From an optimization exercise on the open Yosys and OpenROAD flow, aimed at a short achievable clock period and few clock cycles; shortcuts taken in it are not production practice.
In this exercise RTL edits were held to simulation tests only and were not proved equivalent to the original.
Not every run is shown, and edits may drop behaviour that the tests do not exercise.

$ cat flow/constraint.sdc
create_clock -name core_clock -period 16.0 [get_ports {clk}]
set_input_delay 3.2000 -clock core_clock [delete_from_list [all_inputs] [get_ports {clk}]]
set_output_delay 3.2000 -clock core_clock [all_outputs]
set_load 0.01 [all_outputs]
$ cat flow/run.sh
#!/bin/bash
# synth_recipe.tcl (not shown) runs the flow's synth.tcl, then flattens the netlist and writes it again
# the make line also repeats each setting of config.mk as NAME=value (left out here)
make -C /OpenROAD-flow-scripts/flow DESIGN_CONFIG=/design/flow/config.mk WORK_HOME=/design/flow/orfs CLKGATE_MAP_FILE= SYNTH_SCRIPT=/design/flow/synth_recipe.tcl finish
$ cat flow/design.v
module FemtoRV32(
	input clk,
	output reg [31:0] mem_addr,  
	output [31:0] mem_wdata,  
	output [3:0] mem_wmask,  
	input [31:0] mem_rdata,  
	output mem_rstrb,  
	input mem_rbusy,  
	input mem_wbusy,  
	input reset,  
	output reg trap,
	output reg [3:0] trap_cause
	);
	parameter RESET_ADDR = 32'h00000000;
	parameter NUM_PMP_ENTRIES = 4;  
	reg [31:0] pmpcfg    [0:0];   
	reg [31:0] pmpaddr   [3:0];   
	wire [7:0] pmpcfg_entry [3:0];   
	genvar i;
	integer j, k;   
	generate
		for(i = 0; i < 4; i = i + 1) begin : PMP_CFG_DECODE
			assign pmpcfg_entry[i] = pmpcfg[0][8*i +: 8];
		end
	endgenerate
	wire [31:0] pmp_addr = (state == FETCH_INSTR) ? PC : aluPlus;
	wire [31:0] pmp_waddr = {2'b00, pmp_addr[31:2]};
	reg [2:0] pmp_priv;
	reg [31:0] napot_mask;
	always @(*) begin
		pmp_priv = 3'b000;  
		napot_mask = 32'b0;
		for(j = 0; j < NUM_PMP_ENTRIES; j = j + 1) begin
			case(pmpcfg_entry[j][4:3])  
				2'b00: begin  
				end
				2'b01: begin  
					if(pmp_waddr >= (j == 0 ? 32'h0 : pmpaddr[j-1]) && 
					   pmp_waddr < pmpaddr[j]) begin
						pmp_priv = pmpcfg_entry[j][2:0];
					end
				end
				2'b10: begin  
					if(pmp_waddr == pmpaddr[j]) begin
						pmp_priv = pmpcfg_entry[j][2:0];
					end
				end
				2'b11: begin  
					napot_mask = pmpaddr[j] ^ (pmpaddr[j] + 32'd1);
					if(((pmp_waddr ^ pmpaddr[j]) & ~napot_mask) == 32'b0) begin
						pmp_priv = pmpcfg_entry[j][2:0];
					end
				end
				default: begin
				end
			endcase
		end
	end
	wire pmp_access_fault = 
		reset && !trap && (   
			(state == FETCH_INSTR && !pmp_priv[2]) ||  
			(state == LOAD && !pmp_priv[0]) ||         
			(state == STORE && !pmp_priv[1])           
		);
	localparam CSR_PMPCFG0  = 12'h3A0;
	localparam CSR_PMPADDR0 = 12'h3B0;
	wire [11:0] csr_addr = instr[31:20];
	wire csr_write = (state == EXECUTE) && isSYSTEM && (funct3Is[1] || funct3Is[2] || funct3Is[3]);
	wire [31:0] csr_wdata = funct3Is[1] ? rs1 :            
				funct3Is[2] ? (rs1 | csr_rdata) :   
				funct3Is[3] ? (~rs1 & csr_rdata) :  
				32'b0;
	wire [31:0] csr_rdata = 
		(csr_addr == CSR_PMPCFG0) ? pmpcfg[0] :
		(csr_addr >= CSR_PMPADDR0 && 
		 csr_addr < CSR_PMPADDR0 + NUM_PMP_ENTRIES) ? 
			pmpaddr[csr_addr[1:0]] :   
		32'b0;
	always @(posedge clk) begin
		if (!reset) begin
			pmpcfg[0] <= {24'b0, 8'b00011111};   
			pmpaddr[0] <= 32'hFFFFFFFF;   
			for(k = 1; k < NUM_PMP_ENTRIES; k = k + 1)
				pmpaddr[k] <= 32'b0;
			for(k = 1; k < NUM_PMP_ENTRIES/4; k = k + 1)
				pmpcfg[k] <= 32'b0;
		end else if (csr_write) begin
			if(csr_addr == CSR_PMPCFG0)
				pmpcfg[0] <= csr_wdata;
			else if(csr_addr >= CSR_PMPADDR0 && 
				csr_addr < CSR_PMPADDR0 + NUM_PMP_ENTRIES)
				pmpaddr[csr_addr[1:0]] <= csr_wdata;   
		end
	end
	wire [4:0] rdId = instr[11:7];
	(* onehot *)
	wire [7:0] funct3Is = 8'b00000001 << instr[14:12];
	wire [31:0] Uimm = {	instr[31],	instr[30:12], {12{1'b0}}};
	wire [31:0] Iimm = {{21{instr[31]}},	instr[30:20]};
	/*verilator lint_off UNUSED*/  
	wire [31:0] Simm = {{21{instr[31]}}, instr[30:25], instr[11:7]};
	wire [31:0] Bimm = {{20{instr[31]}}, instr[7], instr[30:25], instr[11:8], 1'b0};
	wire [31:0] Jimm = {{12{instr[31]}}, instr[19:12], instr[20], instr[30:21], 1'b0};
	/*verilator lint_on UNUSED*/
	wire isLoad    = (instr[6:2] == 5'b00000);  
	wire isALUimm  = (instr[6:2] == 5'b00100);  
	wire isStore   = (instr[6:2] == 5'b01000);  
	wire isALUreg  = (instr[6:2] == 5'b01100);  
	wire isSYSTEM  = (instr[6:2] == 5'b11100);  
	wire isJAL     = (instr[6:2] == 5'b11011);  
	wire isJALR    = (instr[6:2] == 5'b11001);  
	wire isLUI     = (instr[6:2] == 5'b01101);  
	wire isAUIPC   = (instr[6:2] == 5'b00101);  
	wire isBranch  = (instr[6:2] == 5'b11000);  
	wire isALU = isALUimm | isALUreg;
	reg [31:0] rs1;
	reg [31:0] rs2;
	(* no_rw_check *)
	reg [31:0] registerFile [31:0];
	always @(posedge clk) begin
	    if (writeBack)
		if (rdId != 0)
		    registerFile[rdId] <= writeBackData;
	end
	wire [31:0] aluIn1 = rs1;
	wire [31:0] aluIn2 = isALUreg | isBranch ? rs2 : isStore ? Simm : Iimm;
	reg  [31:0] aluReg;      
	reg  [4:0]  aluShamt;    
	wire aluBusy = |aluShamt;  
	wire aluWr;                
	wire [31:0] aluPlus = aluIn1 + aluIn2;
	wire [32:0] aluMinus = {1'b1, ~aluIn2} + {1'b0, aluIn1} + 33'b1;
	wire        LT  = (aluIn1[31] ^ aluIn2[31]) ? aluIn1[31] : aluMinus[32];
	wire        LTU = aluMinus[32];
	wire        EQ  = (aluMinus[31:0] == 0);
	wire [31:0] aluOut =
	    (funct3Is[0] ? (instr[30] & instr[5] ? aluMinus[31:0] : aluPlus) : 32'b0) |
	    (funct3Is[2] ? {31'b0, LT}  : 32'b0) |
	    (funct3Is[3] ? {31'b0, LTU} : 32'b0) |
	    (funct3Is[4] ? aluIn1 ^ aluIn2 : 32'b0) |
	    (funct3Is[6] ? aluIn1 | aluIn2 : 32'b0) |
	    (funct3Is[7] ? aluIn1 & aluIn2 : 32'b0) |
	    (funct3IsShift ? aluReg : 32'b0);
	wire funct3IsShift = funct3Is[1] | funct3Is[5];
	assign aluWr = (state == EXECUTE) && isALU && funct3IsShift;
	always @(posedge clk) begin
		if (aluWr) begin
			aluReg   <= aluIn1;
			aluShamt <= aluIn2[4:0];
		end else if (aluShamt != 0) begin
			aluShamt <= aluShamt - 1;
			case (1'b1)
				funct3Is[1]: aluReg <= {aluReg[30:0], 1'b0};                     
				funct3Is[5]: aluReg <= {(instr[30] & aluReg[31]), aluReg[31:1]};  
				default: aluReg <= aluReg;   
			endcase
		end
	end
	reg [31:0] PC;
	reg [31:0] instr;
	reg [2:0] state;
	localparam FETCH_INSTR = 0;
	localparam WAIT_INSTR = 1;
	localparam DECODE     = 2;
	localparam EXECUTE    = 3;
	localparam WAIT_ALU   = 4;
	localparam LOAD       = 5;
	localparam WAIT_LOAD  = 6;
	localparam STORE      = 7;
	wire [31:0] nextPC = (isJAL || (isBranch && takeBranch)) ? PC + (isJAL ? Jimm : Bimm) :
			     isJALR ? {aluPlus[31:1], 1'b0} :
			     PC + 4;
	wire takeBranch = isBranch && (
		(funct3Is[0] &&  EQ)  ||  
		(funct3Is[1] && !EQ)  ||  
		(funct3Is[4] &&  LT)  ||  
		(funct3Is[5] && !LT)  ||  
		(funct3Is[6] &&  LTU) ||  
		(funct3Is[7] && !LTU)     
	);
	always @(posedge clk) begin
		if (!reset) begin
			PC    <= RESET_ADDR;
			state <= FETCH_INSTR;
			trap <= 0;
			trap_cause <= 4'b0;
		end else if (!trap) begin
			case (state)
				FETCH_INSTR: begin
					mem_addr <= PC;
					if (!mem_rbusy) begin
						state <= WAIT_INSTR;
					end
				end
				WAIT_INSTR: begin
					if (!mem_rbusy) begin
						instr <= mem_rdata;
						state <= DECODE;
					end
				end
				DECODE: begin
					rs1 <= (instr[19:15] == 5'd0) ? 32'b0 : registerFile[instr[19:15]];
					rs2 <= (instr[24:20] == 5'd0) ? 32'b0 : registerFile[instr[24:20]];
					state <= EXECUTE;
				end
				EXECUTE: begin
					if (isALU && funct3IsShift) begin
						state <= WAIT_ALU;
					end else if (isLoad) begin
						state <= LOAD;
					end else if (isStore) begin
						mem_addr <= aluPlus;
						state <= STORE;
					end else begin
						PC <= nextPC;
						state <= FETCH_INSTR;
					end
				end
				WAIT_ALU: begin
					if (!aluBusy) begin
						PC <= nextPC;
						state <= FETCH_INSTR;
					end
				end
				LOAD: begin
					mem_addr <= aluPlus;
					if (!mem_rbusy) begin
						state <= WAIT_LOAD;
					end
				end
				WAIT_LOAD: begin
					if (!mem_rbusy) begin
						PC <= nextPC;
						state <= FETCH_INSTR;
					end
				end
				STORE: begin
					if (!mem_wbusy) begin
						PC <= nextPC;
						state <= FETCH_INSTR;
					end
				end
				default: begin
					state <= FETCH_INSTR;
				end
			endcase
			if (pmp_access_fault) begin
				trap <= 1;
				trap_cause <= (state == FETCH_INSTR) ? 4'h1 :   
							 (state == LOAD)         ? 4'h5 :   
							 (state == STORE)        ? 4'h7 :   
													4'h0;
				state <= FETCH_INSTR;   
			end
		end
	end
	assign mem_rstrb = ((state == WAIT_INSTR) || (state == WAIT_LOAD)) && reset && !trap;
	wire [31:0] loadWord = mem_rdata >> (8 * mem_addr[1:0]);  
	wire [31:0] loadData =
		funct3Is[0] ? {{24{loadWord[7]}},  loadWord[7:0]} :   
		funct3Is[1] ? {{16{loadWord[15]}}, loadWord[15:0]} :  
		funct3Is[2] ? mem_rdata :                              
		funct3Is[4] ? {24'b0, loadWord[7:0]} :                
		funct3Is[5] ? {16'b0, loadWord[15:0]} :               
		32'b0;
	assign mem_wmask =
		(state == STORE && reset && !trap && !pmp_access_fault) ?
		(funct3Is[0] ? (4'b0001 << aluPlus[1:0]) :   
		 funct3Is[1] ? (4'b0011 << aluPlus[1:0]) :   
		 funct3Is[2] ? 4'b1111 :                      
		 4'b0000) : 4'b0000;
	wire [31:0] storeData = 
		funct3Is[0] ? {4{rs2[7:0]}} :    
		funct3Is[1] ? {2{rs2[15:0]}} :   
		rs2;                             
	assign mem_wdata = storeData << (8 * aluPlus[1:0]);
	wire [31:0] writeBackData =
		isLoad ? loadData :
		isJAL || isJALR ? PC + 4 :
		isLUI ? Uimm :
		isAUIPC ? PC + Uimm :
		isSYSTEM ? csr_rdata :
		aluOut;
	wire writeBack = (state == EXECUTE && !isStore && !isLoad && !isBranch) ||
			(state == WAIT_ALU && !aluBusy) ||
			(state == WAIT_LOAD && !mem_rbusy);
endmodule
$ cat flow/config.mk
export PLATFORM = sky130hd
export DESIGN_NAME = FemtoRV32
export DESIGN_NICKNAME = FemtoRV32
export VERILOG_FILES = /design/flow/design.v
export SDC_FILE = /design/flow/constraint.sdc
export NUM_CORES = 4
export LEC_CHECK = 0
export CAP_MARGIN = 20
export CORE_MARGIN = 2
export CORE_UTILIZATION = 45
export PLACE_DENSITY = 0.6
export SLEW_MARGIN = 20
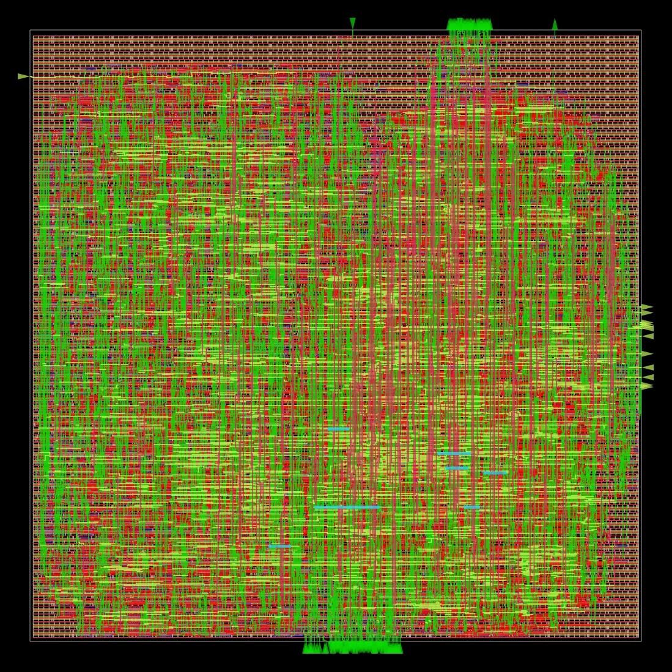
Figure 1: run 1, wires after detailed routing.
GRT Resource Usage Total: 35.2%
met3 wire length: 33600 um
detailed-route wire length on metal 1: 118000 um
post-detailed-route wirelength per cell: 36.9 um

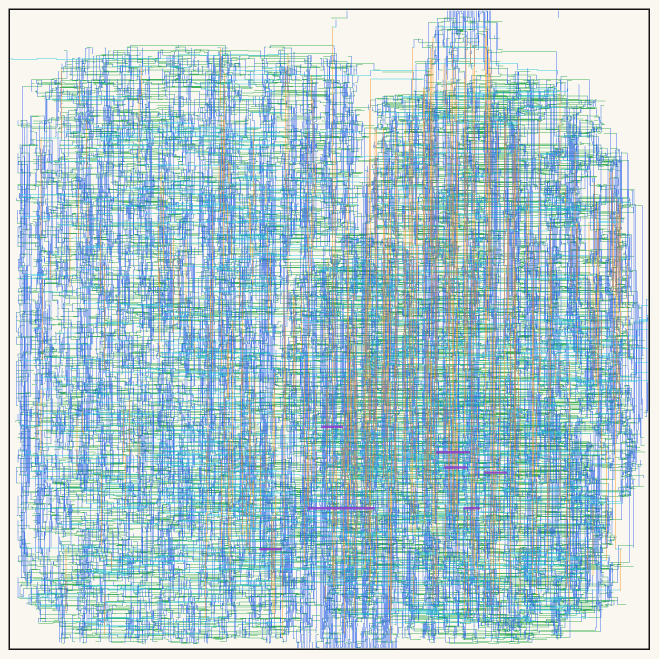
Figure 2: run 1, routed metal, one color a layer.
Scale: 1.5 px per um.
- M5: purple (wire length 128 um)
- M1: green (wire length 118 mm)
- M4: orange (wire length 24.1 mm)
- M3: cyan (wire length 33.6 mm)
- M2: blue (wire length 146 mm)

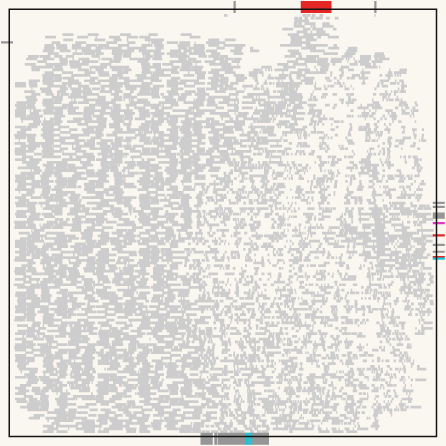
Figure 3: run 1, I/O pins on the die edge.
Scale: 1 px per um. Pins as bars across the die edge, other pins in gray.
- mem_wmask: cyan (pins 4; direction output; edge 3 bottom, 1 right)
- mem_addr: red (pins 32; direction output; edge 30 top, 2 right)
- mem_rbusy: magenta (pins 1; direction input; edge right)
- all pins by edge: 64 bottom, 33 top, 12 right, 1 left

==> flow_metrics.tcl, run 1 <==
set metrics [dict create \
    first_global_vias 57100 \
    regToRegEndpoint "state[0]$_SDFFE_PN0P_" \
    layout.cell_area.non_filler_um2 89800 \
    use_met2_pct 54.0 \
    fin_tns_setup_ns 0 \
    cts_tree "done" \
    core_area_um2 176000 \
    layout-drive-gt1-share_pct 19.8 \
    synthDominantAreaCellType "sky130_fd_sc_hd__edfxtp_1" \
    max_freq_ghz 0.0690 \
    highest_layer "met5" \
    multiInputGateArea_um2 37100 \
    timing.hold.worst.start "trap_cause[0]$_SDFFE_PN0P_" \
    ioPinCount 110 \
    port_buffer_count 108 \
    drtAntennaViolNets 0 \
    multi_input_area_share_pct 41.3 \
    maxCapViolations 0 \
    post_synthesis_mux_area_share_pct 20.2 \
    drc 0 \
    bufAreaShareNonClock_pct 3.14 \
    flow.area_growth_from_synthesis_pct 12.2 \
    antenna_cells_inserted 12 \
    post_synth_xor_area_fraction_pct 1.46 \
    finalHoldViolations 0 \
    clkCellAreaFrac_pct 5.52 \
    final_common_cell "sky130_fd_sc_hd__edfxtp_1" \
    cts_max_level 4 \
    hold_end "trap_cause[0]$_SDFFE_PN0P_" \
    synth-compound-area-share_pct 10.5 \
    dieHeight_um 426 \
    vias 59100 \
    grt_start_max_net_pins 125 \
    yosys.area_share.simple_pct 8.89 \
    gp_congestion 1.06 \
    sequential_cell_total 1387 \
    cell_row_count 154 \
    finalCriticalPeriod_ns 14.48 \
    regMostFlops "registerFile" \
    sequential_cell_area_um2 40900 \
    final.setup.worst_slack_ns 1.52 \
    pre_cts_ws_ns 2.53 \
    timing.critical_path.arrival_ns 11.28 \
    core_utilization_of_the_finished_layout_pct 50.9 \
    number_of_flip_flops_under_the_largest_register_name 1024 \
    min-delay-path-class "reg -> reg" \
    num_tap_cells 2340 \
    dr.pass1.iters 6 \
    post_cts_resized 0 \
    critical_path.endpoint "mem_wmask[0]" \
    met2WireLength_um 146000 \
    drt_first_iter_violations 8532 \
    grt_overflow_total 0 \
    finalCritPeriodShare_pct 90.5 \
    globalRouteMet3Util_pct 7.97 \
    cp-end-kind "output port" \
    cp_max_fo 38 \
    fin_hold_ws_ns 0.475 \
    cts_inserted_buffers 153 \
    critical_path_depth 32 \
    synthDominantCellAreaShare_pct 49.3 \
    worst_setup_path_startpoint "instr[6]$_DFFE_PP_" \
    share_of_the_final_layout_cell_area_in_sequential_cells_pct 45.6 \
    ys.flop_type "sky130_fd_sc_hd__edfxtp_1" \
    inverter_count_of_the_layout_excluding_clock_inverters 289 \
    max-slew-margin-rel_pct 13.7 \
    hold-path-cell-count 2 \
    final_max_slew_viol_count 0 \
    grtUsageMet1_pct 45.3 \
    critPathSlowestCell "sky130_fd_sc_hd__or4_1" \
    timing.critical_path.from_type "flip-flop" \
    unrepaired_setup_endpoints_after_global_routing "no" \
    reg2regPathDepth 32 \
    result_of_the_run "timing/DRC/antenna clean" \
    critical_path.reg2reg.startpoint "instr[6]$_DFFE_PP_" \
    post_synth_inst_count 6129 \
    placed_cell_area_um2 84800 \
    ys_seq_elements 1387 \
    antenna_found_initial 14 \
]
Testbench counts for the RTL of run 1, summed over its fixed seeds: cycles 248,748.
==> run 2: a larger rewrite; changed files in full <==
==> flow/design.v <==
module FemtoRV32(
	input clk,
	output reg [31:0] mem_addr,   
	output [31:0] mem_wdata,      
	output [3:0] mem_wmask,       
	input [31:0] mem_rdata,       
	output mem_rstrb,             
	input mem_rbusy,              
	input mem_wbusy,              
	input reset,                  
	output reg trap,
	output reg [3:0] trap_cause
	);
	parameter RESET_ADDR = 32'h00000000;
	reg [31:0] pmpcfg;
	reg [31:0] pmpaddr [3:0];
	reg [31:0] registerFile [31:0];    
	reg [31:0] fpc;         
	reg        mem_cycle;   
	reg        m_load;      
	reg [4:0]  m_rd;        
	reg [4:0]  m_ld;        
	reg        rstrb_r;
	reg [3:0]  wmask_r;
	reg [31:0] wdata_r;
	reg        e_valid;
	reg [31:0] e_pc;
	reg [31:0] e_pc4;       
	reg [31:0] e_pcimm;     
	reg        e_pred;      
	reg [31:0] e_imm;       
	reg [31:0] e_rs1v;
	reg [31:0] e_rs2v;
	reg [31:0] e_op2;       
	reg [4:0]  e_rs1;
	reg [4:0]  e_rs2;
	reg [4:0]  e_rd;
	reg [7:0]  e_f3;        
	reg [2:0]  e_fn3;       
	reg        e_i30;       
	reg        e_sub;       
	reg [4:0]  e_csrSel;    
	reg [4:0]  e_resSel;    
	reg e_isLoad, e_isStore, e_isALUreg, e_isSYSTEM, e_isJALR, e_isBranch, e_writesRd;
	reg        w_en;
	reg [4:0]  w_rd;
	reg [31:0] w_data;
	wire [31:0] agu = e_rs1v + e_imm;           
	wire [31:0] pa_x = {2'b00, e_pc[31:2]};
	wire [31:0] pa_d = {2'b00, agu[31:2]};
	wire [3:0] match_x, match_d;
	genvar i;
	generate
		for (i = 0; i < 4; i = i + 1) begin : PMP
			wire [1:0]  A    = pmpcfg[8*i+3 +: 2];
			wire [31:0] addr = pmpaddr[i];
			wire [31:0] lo   = (i == 0) ? 32'b0 : pmpaddr[(i == 0) ? 0 : i-1];
			wire [31:0] mask = addr ^ (addr + 32'd1);
			wire tor_x  = (pa_x >= lo) && (pa_x < addr);
			wire tor_d  = (pa_d >= lo) && (pa_d < addr);
			wire na4_x  = (pa_x == addr);
			wire na4_d  = (pa_d == addr);
			wire nap_x  = (((pa_x ^ addr) & ~mask) == 32'b0);
			wire nap_d  = (((pa_d ^ addr) & ~mask) == 32'b0);
			assign match_x[i] = (A == 2'd1) ? tor_x : (A == 2'd2) ? na4_x : (A == 2'd3) ? nap_x : 1'b0;
			assign match_d[i] = (A == 2'd1) ? tor_d : (A == 2'd2) ? na4_d : (A == 2'd3) ? nap_d : 1'b0;
		end
	endgenerate
	wire [2:0] perm_x = match_x[3] ? pmpcfg[26:24] : match_x[2] ? pmpcfg[18:16] :
	                    match_x[1] ? pmpcfg[10:8]  : match_x[0] ? pmpcfg[2:0]   : 3'b000;
	wire [2:0] perm_d = match_d[3] ? pmpcfg[26:24] : match_d[2] ? pmpcfg[18:16] :
	                    match_d[1] ? pmpcfg[10:8]  : match_d[0] ? pmpcfg[2:0]   : 3'b000;
	wire run    = !trap;
	wire e_exec = run && !mem_cycle && e_valid;
	wire xfault = !perm_x[2];
	wire lfault = e_isLoad  && !perm_d[0];
	wire sfault = e_isStore && !perm_d[1];
	wire fault  = e_exec && (xfault || lfault || sfault);
	wire [31:0] aluIn1 = e_rs1v;
	wire [31:0] aluIn2 = e_op2;
	wire [31:0] aluPlus = aluIn1 + aluIn2;
	wire [32:0] aluMinus = {1'b0, aluIn1} - {1'b0, aluIn2};
	wire LT  = (aluIn1[31] ^ aluIn2[31]) ? aluIn1[31] : aluMinus[32];
	wire LTU = aluMinus[32];
	wire [4:0]  shamt = aluIn2[4:0];
	wire [31:0] sll = aluIn1 << shamt;
	wire [63:0] srx64 = {{32{e_i30 & aluIn1[31]}}, aluIn1} >> shamt;
	wire [31:0] srx = srx64[31:0];
	wire [31:0] aluOut =
		(e_f3[0] ? (e_sub ? aluMinus[31:0] : aluPlus) : 32'b0) |
		(e_f3[1] ? sll : 32'b0) |
		(e_f3[2] ? {31'b0, LT}  : 32'b0) |
		(e_f3[3] ? {31'b0, LTU} : 32'b0) |
		(e_f3[4] ? aluIn1 ^ aluIn2 : 32'b0) |
		(e_f3[5] ? srx : 32'b0) |
		(e_f3[6] ? aluIn1 | aluIn2 : 32'b0) |
		(e_f3[7] ? aluIn1 & aluIn2 : 32'b0);
	wire [32:0] bMinus = {1'b0, e_rs1v} - {1'b0, e_rs2v};
	wire bEQ  = (e_rs1v == e_rs2v);
	wire bLTU = bMinus[32];
	wire bLT  = (e_rs1v[31] ^ e_rs2v[31]) ? e_rs1v[31] : bMinus[32];
	wire takeBranch =
		(e_f3[0] &  bEQ)  | (e_f3[1] & !bEQ)  |
		(e_f3[4] &  bLT)  | (e_f3[5] & !bLT)  |
		(e_f3[6] &  bLTU) | (e_f3[7] & !bLTU);
	wire mispredict = e_isBranch && (takeBranch != e_pred);
	wire redirect   = e_exec && (mispredict || e_isJALR);
	wire [31:0] redirect_pc = e_isJALR ? {agu[31:1], 1'b0} : (e_pred ? e_pc4 : e_pcimm);
	wire [31:0] csr_rdata =
		(e_csrSel[0] ? pmpcfg     : 32'b0) |
		(e_csrSel[1] ? pmpaddr[0] : 32'b0) |
		(e_csrSel[2] ? pmpaddr[1] : 32'b0) |
		(e_csrSel[3] ? pmpaddr[2] : 32'b0) |
		(e_csrSel[4] ? pmpaddr[3] : 32'b0);
	wire csr_write = e_exec && !xfault && e_isSYSTEM && (e_f3[1] | e_f3[2] | e_f3[3]);
	wire [31:0] csr_wdata = e_f3[1] ? e_rs1v :
	                        e_f3[2] ? (e_rs1v | csr_rdata) :
	                        e_f3[3] ? (~e_rs1v & csr_rdata) : 32'b0;
	wire [31:0] e_auipc = e_pc + e_imm;
	wire [31:0] e_result =
		(e_resSel[0] ? aluOut    : 32'b0) |
		(e_resSel[1] ? e_imm     : 32'b0) |
		(e_resSel[2] ? e_auipc   : 32'b0) |
		(e_resSel[3] ? e_pc4     : 32'b0) |
		(e_resSel[4] ? csr_rdata : 32'b0);
	wire e_wr = e_valid && !mem_cycle && e_writesRd;
	wire ldst = e_exec && (e_isLoad || e_isStore);
	wire [3:0] st_mask = e_f3[0] ? (4'b0001 << agu[1:0]) :
	                     e_f3[1] ? (4'b0011 << agu[1:0]) :
	                     e_f3[2] ? 4'b1111 : 4'b0000;
	wire [31:0] st_data = (e_f3[0] ? {4{e_rs2v[7:0]}} : e_f3[1] ? {2{e_rs2v[15:0]}} : e_rs2v)
	                      << (8 * agu[1:0]);
	wire [31:0] loadWord = mem_rdata >> (8 * mem_addr[1:0]);
	wire [31:0] loadData =
		(m_ld[4] ? mem_rdata : 32'b0) |
		(m_ld[3] ? {{16{m_ld[1] & loadWord[15]}}, loadWord[15:0]} : 32'b0) |
		(m_ld[2] ? {{24{m_ld[1] & loadWord[7]}},  loadWord[7:0]}  : 32'b0);
	wire m_done = mem_cycle && (m_load ? !mem_rbusy : !mem_wbusy);
	wire m_wr   = mem_cycle && m_load && !mem_rbusy;
	always @(posedge clk) begin
		if (w_en)
			registerFile[w_rd] <= w_data;
	end
	wire [31:0] fi = mem_rdata;
	wire f_isLoad   = (fi[6:2] == 5'b00000);
	wire f_isALUimm = (fi[6:2] == 5'b00100);
	wire f_isStore  = (fi[6:2] == 5'b01000);
	wire f_isALUreg = (fi[6:2] == 5'b01100);
	wire f_isSYSTEM = (fi[6:2] == 5'b11100);
	wire f_isJAL    = (fi[6:2] == 5'b11011);
	wire f_isJALR   = (fi[6:2] == 5'b11001);
	wire f_isLUI    = (fi[6:2] == 5'b01101);
	wire f_isAUIPC  = (fi[6:2] == 5'b00101);
	wire f_isBranch = (fi[6:2] == 5'b11000);
	wire [31:0] f_Uimm = {fi[31:12], 12'b0};
	wire [31:0] f_Iimm = {{21{fi[31]}}, fi[30:20]};
	wire [31:0] f_Simm = {{21{fi[31]}}, fi[30:25], fi[11:7]};
	wire [31:0] f_Bimm = {{20{fi[31]}}, fi[7], fi[30:25], fi[11:8], 1'b0};
	wire [31:0] f_Jimm = {{12{fi[31]}}, fi[19:12], fi[20], fi[30:21], 1'b0};
	wire [31:0] f_bt  = fpc + f_Bimm;
	wire [31:0] f_jt  = fpc + f_Jimm;
	wire [31:0] f_pc4 = fpc + 32'd4;
	wire        f_predB = f_isBranch && fi[31];
	wire [31:0] f_next  = f_isJAL ? f_jt : f_predB ? f_bt : f_pc4;
	wire [31:0] f_imm = f_isStore ? f_Simm : (f_isLUI | f_isAUIPC) ? f_Uimm : f_Iimm;
	wire [4:0] f_rs1 = fi[19:15];
	wire [4:0] f_rs2 = fi[24:20];
	wire [31:0] sel1 = 32'b1 << f_rs1;
	wire [31:0] sel2 = 32'b1 << f_rs2;
	reg  [31:0] rf1, rf2;
	integer k;
	always @(*) begin
		rf1 = 32'b0;
		rf2 = 32'b0;
		for (k = 1; k < 32; k = k + 1) begin
			rf1 = rf1 | (registerFile[k] & {32{sel1[k]}});
			rf2 = rf2 | (registerFile[k] & {32{sel2[k]}});
		end
	end
	wire hitE1 = e_wr && (e_rd == f_rs1) && (f_rs1 != 5'd0);
	wire hitE2 = e_wr && (e_rd == f_rs2) && (f_rs2 != 5'd0);
	wire hitW1 = w_en && (w_rd == f_rs1);
	wire hitW2 = w_en && (w_rd == f_rs2);
	wire [31:0] f_rs1v = hitE1 ? e_result : hitW1 ? w_data : rf1;
	wire [31:0] f_rs2v = hitE2 ? e_result : hitW2 ? w_data : rf2;
	wire f_take = run && !mem_cycle && !mem_rbusy && !redirect;
	always @(posedge clk) begin
		if (!reset) begin
			trap       <= 1'b0;
			trap_cause <= 4'b0;
			mem_addr   <= RESET_ADDR;
			fpc        <= RESET_ADDR;
			mem_cycle  <= 1'b0;
			rstrb_r    <= 1'b1;
			wmask_r    <= 4'b0;
			e_valid    <= 1'b0;
			w_en       <= 1'b0;
		end else if (!trap) begin
			w_en <= 1'b0;
			if (mem_cycle) begin
				if (m_done) begin
					mem_cycle <= 1'b0;
					mem_addr  <= fpc;
					rstrb_r   <= 1'b1;
					wmask_r   <= 4'b0;
				end
				if (m_wr) begin
					w_en   <= (m_rd != 5'd0);
					w_rd   <= m_rd;
					w_data <= loadData;
					if (e_rs1 == m_rd && m_rd != 5'd0) e_rs1v <= loadData;
					if (e_rs2 == m_rd && m_rd != 5'd0) e_rs2v <= loadData;
					if (e_rs2 == m_rd && m_rd != 5'd0 && e_isALUreg) e_op2 <= loadData;
				end
			end else begin
				if (fault) begin
					trap       <= 1'b1;
					trap_cause <= xfault ? 4'h1 : lfault ? 4'h5 : 4'h7;
					rstrb_r    <= 1'b0;
				end
				w_en   <= e_exec && e_writesRd && !xfault && (e_rd != 5'd0);
				w_rd   <= e_rd;
				w_data <= e_result;
				if (redirect) begin
					fpc      <= redirect_pc;
					mem_addr <= redirect_pc;
				end else begin
					if (!mem_rbusy) fpc <= f_next;
					mem_addr <= ldst ? agu : (!mem_rbusy ? f_next : fpc);
				end
				if (ldst) begin
					mem_cycle <= 1'b1;
					m_load    <= e_isLoad;
					m_rd      <= e_rd;
					m_ld      <= {e_f3[2], e_f3[1] | e_f3[5], e_f3[0] | e_f3[4], !e_fn3[2], 1'b0};
					if (!fault) rstrb_r <= e_isLoad;
					wmask_r   <= (e_isStore && !fault) ? st_mask : 4'b0;
					wdata_r   <= st_data;
				end
				e_valid    <= f_take;
				e_pc       <= fpc;
				e_pc4      <= f_pc4;
				e_pcimm    <= f_bt;
				e_pred     <= f_predB;
				e_imm      <= f_imm;
				e_rs1v     <= f_rs1v;
				e_rs2v     <= f_rs2v;
				e_op2      <= f_isALUreg ? f_rs2v : f_imm;
				e_rs1      <= f_rs1;
				e_rs2      <= f_rs2;
				e_rd       <= fi[11:7];
				e_f3       <= 8'b00000001 << fi[14:12];
				e_fn3      <= fi[14:12];
				e_i30      <= fi[30];
				e_sub      <= fi[30] & f_isALUreg;
				e_csrSel   <= {fi[31:20] == 12'h3B3, fi[31:20] == 12'h3B2, fi[31:20] == 12'h3B1,
				               fi[31:20] == 12'h3B0, fi[31:20] == 12'h3A0};
				e_resSel   <= {f_isSYSTEM, f_isJAL | f_isJALR, f_isAUIPC, f_isLUI,
				               f_isALUreg | f_isALUimm};
				e_isLoad   <= f_isLoad;
				e_isStore  <= f_isStore;
				e_isALUreg <= f_isALUreg;
				e_isSYSTEM <= f_isSYSTEM;
				e_isJALR   <= f_isJALR;
				e_isBranch <= f_isBranch;
				e_writesRd <= f_isALUreg | f_isALUimm | f_isLUI | f_isAUIPC | f_isJAL | f_isJALR | f_isSYSTEM;
			end
		end
	end
	always @(posedge clk) begin
		if (!reset) begin
			pmpcfg     <= 32'h0000001F;
			pmpaddr[0] <= 32'hFFFFFFFF;
			pmpaddr[1] <= 32'b0;
			pmpaddr[2] <= 32'b0;
			pmpaddr[3] <= 32'b0;
		end else if (csr_write) begin
			if (e_csrSel[0]) pmpcfg     <= csr_wdata;
			if (e_csrSel[1]) pmpaddr[0] <= csr_wdata;
			if (e_csrSel[2]) pmpaddr[1] <= csr_wdata;
			if (e_csrSel[3]) pmpaddr[2] <= csr_wdata;
			if (e_csrSel[4]) pmpaddr[3] <= csr_wdata;
		end
	end
	assign mem_rstrb = rstrb_r;
	assign mem_wmask = reset ? wmask_r : 4'b0000;
	assign mem_wdata = wdata_r;
endmodule
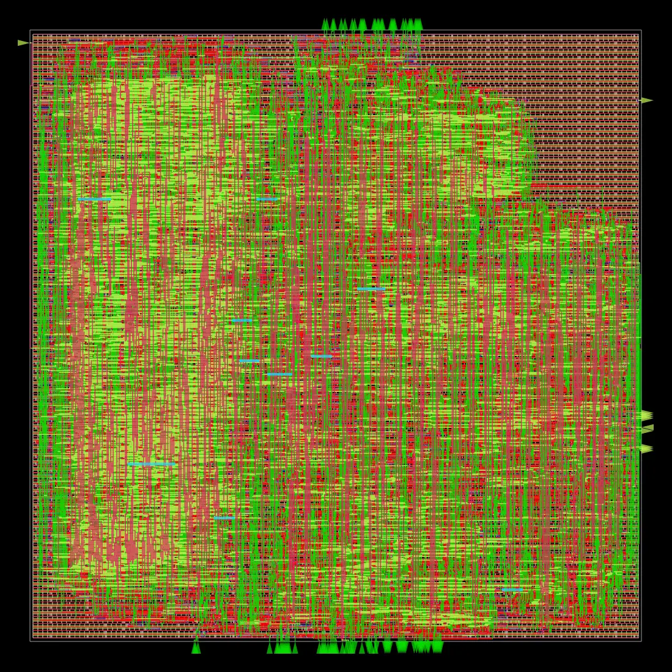
Figure 4: run 2, wires after detailed routing.
Max Used Layer: met5
met3 wire length: 68100 um
detailed-route wire length on metal 1: 162000 um
met2 layer wire length in the routed design: 207000 um
GRT Resource Usage Total: 44.3%

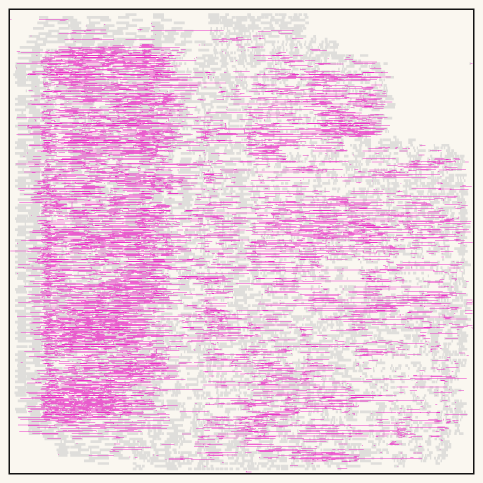
Figure 5: run 2, the metal 3 layer.
Scale: 1 px per um. Cells faint in the background.
- nets with wire on the layer: 1699
- longest straight run: 234 um

==> run 2 against run 1 <==
Compared with the run above:
- still clean
- via count increased by 52%
- register-to-register slack better by 2.5 ns
- critical path depth decreased by 29
- utilization decreased by 0.28 points
- global-route usage rose by 9.1 points
- clock skew increased by 0.019 ns
- setup slack better by 6.5 ns
- synthesized cell count up 49%
==> flow_metrics.tcl, run 2 <==
set metrics [dict create \
    ys_seq_elements 1571 \
    fin_tns_setup_ns 0 \
    ys.flop_type "sky130_fd_sc_hd__edfxtp_1" \
    post_synth_inst_count 9128 \
    critical_path.endpoint "mem_wmask[3]" \
    final_common_cell "sky130_fd_sc_hd__edfxtp_1" \
    num_tap_cells 2805 \
    ioPinCount 110 \
    gp_congestion 1.08 \
    sequential_cell_total 1571 \
    pre_cts_ws_ns 8.07 \
    regMostFlops "registerFile" \
    cp-end-kind "output port" \
    drc 0 \
    reg2regPathDepth 21 \
    clkCellAreaFrac_pct 5.61 \
    final.setup.worst_slack_ns 8.05 \
    core_area_um2 210000 \
    yosys.area_share.simple_pct 12.8 \
    grt_overflow_total 0 \
    multi_input_area_share_pct 44.2 \
    synthDominantCellAreaShare_pct 42.3 \
    fin_hold_ws_ns 0.468 \
    timing.critical_path.from_type "input pin" \
    synth-compound-area-share_pct 22.4 \
    use_met2_pct 65.5 \
    critical_path.reg2reg.startpoint "e_rs1v[0]$_DFFE_PP_" \
    drtAntennaViolNets 0 \
    maxCapViolations 0 \
    unrepaired_setup_endpoints_after_global_routing "no" \
    min-delay-path-class "reg -> reg" \
    share_of_the_final_layout_cell_area_in_sequential_cells_pct 42.3 \
    cts_inserted_buffers 171 \
    drt_first_iter_violations 19000 \
    result_of_the_run "timing/DRC/antenna clean" \
    post_cts_resized 0 \
    final_max_slew_viol_count 0 \
    post_synth_xor_area_fraction_pct 1.58 \
    hold_end "pmpcfg[14]$_SDFFE_PN0P_" \
    dr.pass1.iters 12 \
    cell_row_count 168 \
    antenna_cells_inserted 14 \
    cp_max_fo 99 \
    multiInputGateArea_um2 46900 \
]
Testbench counts for the RTL of run 2, summed over its fixed seeds: cycles 60,601.
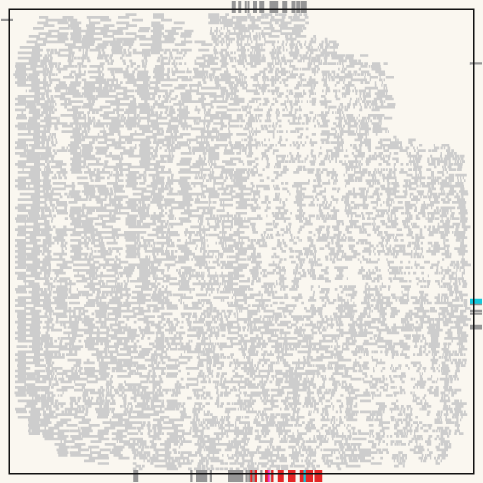
Figure 6: run 2, I/O pins on the die edge.
Scale: 1 px per um. Pins as bars across the die edge, other pins in gray.
- mem_addr: red (pins 32; direction output; edge bottom)
- mem_wmask: cyan (pins 4; direction output; edge 3 right, 1 bottom)
- mem_rbusy: magenta (pins 1; direction input; edge bottom)

--- run 3 (diff from run 2) ---
==> flow/flow/run.sh (new file) <==
#!/bin/bash
set -euo pipefail
MARGIN=${MARGIN:-9.4}
sed "s/CLKGATE_MAP_FILE= /CLKGATE_MAP_FILE= SETUP_SLACK_MARGIN=${MARGIN} /" standard.sh > standard_margin.sh
grep -q "SETUP_SLACK_MARGIN=${MARGIN}" standard_margin.sh
bash standard_margin.sh > standard_margin.log 2>&1
==> flow/standard.sh (new file) <==
#!/bin/bash
# synth_recipe.tcl (not shown) runs the flow's synth.tcl, then flattens the netlist and writes it again
# the make line also repeats each setting of config.mk as NAME=value (left out here)
make -C /OpenROAD-flow-scripts/flow DESIGN_CONFIG=/design/flow/config.mk WORK_HOME=/design/flow/orfs CLKGATE_MAP_FILE= SYNTH_SCRIPT=/design/flow/synth_recipe.tcl "${@:-finish}"
removed: flow/run.sh
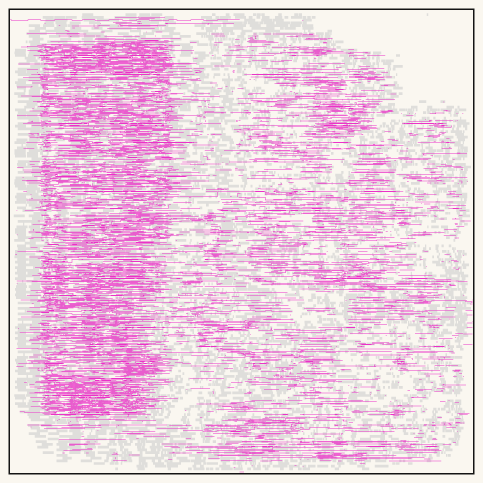
Figure 7: run 3, the metal 3 layer.
Scale: 1 px per um. Cells faint in the background.
global routing met3 resource utilization: 14.2%
total wire length: 506000 um
overall via count from detail_route: 90500

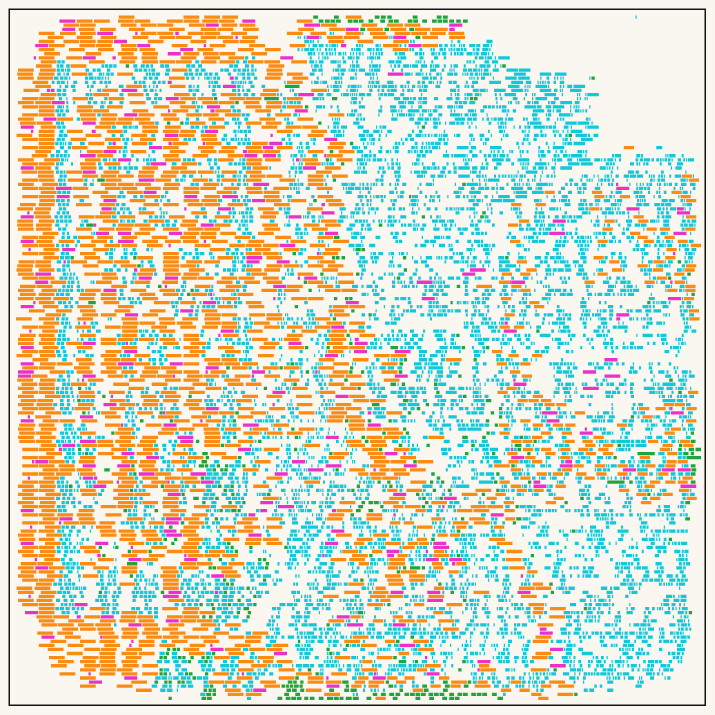
Figure 8: run 3, placed cells, one color a class.
Scale: 1.5 px per um.
- clock drivers and dummy loads: magenta (cells 324; share of their area 6.0%)
- registers: orange (cells 1571; share of their area 43%)
- remaining buffers and delay cells: green (cells 464; share of their area 3.9%)
- remaining logic cells: cyan (cells 6934; share of their area 47%)

==> run 3 against run 2 <==
Compared with the run above:
- sequential share of layout area is 0.51 points lower
- clock-buffer cell count is 13 lower
- setup slack better by 1.1 ns
- register-to-register slack better by 1.2 ns
- via count is 0.58% higher
- synthesized cell count stayed put
- critical path type unchanged
- global-route usage is 0.99 points higher
- critical endpoint unchanged
==> flow_metrics.tcl, run 3 <==
set metrics [dict create \
    result_of_the_run "timing/DRC/antenna clean" \
    synth-compound-area-share_pct 22.4 \
    num_tap_cells 2805 \
    critical_path.endpoint "mem_wmask[3]" \
    pre_cts_ws_ns 8.28 \
    timing.critical_path.from_type "input pin" \
    number_of_flip_flops_under_the_largest_register_name 992 \
    antenna_found_initial 35 \
    first_global_vias 84000 \
    bufAreaShareNonClock_pct 3.73 \
    ys_seq_elements 1571 \
    core_utilization_of_the_finished_layout_pct 51.2 \
    cell_row_count 168 \
    post_synth_xor_area_fraction_pct 1.58 \
    layout-drive-gt1-share_pct 11.1 \
    hold-path-cell-count 2 \
    grt_start_max_net_pins 170 \
    synthDominantCellAreaShare_pct 42.3 \
    finalCriticalPeriod_ns 6.82 \
    final.setup.worst_slack_ns 9.18 \
    min-delay-path-class "reg -> reg" \
    maxCapViolations 0 \
    layout.cell_area.non_filler_um2 107000 \
    critical_path.reg2reg.startpoint "e_rs1v[2]$_DFFE_PP_" \
    ys.flop_type "sky130_fd_sc_hd__edfxtp_1" \
    drt_first_iter_violations 19000 \
    cp_max_fo 6 \
    regMostFlops "registerFile" \
    sequential_cell_total 1571 \
    timing.critical_path.arrival_ns 3.62 \
    fin_hold_ws_ns 0.473 \
    cts_tree "done" \
    flow.area_growth_from_synthesis_pct 13.2 \
    multi_input_area_share_pct 44.0 \
    post_synthesis_mux_area_share_pct 4.91 \
    cts_max_level 4 \
    share_of_the_final_layout_cell_area_in_sequential_cells_pct 41.7 \
    fin_tns_setup_ns 0 \
    regToRegEndpoint "wmask_r[3]$_SDFFE_PN0P_" \
    reg2regPathDepth 21 \
    post_synth_inst_count 9128 \
    grtUsageMet1_pct 52.5 \
    final_common_cell "sky130_fd_sc_hd__edfxtp_1" \
    inverter_count_of_the_layout_excluding_clock_inverters 381 \
    drc 0 \
    dr.pass1.iters 17 \
    cts_inserted_buffers 172 \
    drtAntennaViolNets 0 \
    multiInputGateArea_um2 47300 \
]
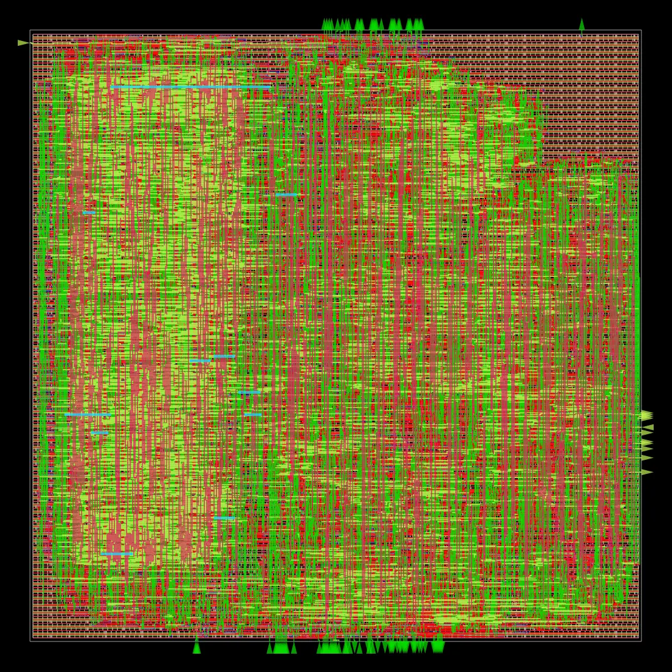
Figure 9: run 3, wires after detailed routing.
detailed-route wire length on metal 1: 167000 um
met3 wire length: 67400 um
met2 layer wire length in the routed design: 212000 um
GRT Resource Usage Total: 45.3%

--- run 4 (changed files replaced; the others as in run 3) ---
==> flow/design.v <==
module FemtoRV32(
	input clk,
	output reg [31:0] mem_addr,   
	output [31:0] mem_wdata,      
	output [3:0] mem_wmask,       
	input [31:0] mem_rdata,       
	output mem_rstrb,             
	input mem_rbusy,              
	input mem_wbusy,              
	input reset,                  
	output reg trap,
	output reg [3:0] trap_cause
	);
	parameter RESET_ADDR = 32'h00000000;
	reg [31:0] pmpcfg;
	reg [31:0] pmpaddr [3:0];
	reg [31:0] registerFile [31:0];    
	reg [31:0] fpc;         
	reg        mem_cycle;   
	reg        m_load;      
	reg [4:0]  m_rd;        
	reg [4:0]  m_ld;        
	reg        rstrb_r;
	reg [3:0]  wmask_r;
	reg [31:0] wdata_r;
	reg        e_valid;
	reg [31:0] e_pc;
	reg [31:0] e_pc4;       
	reg [31:0] e_pcimm;     
	reg        e_pred;      
	reg [31:0] e_imm;       
	reg [31:0] e_rs1v;
	reg [31:0] e_rs2v;
	reg [31:0] e_op2;       
	reg [4:0]  e_rs1;
	reg [4:0]  e_rs2;
	reg [4:0]  e_rd;
	reg [7:0]  e_f3;        
	reg [2:0]  e_fn3;       
	reg        e_i30;       
	reg        e_sub;       
	reg [4:0]  e_csrSel;    
	reg [4:0]  e_resSel;    
	reg [31:0] e_negimm;    
	reg e_isLoad, e_isStore, e_isALUreg, e_isSYSTEM, e_isJALR, e_isBranch, e_writesRd;
	reg e_isAUIPC, e_isADDI, e_useRs1, e_useRs2;
	reg        wa_en;
	reg [4:0]  wa_rd;
	reg [31:0] wa_data;
	reg        wb_en;
	reg [4:0]  wb_rd;
	reg [31:0] wb_data;
	reg [31:0] ic_data [15:0];
	reg [25:0] ic_tag  [15:0];
	reg [15:0] ic_valid;
	wire [31:0] agu = e_rs1v + e_imm;           
	wire [31:0] pa_x = {2'b00, e_pc[31:2]};
	wire [31:0] pa_d = {2'b00, agu[31:2]};
	wire [3:0] match_x, match_d;
	wire [3:0] lt_x, lt_d;
	genvar i;
	generate
		for (i = 0; i < 4; i = i + 1) begin : PMP
			wire [1:0]  A    = pmpcfg[8*i+3 +: 2];
			wire [31:0] addr = pmpaddr[i];
			wire [31:0] cmpmask = (A == 2'd3) ? ~(addr ^ (addr + 32'd1)) : 32'hFFFFFFFF;
			assign lt_x[i] = (pa_x < addr);
			assign lt_d[i] = (pa_d < addr);
			wire ge_x = (i == 0) ? 1'b1 : !lt_x[(i == 0) ? 0 : i-1];
			wire ge_d = (i == 0) ? 1'b1 : !lt_d[(i == 0) ? 0 : i-1];
			wire eq_x = (((pa_x ^ addr) & cmpmask) == 32'b0);
			wire eq_d = (((pa_d ^ addr) & cmpmask) == 32'b0);
			assign match_x[i] = (A == 2'd1) ? (ge_x && lt_x[i]) : A[1] && eq_x;
			assign match_d[i] = (A == 2'd1) ? (ge_d && lt_d[i]) : A[1] && eq_d;
		end
	endgenerate
	wire [2:0] perm_x = match_x[3] ? pmpcfg[26:24] : match_x[2] ? pmpcfg[18:16] :
	                    match_x[1] ? pmpcfg[10:8]  : match_x[0] ? pmpcfg[2:0]   : 3'b000;
	wire [2:0] perm_d = match_d[3] ? pmpcfg[26:24] : match_d[2] ? pmpcfg[18:16] :
	                    match_d[1] ? pmpcfg[10:8]  : match_d[0] ? pmpcfg[2:0]   : 3'b000;
	wire run    = !trap;
	wire m_hazard = m_load && (m_rd != 5'd0) &&
	                ((e_useRs1 && e_rs1 == m_rd) || (e_useRs2 && e_rs2 == m_rd) ||
	                 (e_writesRd && e_rd == m_rd));
	wire conc_ok = !e_isLoad && !e_isStore && !m_hazard && perm_x[2];
	wire e_exec = run && e_valid && (!mem_cycle || conc_ok || (m_done && !m_hazard));
	wire xfault = !perm_x[2];
	wire lfault = e_isLoad  && !perm_d[0];
	wire sfault = e_isStore && !perm_d[1];
	wire fault  = e_exec && (xfault || lfault || sfault);
	wire [31:0] aluIn1 = e_rs1v;
	wire [31:0] aluIn2 = e_op2;
	wire [31:0] aluPlus = aluIn1 + aluIn2;
	wire [32:0] aluMinus = {1'b0, aluIn1} - {1'b0, aluIn2};
	wire LT  = (aluIn1[31] ^ aluIn2[31]) ? aluIn1[31] : aluMinus[32];
	wire LTU = aluMinus[32];
	wire [4:0]  shamt = aluIn2[4:0];
	wire [31:0] sll = aluIn1 << shamt;
	wire [63:0] srx64 = {{32{e_i30 & aluIn1[31]}}, aluIn1} >> shamt;
	wire [31:0] srx = srx64[31:0];
	wire [31:0] aluOut =
		(e_f3[0] ? (e_sub ? aluMinus[31:0] : aluPlus) : 32'b0) |
		(e_f3[1] ? sll : 32'b0) |
		(e_f3[2] ? {31'b0, LT}  : 32'b0) |
		(e_f3[3] ? {31'b0, LTU} : 32'b0) |
		(e_f3[4] ? aluIn1 ^ aluIn2 : 32'b0) |
		(e_f3[5] ? srx : 32'b0) |
		(e_f3[6] ? aluIn1 | aluIn2 : 32'b0) |
		(e_f3[7] ? aluIn1 & aluIn2 : 32'b0);
	wire [32:0] bMinus = {1'b0, e_rs1v} - {1'b0, e_rs2v};
	wire bEQ  = (e_rs1v == e_rs2v);
	wire bLTU = bMinus[32];
	wire bLT  = (e_rs1v[31] ^ e_rs2v[31]) ? e_rs1v[31] : bMinus[32];
	wire takeBranch =
		(e_f3[0] &  bEQ)  | (e_f3[1] & !bEQ)  |
		(e_f3[4] &  bLT)  | (e_f3[5] & !bLT)  |
		(e_f3[6] &  bLTU) | (e_f3[7] & !bLTU);
	wire mispredict = e_isBranch && (takeBranch != e_pred);
	wire redirect   = e_exec && (mispredict || (e_isJALR && !e_pred));
	wire [31:0] redirect_pc = e_isJALR ? {agu[31:1], 1'b0} : (e_pred ? e_pc4 : e_pcimm);
	wire [31:0] csr_rdata =
		(e_csrSel[0] ? pmpcfg     : 32'b0) |
		(e_csrSel[1] ? pmpaddr[0] : 32'b0) |
		(e_csrSel[2] ? pmpaddr[1] : 32'b0) |
		(e_csrSel[3] ? pmpaddr[2] : 32'b0) |
		(e_csrSel[4] ? pmpaddr[3] : 32'b0);
	wire csr_write = e_exec && !xfault && e_isSYSTEM && (e_f3[1] | e_f3[2] | e_f3[3]);
	wire [31:0] csr_wdata = e_f3[1] ? e_rs1v :
	                        e_f3[2] ? (e_rs1v | csr_rdata) :
	                        e_f3[3] ? (~e_rs1v & csr_rdata) : 32'b0;
	wire [31:0] e_auipc = e_pc + e_imm;
	wire [31:0] e_result =
		(e_resSel[0] ? aluOut    : 32'b0) |
		(e_resSel[1] ? e_imm     : 32'b0) |
		(e_resSel[2] ? e_auipc   : 32'b0) |
		(e_resSel[3] ? e_pc4     : 32'b0) |
		(e_resSel[4] ? csr_rdata : 32'b0);
	wire e_wr = e_valid && e_writesRd;
	wire ldst = e_exec && (e_isLoad || e_isStore);
	wire [3:0] st_mask = e_f3[0] ? (4'b0001 << agu[1:0]) :
	                     e_f3[1] ? (4'b0011 << agu[1:0]) :
	                     e_f3[2] ? 4'b1111 : 4'b0000;
	wire [31:0] st_data = (e_f3[0] ? {4{e_rs2v[7:0]}} : e_f3[1] ? {2{e_rs2v[15:0]}} : e_rs2v)
	                      << (8 * agu[1:0]);
	wire [31:0] loadWord = mem_rdata >> (8 * mem_addr[1:0]);
	wire [31:0] loadData =
		(m_ld[4] ? mem_rdata : 32'b0) |
		(m_ld[3] ? {{16{m_ld[1] & loadWord[15]}}, loadWord[15:0]} : 32'b0) |
		(m_ld[2] ? {{24{m_ld[1] & loadWord[7]}},  loadWord[7:0]}  : 32'b0);
	wire m_done = mem_cycle && (m_load ? !mem_rbusy : !mem_wbusy);
	wire m_wr   = mem_cycle && m_load && !mem_rbusy;
	integer r;
	always @(posedge clk) begin
		for (r = 1; r < 32; r = r + 1) begin
			if (wa_en && wa_rd == r)
				registerFile[r] <= wa_data;
			else if (wb_en && wb_rd == r)
				registerFile[r] <= wb_data;
		end
	end
	wire [3:0] ic_idx = fpc[5:2];
	wire st_cycle = mem_cycle && !m_load;
	wire [15:0] ic_onehot = 16'b1 << ic_idx;
	reg  [15:0] ic_match;
	integer t;
	always @(*)
		for (t = 0; t < 16; t = t + 1)
			ic_match[t] = ic_valid[t] && ic_onehot[t] && (ic_tag[t] == fpc[31:6]);
	wire ic_hit = (|ic_match) && !(st_cycle && mem_addr[31:2] == fpc[31:2]);
	wire f_port = !mem_cycle && !mem_rbusy;     
	wire f_avail = ic_hit || f_port;
	wire [31:0] fi = ic_hit ? ic_data[ic_idx] : mem_rdata;
	wire f_isLoad   = (fi[6:2] == 5'b00000);
	wire f_isALUimm = (fi[6:2] == 5'b00100);
	wire f_isStore  = (fi[6:2] == 5'b01000);
	wire f_isALUreg = (fi[6:2] == 5'b01100);
	wire f_isSYSTEM = (fi[6:2] == 5'b11100);
	wire f_isJAL    = (fi[6:2] == 5'b11011);
	wire f_isJALR   = (fi[6:2] == 5'b11001);
	wire f_isLUI    = (fi[6:2] == 5'b01101);
	wire f_isAUIPC  = (fi[6:2] == 5'b00101);
	wire f_isBranch = (fi[6:2] == 5'b11000);
	wire [31:0] f_Uimm = {fi[31:12], 12'b0};
	wire [31:0] f_Iimm = {{21{fi[31]}}, fi[30:20]};
	wire [31:0] f_Simm = {{21{fi[31]}}, fi[30:25], fi[11:7]};
	wire [31:0] f_Bimm = {{20{fi[31]}}, fi[7], fi[30:25], fi[11:8], 1'b0};
	wire [31:0] f_Jimm = {{12{fi[31]}}, fi[19:12], fi[20], fi[30:21], 1'b0};
	wire [31:0] f_bt  = fpc + f_Bimm;
	wire [31:0] f_jt  = fpc + f_Jimm;
	wire [31:0] f_pc4 = fpc + 32'd4;
	wire [31:0] f_imm = f_isStore ? f_Simm : (f_isLUI | f_isAUIPC) ? f_Uimm : f_Iimm;
	wire [4:0] f_rs1 = fi[19:15];
	wire [4:0] f_rs2 = fi[24:20];
	wire [31:0] sel1 = 32'b1 << f_rs1;
	wire [31:0] sel2 = 32'b1 << f_rs2;
	reg  [31:0] rf1, rf2;
	integer k;
	always @(*) begin
		rf1 = 32'b0;
		rf2 = 32'b0;
		for (k = 1; k < 32; k = k + 1) begin
			rf1 = rf1 | (registerFile[k] & {32{sel1[k]}});
			rf2 = rf2 | (registerFile[k] & {32{sel2[k]}});
		end
	end
	wire hitE1 = e_wr && (e_rd == f_rs1) && (f_rs1 != 5'd0);
	wire hitE2 = e_wr && (e_rd == f_rs2) && (f_rs2 != 5'd0);
	wire hitM1 = m_wr && (m_rd == f_rs1);
	wire hitM2 = m_wr && (m_rd == f_rs2);
	wire hitA1 = wa_en && (wa_rd == f_rs1);
	wire hitA2 = wa_en && (wa_rd == f_rs2);
	wire hitB1 = wb_en && (wb_rd == f_rs1);
	wire hitB2 = wb_en && (wb_rd == f_rs2);
	wire [31:0] f_v1 = hitM1 ? loadData : hitA1 ? wa_data : hitB1 ? wb_data : rf1;
	wire [31:0] f_v2 = hitM2 ? loadData : hitA2 ? wa_data : hitB2 ? wb_data : rf2;
	wire [31:0] f_rs1v = hitE1 ? e_result : f_v1;
	wire [31:0] f_rs2v = hitE2 ? e_result : f_v2;
	wire e_zero = (e_rs1v == e_negimm);
	wire zE = e_isADDI && fi[14:13] == 2'b00 &&
	          ((hitE1 && f_rs2 == 5'd0) || (hitE2 && f_rs1 == 5'd0));
	wire f_predB = f_isBranch && (zE ? (e_zero ^ fi[12]) : fi[31]);
	wire f_predJ = f_isJALR && hitE1 && e_isAUIPC;
	wire [31:0] f_jrt = e_auipc + f_Iimm;
	wire [31:0] f_next = f_isJAL ? f_jt : f_predJ ? {f_jrt[31:1], 1'b0} : f_predB ? f_bt : f_pc4;
	wire e_free = !e_valid || e_exec;
	wire f_take = run && f_avail && e_free && !redirect;
	wire [31:0] next_fetch = redirect ? redirect_pc : f_take ? f_next : fpc;
	always @(posedge clk) begin
		if (!reset) begin
			trap       <= 1'b0;
			trap_cause <= 4'b0;
			mem_addr   <= RESET_ADDR;
			fpc        <= RESET_ADDR;
			mem_cycle  <= 1'b0;
			rstrb_r    <= 1'b1;
			wmask_r    <= 4'b0;
			e_valid    <= 1'b0;
			wa_en      <= 1'b0;
			wb_en      <= 1'b0;
			ic_valid   <= 16'b0;
		end else if (!trap) begin
			wa_en   <= e_exec && e_writesRd && !xfault && (e_rd != 5'd0);
			wa_rd   <= e_rd;
			wa_data <= e_result;
			wb_en   <= m_wr && (m_rd != 5'd0);
			wb_rd   <= m_rd;
			wb_data <= loadData;
			if (f_port) begin
				ic_data[ic_idx]  <= mem_rdata;
				ic_tag[ic_idx]   <= fpc[31:6];
				ic_valid[ic_idx] <= 1'b1;
			end
			if (st_cycle)
				ic_valid[mem_addr[5:2]] <= 1'b0;
			if (fault) begin
				trap       <= 1'b1;
				trap_cause <= xfault ? 4'h1 : lfault ? 4'h5 : 4'h7;
			end
			if (m_done) begin
				mem_cycle <= 1'b0;
				rstrb_r   <= 1'b1;
				wmask_r   <= 4'b0;
			end
			if (ldst) begin
				mem_cycle <= 1'b1;
				m_load    <= e_isLoad;
				m_rd      <= e_rd;
				m_ld      <= {e_f3[2], e_f3[1] | e_f3[5], e_f3[0] | e_f3[4], !e_fn3[2], 1'b0};
				rstrb_r   <= e_isLoad;
				wmask_r   <= (perm_d[1] && !xfault && e_isStore) ? st_mask : 4'b0;
				wdata_r   <= st_data;
			end
			if (mem_cycle && !m_done)
				mem_addr <= mem_addr;
			else if (ldst)
				mem_addr <= agu;
			else
				mem_addr <= next_fetch;
			if (redirect || f_take)
				fpc <= next_fetch;
			if (e_free) begin
				e_valid    <= f_take;
				e_pc       <= fpc;
				e_pc4      <= f_pc4;
				e_pcimm    <= f_bt;
				e_pred     <= f_predB | f_predJ;
				e_negimm   <= 32'b0 - f_Iimm;
				e_isAUIPC  <= f_isAUIPC;
				e_isADDI   <= f_isALUimm && fi[14:12] == 3'd0;
				e_imm      <= f_imm;
				e_rs1v     <= f_rs1v;
				e_rs2v     <= f_rs2v;
				e_op2      <= f_isALUreg ? f_rs2v : f_imm;
				e_rs1      <= f_rs1;
				e_rs2      <= f_rs2;
				e_rd       <= fi[11:7];
				e_f3       <= 8'b00000001 << fi[14:12];
				e_fn3      <= fi[14:12];
				e_i30      <= fi[30];
				e_sub      <= fi[30] & f_isALUreg;
				e_csrSel   <= {fi[31:20] == 12'h3B3, fi[31:20] == 12'h3B2, fi[31:20] == 12'h3B1,
				               fi[31:20] == 12'h3B0, fi[31:20] == 12'h3A0};
				e_resSel   <= {f_isSYSTEM, f_isJAL | f_isJALR, f_isAUIPC, f_isLUI,
				               f_isALUreg | f_isALUimm};
				e_isLoad   <= f_isLoad;
				e_isStore  <= f_isStore;
				e_isALUreg <= f_isALUreg;
				e_isSYSTEM <= f_isSYSTEM;
				e_isJALR   <= f_isJALR;
				e_isBranch <= f_isBranch;
				e_writesRd <= f_isALUreg | f_isALUimm | f_isLUI | f_isAUIPC | f_isJAL | f_isJALR | f_isSYSTEM;
				e_useRs1   <= !(f_isLUI | f_isAUIPC | f_isJAL);
				e_useRs2   <= f_isALUreg | f_isBranch | f_isStore;
			end else if (m_wr && m_rd != 5'd0) begin
				if (e_rs1 == m_rd) e_rs1v <= loadData;
				if (e_rs2 == m_rd) e_rs2v <= loadData;
				if (e_rs2 == m_rd && e_isALUreg) e_op2 <= loadData;
			end
		end
	end
	always @(posedge clk) begin
		if (!reset) begin
			pmpcfg     <= 32'h0000001F;
			pmpaddr[0] <= 32'hFFFFFFFF;
			pmpaddr[1] <= 32'b0;
			pmpaddr[2] <= 32'b0;
			pmpaddr[3] <= 32'b0;
		end else if (csr_write) begin
			if (e_csrSel[0]) pmpcfg     <= csr_wdata;
			if (e_csrSel[1]) pmpaddr[0] <= csr_wdata;
			if (e_csrSel[2]) pmpaddr[1] <= csr_wdata;
			if (e_csrSel[3]) pmpaddr[2] <= csr_wdata;
			if (e_csrSel[4]) pmpaddr[3] <= csr_wdata;
		end
	end
	assign mem_rstrb = rstrb_r && !trap;
	assign mem_wmask = reset ? wmask_r : 4'b0000;
	assign mem_wdata = wdata_r;
endmodule
==> flow/flow/run.sh <==
#!/bin/bash
set -euo pipefail
MARGIN=${MARGIN:-9.3}
sed "s/CLKGATE_MAP_FILE= /CLKGATE_MAP_FILE= SETUP_SLACK_MARGIN=${MARGIN} /" standard.sh > standard_margin.sh
grep -q "SETUP_SLACK_MARGIN=${MARGIN}" standard_margin.sh
bash standard_margin.sh > standard_margin.log 2>&1
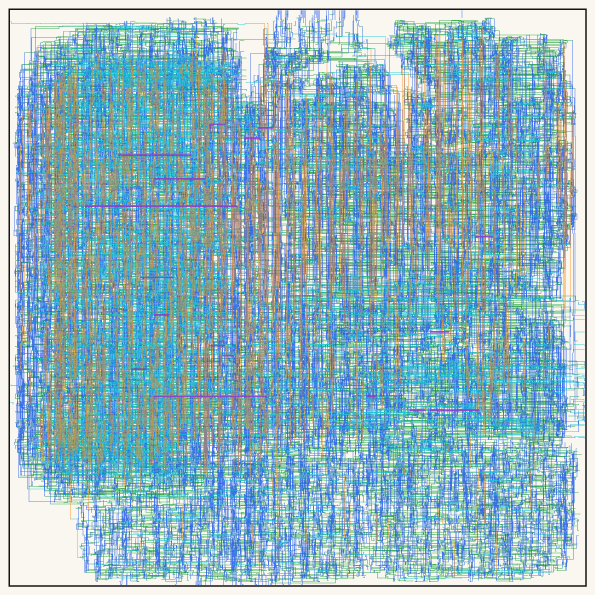
Figure 10: run 4, routed metal, one color a layer.
Scale: 1 px per um.
- M3: cyan (wire length 99.1 mm)
- M5: purple (wire length 613 um)
- M1: green (wire length 262 mm)
- M2: blue (wire length 307 mm)
- M4: orange (wire length 76.7 mm)

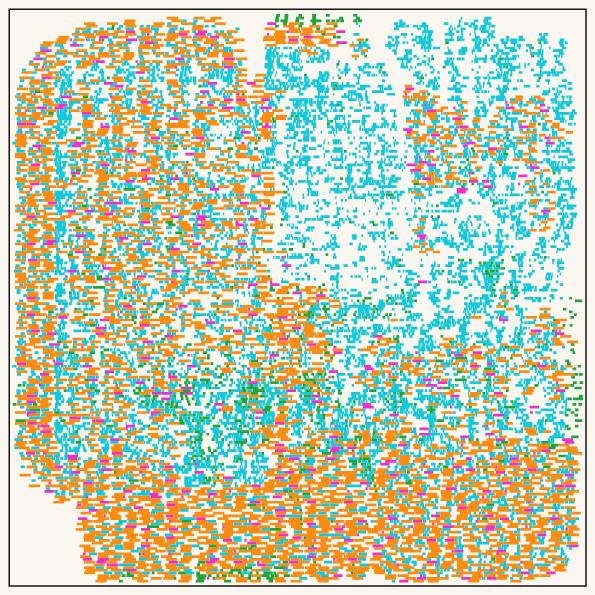
Figure 11: run 4, placed cells, one color a class.
Scale: 1 px per um.
- registers: orange (cells 2540; share of their area 45%)
- remaining buffers and delay cells: green (cells 834; share of their area 5.0%)
- remaining logic cells: cyan (cells 9023; share of their area 44%)
- clock drivers and dummy loads: magenta (cells 522; share of their area 5.9%)

==> run 4 against run 3 <==
Compared with the run above:
- still clean
- clock skew is 0.014 ns higher
- first-iteration DRC count is 27% higher
- setup slack worse by 0.17 ns
- hold slack worse by 0.024 ns
- die area is 54% higher
- fmax is 2.4% lower
- flip-flop and latch count is 969 higher
- synthesized area is 55% higher
- sequential share of layout area is 1.6 points higher
==> flow_metrics.tcl, run 4 <==
set metrics [dict create \
    clkCellAreaFrac_pct 5.67 \
    post_cts_resized 429 \
    grt_start_max_net_pins 100 \
    wire_per_inst_um 43.0 \
    post_synthesis_mux_area_share_pct 13.3 \
    fin_tns_setup_ns 0 \
    core_utilization_of_the_finished_layout_pct 52.4 \
    bufAreaShareNonClock_pct 4.84 \
    max_freq_ghz 0.143 \
    route.layer.met1.wl_um 262000 \
    cp_max_fo 5 \
    post_synth_xor_area_fraction_pct 4.29 \
    worst_setup_path_startpoint "reset" \
    hold-path-cell-count 0 \
    post_synth_inst_count 12600 \
    final_common_cell "sky130_fd_sc_hd__edfxtp_1" \
    globalRouteMet3Util_pct 15.6 \
    use_met2_pct 61.9 \
    cts_max_level 5 \
    grt_usage_pct 43.5 \
    total_wire_length_um 745000 \
    drc 0 \
    met2WireLength_um 307000 \
    finalCriticalPeriod_ns 6.98 \
    ys.flop_type "sky130_fd_sc_hd__edfxtp_1" \
    dieHeight_um 575 \
    inverter_count_of_the_layout_excluding_clock_inverters 411 \
    synthDominantAreaCellType "sky130_fd_sc_hd__edfxtp_1" \
    final.setup.worst_slack_ns 9.02 \
    gp_congestion 1.05 \
    drt_first_iter_violations 24100 \
    sequential_cell_total 2540 \
    result_of_the_run "timing/DRC/antenna clean" \
    layout.cell_area.non_filler_um2 170000 \
    timing.critical_path.arrival_ns 3.78 \
    antenna_cells_inserted 65 \
    core_area_um2 325000 \
    timing.hold.worst.start "fpc[0]$_SDFFE_PN0P_" \
    yosys.area_share.simple_pct 9.08 \
    unrepaired_setup_endpoints_after_global_routing "yes" \
    finalHoldViolations 0 \
    sequential_cell_area_um2 73800 \
    ys_seq_elements 2540 \
    met3_wirelength_um 99100 \
    num_tap_cells 4325 \
    critical_path_depth 5 \
    hold_end "e_pcimm[0]$_DFFE_PP_" \
    cell_row_count 209 \
    cp-end-kind "output port" \
    final_max_slew_viol_count 0 \
    regToRegEndpoint "wmask_r[3]$_SDFFE_PN0P_" \
    min-delay-path-class "reg -> reg" \
    port_buffer_count 108 \
    number_of_flip_flops_under_the_largest_register_name 992 \
    max-slew-margin-rel_pct 12.1 \
    pre_cts_ws_ns 6.67 \
    critical_path.endpoint "mem_wmask[2]" \
    multiInputGateArea_um2 71300 \
]
Testbench counts for the RTL of run 4, summed over its fixed seeds: cycles 55,213.
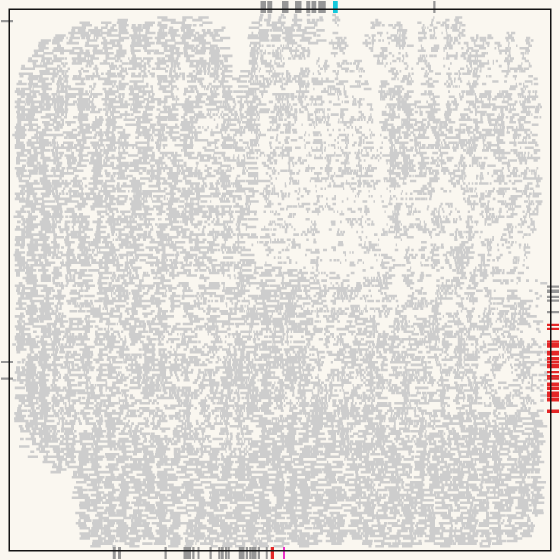
Figure 12: run 4, I/O pins on the die edge.
Pins as bars across the die edge, other pins in gray.
- mem_rbusy: magenta (pins 1; direction input; edge bottom)
- mem_addr: red (pins 32; direction output; edge 30 right, 2 bottom)
- mem_wmask: cyan (pins 4; direction output; edge top)
- all pins by edge: 37 right, 37 top, 33 bottom, 3 left

--- run 5 (diff from run 4) ---
--- a/flow/design.v
+++ b/flow/design.v
@@ -56,7 +56,8 @@
 	wire [31:0] agu = e_rs1v + e_imm;           
 	wire [31:0] pa_x = {2'b00, e_pc[31:2]};
-	wire [31:0] pa_d = {2'b00, agu[31:2]};
 	wire [3:0] match_x, match_d;
-	wire [3:0] lt_x, lt_d;
+	wire [3:0] lt_x;
+	wire [32:0] b_lo [3:0];    
+	wire [32:0] b_hi [3:0];
 	genvar i;
 	generate
@@ -64,13 +65,60 @@
 			wire [1:0]  A    = pmpcfg[8*i+3 +: 2];
 			wire [31:0] addr = pmpaddr[i];
-			wire [31:0] cmpmask = (A == 2'd3) ? ~(addr ^ (addr + 32'd1)) : 32'hFFFFFFFF;
+			wire [31:0] prev = (i == 0) ? 32'b0 : pmpaddr[(i == 0) ? 0 : i-1];
+			wire [31:0] ones = addr ^ (addr + 32'd1);    
+			wire [31:0] cmpmask = (A == 2'd3) ? ~ones : 32'hFFFFFFFF;
 			assign lt_x[i] = (pa_x < addr);
-			assign lt_d[i] = (pa_d < addr);
 			wire ge_x = (i == 0) ? 1'b1 : !lt_x[(i == 0) ? 0 : i-1];
-			wire ge_d = (i == 0) ? 1'b1 : !lt_d[(i == 0) ? 0 : i-1];
 			wire eq_x = (((pa_x ^ addr) & cmpmask) == 32'b0);
-			wire eq_d = (((pa_d ^ addr) & cmpmask) == 32'b0);
 			assign match_x[i] = (A == 2'd1) ? (ge_x && lt_x[i]) : A[1] && eq_x;
-			assign match_d[i] = (A == 2'd1) ? (ge_d && lt_d[i]) : A[1] && eq_d;
+			assign b_lo[i] = (A == 2'd1) ? {1'b0, prev} : (A == 2'd2) ? {1'b0, addr} : {1'b0, addr & ~ones};
+			assign b_hi[i] = ((A == 2'd1 || A == 2'd2) ? {1'b0, addr} : {1'b0, addr | ones}) +
+			                 ((A == 2'd1) ? 33'd0 : 33'd1);
+		end
+	endgenerate
+	reg  [32:0] bl_r [3:0];
+	reg  [32:0] bh_r [3:0];
+	reg         pmp_chg;         
+	wire [32:0] bnd [7:0];       
+	generate
+		for (i = 0; i < 4; i = i + 1) begin : BND
+			assign bnd[2*i]   = bl_r[i];
+			assign bnd[2*i+1] = bh_r[i];
+		end
+	endgenerate
+	wire [11:0] f_dimm;
+	wire [35:0] yF [7:0];
+	wire [35:0] yE [7:0];
+	generate
+		for (i = 0; i < 8; i = i + 1) begin : YB
+			wire [34:0] X      = {bnd[i], 2'b00};
+			wire [23:0] xh     = {1'b0, X[34:12]};
+			wire [23:0] xh_inc = xh + 24'd1;
+			wire [23:0] xh_dec = xh - 24'd1;
+			wire [12:0] lo_f = {1'b0, X[11:0]} - {1'b0, f_dimm};
+			assign yF[i] = {(f_dimm[11] && !lo_f[12]) ? xh_inc : (!f_dimm[11] && lo_f[12]) ? xh_dec : xh,
+			                lo_f[11:0]};
+			wire [12:0] lo_e = {1'b0, X[11:0]} - {1'b0, e_imm[11:0]};
+			assign yE[i] = {(e_imm[11] && !lo_e[12]) ? xh_inc : (!e_imm[11] && lo_e[12]) ? xh_dec : xh,
+			                lo_e[11:0]};
+		end
+	endgenerate
+	reg  [35:0] e_Y [7:0];
+	reg  [31:0] e_K;             
+	reg         e_immPos, e_immNeg;
+	wire cw = (e_rs1v < e_K);
+	wire wP = e_immPos && !cw;   
+	wire wN = e_immNeg && cw;    
+	wire [7:0] lt_d;
+	generate
+		for (i = 0; i < 8; i = i + 1) begin : DBOUND
+			wire [3:0] yh = e_Y[i][35:32];
+			wire c = (e_rs1v < e_Y[i][31:0]);
+			assign lt_d[i] = wP ? (!yh[3] || (yh == 4'hF && c)) :
+			                 wN ? ((!yh[3] && yh[2:1] != 2'b00) || (yh == 4'h1 && c)) :
+			                      ((!yh[3] && yh != 4'h0) || (yh == 4'h0 && c));
+		end
+		for (i = 0; i < 4; i = i + 1) begin : DMATCH
+			assign match_d[i] = (pmpcfg[8*i+3 +: 2] != 2'd0) && !lt_d[2*i] && lt_d[2*i+1];
 		end
 	endgenerate
@@ -84,5 +132,7 @@
 	                 (e_writesRd && e_rd == m_rd));
 	wire conc_ok = !e_isLoad && !e_isStore && !m_hazard && perm_x[2];
-	wire e_exec = run && e_valid && (!mem_cycle || conc_ok || (m_done && !m_hazard));
+	reg e_stale;
+	wire e_wait = e_stale && (e_isLoad || e_isStore);
+	wire e_exec = run && e_valid && !e_wait && (!mem_cycle || conc_ok || (m_done && !m_hazard));
 	wire xfault = !perm_x[2];
 	wire lfault = e_isLoad  && !perm_d[0];
@@ -186,6 +236,16 @@
 	wire [31:0] f_Bimm = {{20{fi[31]}}, fi[7], fi[30:25], fi[11:8], 1'b0};
 	wire [31:0] f_Jimm = {{12{fi[31]}}, fi[19:12], fi[20], fi[30:21], 1'b0};
-	wire [31:0] f_bt  = fpc + f_Bimm;
-	wire [31:0] f_jt  = fpc + f_Jimm;
+	wire [13:0] bt_lo = {1'b0, fpc[12:0]} + {1'b0, f_Bimm[12:0]};
+	wire [18:0] fpc_b = fpc[31:13];
+	wire [18:0] fpc_b_inc = fpc_b + 19'd1;
+	wire [18:0] fpc_b_dec = fpc_b - 19'd1;
+	wire [31:0] f_bt = {(bt_lo[13] && !fi[31]) ? fpc_b_inc : (!bt_lo[13] && fi[31]) ? fpc_b_dec : fpc_b,
+	                    bt_lo[12:0]};
+	wire [21:0] jt_lo = {1'b0, fpc[20:0]} + {1'b0, f_Jimm[20:0]};
+	wire [10:0] fpc_j = fpc[31:21];
+	wire [10:0] fpc_j_inc = fpc_j + 11'd1;
+	wire [10:0] fpc_j_dec = fpc_j - 11'd1;
+	wire [31:0] f_jt = {(jt_lo[21] && !fi[31]) ? fpc_j_inc : (!jt_lo[21] && fi[31]) ? fpc_j_dec : fpc_j,
+	                    jt_lo[20:0]};
 	wire [31:0] f_pc4 = fpc + 32'd4;
 	wire [31:0] f_imm = f_isStore ? f_Simm : (f_isLUI | f_isAUIPC) ? f_Uimm : f_Iimm;
@@ -219,7 +279,14 @@
 	wire zE = e_isADDI && fi[14:13] == 2'b00 &&
 	          ((hitE1 && f_rs2 == 5'd0) || (hitE2 && f_rs1 == 5'd0));
-	wire f_predB = f_isBranch && (zE ? (e_zero ^ fi[12]) : fi[31]);
+	wire f_predB = f_isBranch && (zE ? (e_zero ^ fi[12]) : (fi[14:12] == 3'd1) ? 1'b1 :
+	                              (fi[14:12] == 3'd0) ? 1'b0 : fi[31]);
 	wire f_predJ = f_isJALR && hitE1 && e_isAUIPC;
-	wire [31:0] f_jrt = e_auipc + f_Iimm;
+	wire [12:0] jrt_lo = {1'b0, e_auipc[11:0]} + {1'b0, fi[31:20]};
+	wire [19:0] auipc_h = e_auipc[31:12];
+	wire [19:0] auipc_h_inc = auipc_h + 20'd1;
+	wire [19:0] auipc_h_dec = auipc_h - 20'd1;
+	wire [31:0] f_jrt = {(jrt_lo[12] && !fi[31]) ? auipc_h_inc : (!jrt_lo[12] && fi[31]) ? auipc_h_dec : auipc_h,
+	                     jrt_lo[11:0]};
+	assign f_dimm = f_isStore ? {fi[31:25], fi[11:7]} : fi[31:20];
 	wire [31:0] f_next = f_isJAL ? f_jt : f_predJ ? {f_jrt[31:1], 1'b0} : f_predB ? f_bt : f_pc4;
 	wire e_free = !e_valid || e_exec;
@@ -236,4 +303,5 @@
 			wmask_r    <= 4'b0;
 			e_valid    <= 1'b0;
+			e_stale    <= 1'b0;
 			wa_en      <= 1'b0;
 			wb_en      <= 1'b0;
@@ -281,4 +349,10 @@
 			if (e_free) begin
 				e_valid    <= f_take;
+				e_stale    <= pmp_wr || pmp_chg;
+				for (t = 0; t < 8; t = t + 1)
+					e_Y[t] <= yF[t];
+				e_K        <= 32'b0 - {{20{f_dimm[11]}}, f_dimm};
+				e_immPos   <= !f_dimm[11] && (f_dimm != 12'b0);
+				e_immNeg   <= f_dimm[11];
 				e_pc       <= fpc;
 				e_pc4      <= f_pc4;
@@ -312,11 +386,26 @@
 				e_useRs1   <= !(f_isLUI | f_isAUIPC | f_isJAL);
 				e_useRs2   <= f_isALUreg | f_isBranch | f_isStore;
-			end else if (m_wr && m_rd != 5'd0) begin
+			end else begin
+				if (e_stale && !pmp_chg) begin
+					e_stale <= 1'b0;
+					for (t = 0; t < 8; t = t + 1)
+						e_Y[t] <= yE[t];
+				end
+				if (m_wr && m_rd != 5'd0) begin
 				if (e_rs1 == m_rd) e_rs1v <= loadData;
 				if (e_rs2 == m_rd) e_rs2v <= loadData;
 				if (e_rs2 == m_rd && e_isALUreg) e_op2 <= loadData;
+				end
 			end
 		end
 	end
+	wire pmp_wr = csr_write && (|e_csrSel) && (csr_wdata != csr_rdata);
+	always @(posedge clk) begin
+		for (t = 0; t < 4; t = t + 1) begin
+			bl_r[t] <= b_lo[t];
+			bh_r[t] <= b_hi[t];
+		end
+		pmp_chg <= !reset || pmp_wr;
+	end
 	always @(posedge clk) begin
 		if (!reset) begin
==> flow/flow/run.sh (replaced) <==
#!/bin/bash
set -euo pipefail
MARGIN=${MARGIN:-9.3}
sed "s/CLKGATE_MAP_FILE= /CLKGATE_MAP_FILE= SETUP_SLACK_MARGIN=${MARGIN} /" standard.sh > standard_margin.sh
grep -q "SETUP_SLACK_MARGIN=${MARGIN}" standard_margin.sh
bash standard_margin.sh "BUFFER_PORTS_ARGS=-buffer_cell sky130_fd_sc_hd__buf_4" finish > standard_margin.log 2>&1
--- a/flow/config.mk
+++ b/flow/config.mk
@@ -8,5 +8,5 @@
 export CAP_MARGIN = 20
 export CORE_MARGIN = 2
-export CORE_UTILIZATION = 45
-export PLACE_DENSITY = 0.6
+export CORE_UTILIZATION = 40
+export PLACE_DENSITY = 0.5
 export SLEW_MARGIN = 20
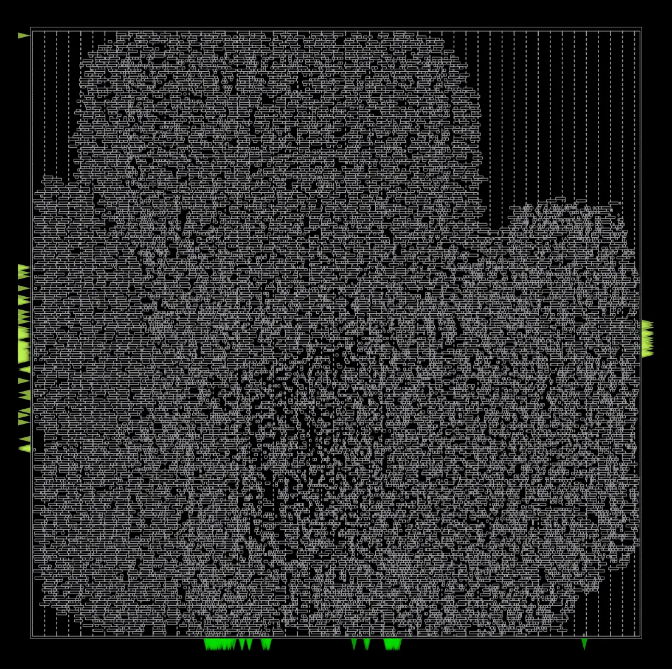
Figure 13: run 5, placement view.
share of the final layout cell area in sequential cells: 38.5%
core utilization of the finished layout: 47.2%
number of filler cells placed in the layout: 44700
count of flip-flops and latches: 3090
tap cell count: 6425

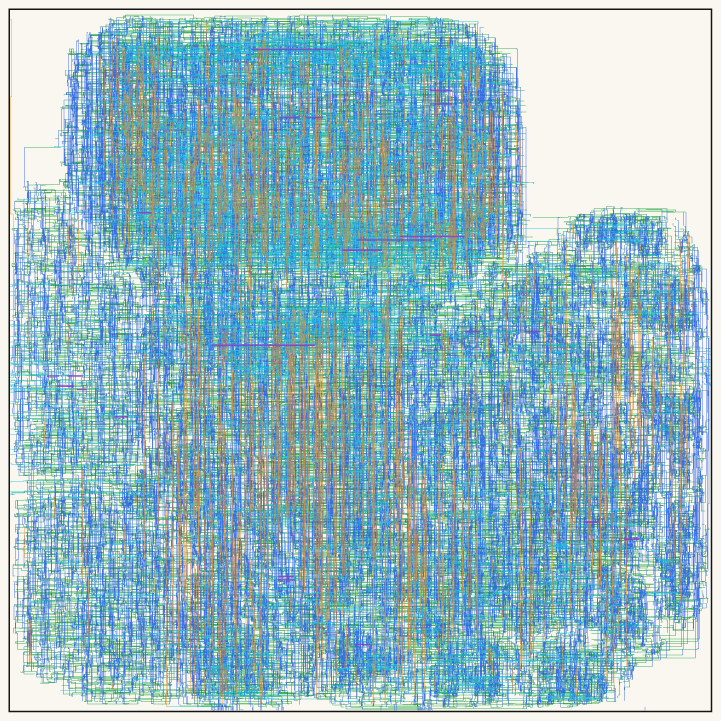
Figure 14: run 5, routed metal, one color a layer.
Scale: 1 px per um.
- M2: blue (wire length 404 mm)
- M1: green (wire length 376 mm)
- M3: cyan (wire length 122 mm)
- M4: orange (wire length 84.1 mm)
- M5: purple (wire length 611 um)

==> run 5 against run 4 <==
Compared with the run above:
- flip-flop and latch count grew 550
- via count grew 34%
- fmax shrank 0.30%
- die area grew 48%
- synthesized area grew 32%
- utilization shrank 5.3 points
- sequential share of layout area shrank 4.9 points
==> flow_metrics.tcl, run 5 <==
set metrics [dict create \
    finalCritPeriodShare_pct 43.8 \
    finalHoldViolations 0 \
    cp_max_fo 7 \
    bufAreaShareNonClock_pct 5.78 \
    grt_overflow_total 0 \
    largest_registers "registerFile x992, ic_data x480, ic_tag x416" \
    critical_path.endpoint "e_Y[0][34]$_DFFE_PP_" \
    port_buffer_count 108 \
    cts_max_level 5 \
    cp-end-kind "flip-flop" \
    post_synth_inst_count 18100 \
    cp.required_ns 16.79 \
    synthDominantAreaCellType "sky130_fd_sc_hd__edfxtp_1" \
    timing.critical_path.arrival_ns 7.80 \
    fin_tns_setup_ns 0 \
    drtAntennaViolNets 0 \
    antenna_found_initial 103 \
    min-delay-path-class "reg -> reg" \
    hold-path-cell-count 0 \
    post_cts_resized 671 \
    ys_seq_elements 3090 \
    ys.flop_type "sky130_fd_sc_hd__edfxtp_1" \
    sequential_cell_area_um2 87700 \
    ys_top_cells_by_count "sky130_fd_sc_hd__edfxtp_1, sky130_fd_sc_hd__ha_1, sky130_fd_sc_hd__nor2_1" \
    synth-compound-area-share_pct 15.0 \
    drc 0 \
    viasPerCell 6.79 \
    critPathSlowestCell "sky130_fd_sc_hd__or4_4" \
    post-cts-setup-buffer-count 285 \
    flow.area_growth_from_synthesis_pct 17.3 \
    layout-drive-gt1-share_pct 21.4 \
    use_met2_pct 54.5 \
    r2r_setup_slack_ns 9.07 \
    pre_cts_ws_ns 6.04 \
    post_cts_hold_buffer_count 0 \
    yosys.area_share.simple_pct 11.0 \
    met2WireLength_um 404000 \
    grtUsageMet1_pct 49.9 \
    final-setup-viol-count 0 \
    layout.non_clock_buffers 1278 \
    first_global_vias 157000 \
    fin_hold_ws_ns 0.426 \
    regToRegEndpoint "e_Y[0][34]$_DFFE_PP_" \
    timing.critical_path.from_type "input pin" \
    max-slew-margin-rel_pct 9.37 \
    drt_first_iter_violations 30800 \
    critical_path_depth 28 \
    unrepaired_setup_endpoints_after_global_routing "yes" \
    highest_layer "met5" \
    path_clk_slew_ns 0.06 \
    grt_start_max_net_pins 132 \
    final_common_cell "sky130_fd_sc_hd__edfxtp_1" \
    core_area_um2 483000 \
    cts_tree "done" \
    globalRouteMet3Util_pct 11.4 \
    timing.critical_path.buf_inv 7 \
    maxCapViolations 0 \
    dieHeight_um 701 \
    final.setup.worst_slack_ns 8.99 \
    timing.hold.worst.start "fpc[0]$_SDFFE_PN0P_" \
    cell_row_count 255 \
    synth_enable_flop_cells 2571 \
    vias 171000 \
    met3_wirelength_um 122000 \
    ioPinCount 110 \
    multiInputGateArea_um2 103000 \
    regMostFlops "registerFile" \
    synthDominantCellAreaShare_pct 39.7 \
    multi_input_area_share_pct 45.3 \
    result_of_the_run "timing/DRC/antenna clean" \
    placed_cell_area_um2 204000 \
    critical_path.max_stage_delay_ns 0.45 \
    wire_per_inst_um 39.2 \
    critical_path.reg2reg.startpoint "mem_addr[8]$_SDFFE_PN0P_" \
    cts_inserted_buffers 368 \
    number_of_flip_flops_under_the_largest_register_name 992 \
    post_synthesis_mux_area_share_pct 11.2 \
    clkCellAreaFrac_pct 5.45 \
    antenna_cells_inserted 65 \
    dr.pass1.iters 11 \
    route.layer.met1.wl_um 376000 \
    hold_end "e_pc[0]$_DFFE_PP_" \
    layout.cell_area.non_filler_um2 228000 \
    reg2regPathDepth 31 \
    max_freq_ghz 0.143 \
    worst_setup_path_startpoint "mem_rdata[3]" \
    inverter_count_of_the_layout_excluding_clock_inverters 814 \
    gp_congestion 1.04 \
    nMultiInputCombCells 12800 \
    finalCriticalPeriod_ns 7.01 \
    final_max_slew_viol_count 0 \
    post_synth_xor_area_fraction_pct 5.91 \
    area_share_of_fa_ha_maj_cells_after_synthesis_pct 7.14 \
]
Testbench counts for the RTL of run 5, summed over its fixed seeds: cycles 55,502.
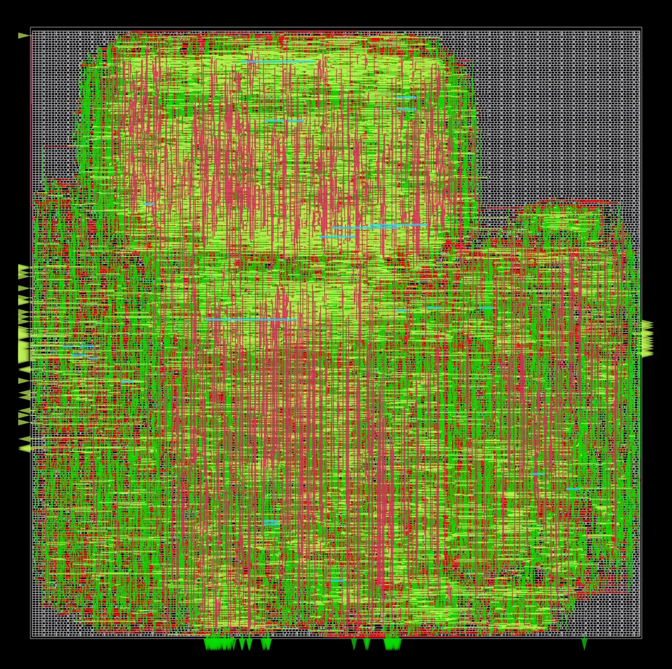
Figure 15: run 5, wires after detailed routing.
total wire length: 987000 um
GRT Resource Usage Total: 38.3%

what the ideal ports hide:
The results above use ideal ports. As a check the final layouts listed here were re-extracted and re-timed, cells and wires unchanged. Step 1 (the two cells are an assumption about what drives the block):
set clk [get_ports {clk}]
set_driving_cell -lib_cell sky130_fd_sc_hd__clkbuf_16 $clk
set_driving_cell -lib_cell sky130_fd_sc_hd__buf_2 [delete_from_list [all_inputs] $clk]
Step 2 times the ports against the registers' clock, not the clock port: input delays grow and output delays shrink by t, the midpoint of the rising clock arrivals with the driver on. a / b / c = ideal / step 1 / step 2; a / b = the first two.
run | shift t [ns] | setup slack, ns | worst setup path after step 2 | worst register clock-pin slew, ns
run 1 | 0.891 | 1.516 / 1.425 / 2.316 | register to output | 0.06 / 0.06
run 2 | 0.956 | 8.051 / 7.999 / 7.817 | input to register | 0.08 / 0.08
run 3 | 0.971 | 9.185 / 9.017 / 8.305 | input to register | 0.08 / 0.08
run 4 | 1.056 | 9.015 / 8.871 / 8.144 | input to register | 0.07 / 0.07
run 5 | 1.149 | 8.995 / 8.682 / 7.892 | input to register | 0.09 / 0.09
After both steps every run listed still meets setup and hold. For run 5, which loses most, drivers alone change the setup slack by -0.313 ns; drivers and shift together by -1.103 ns.
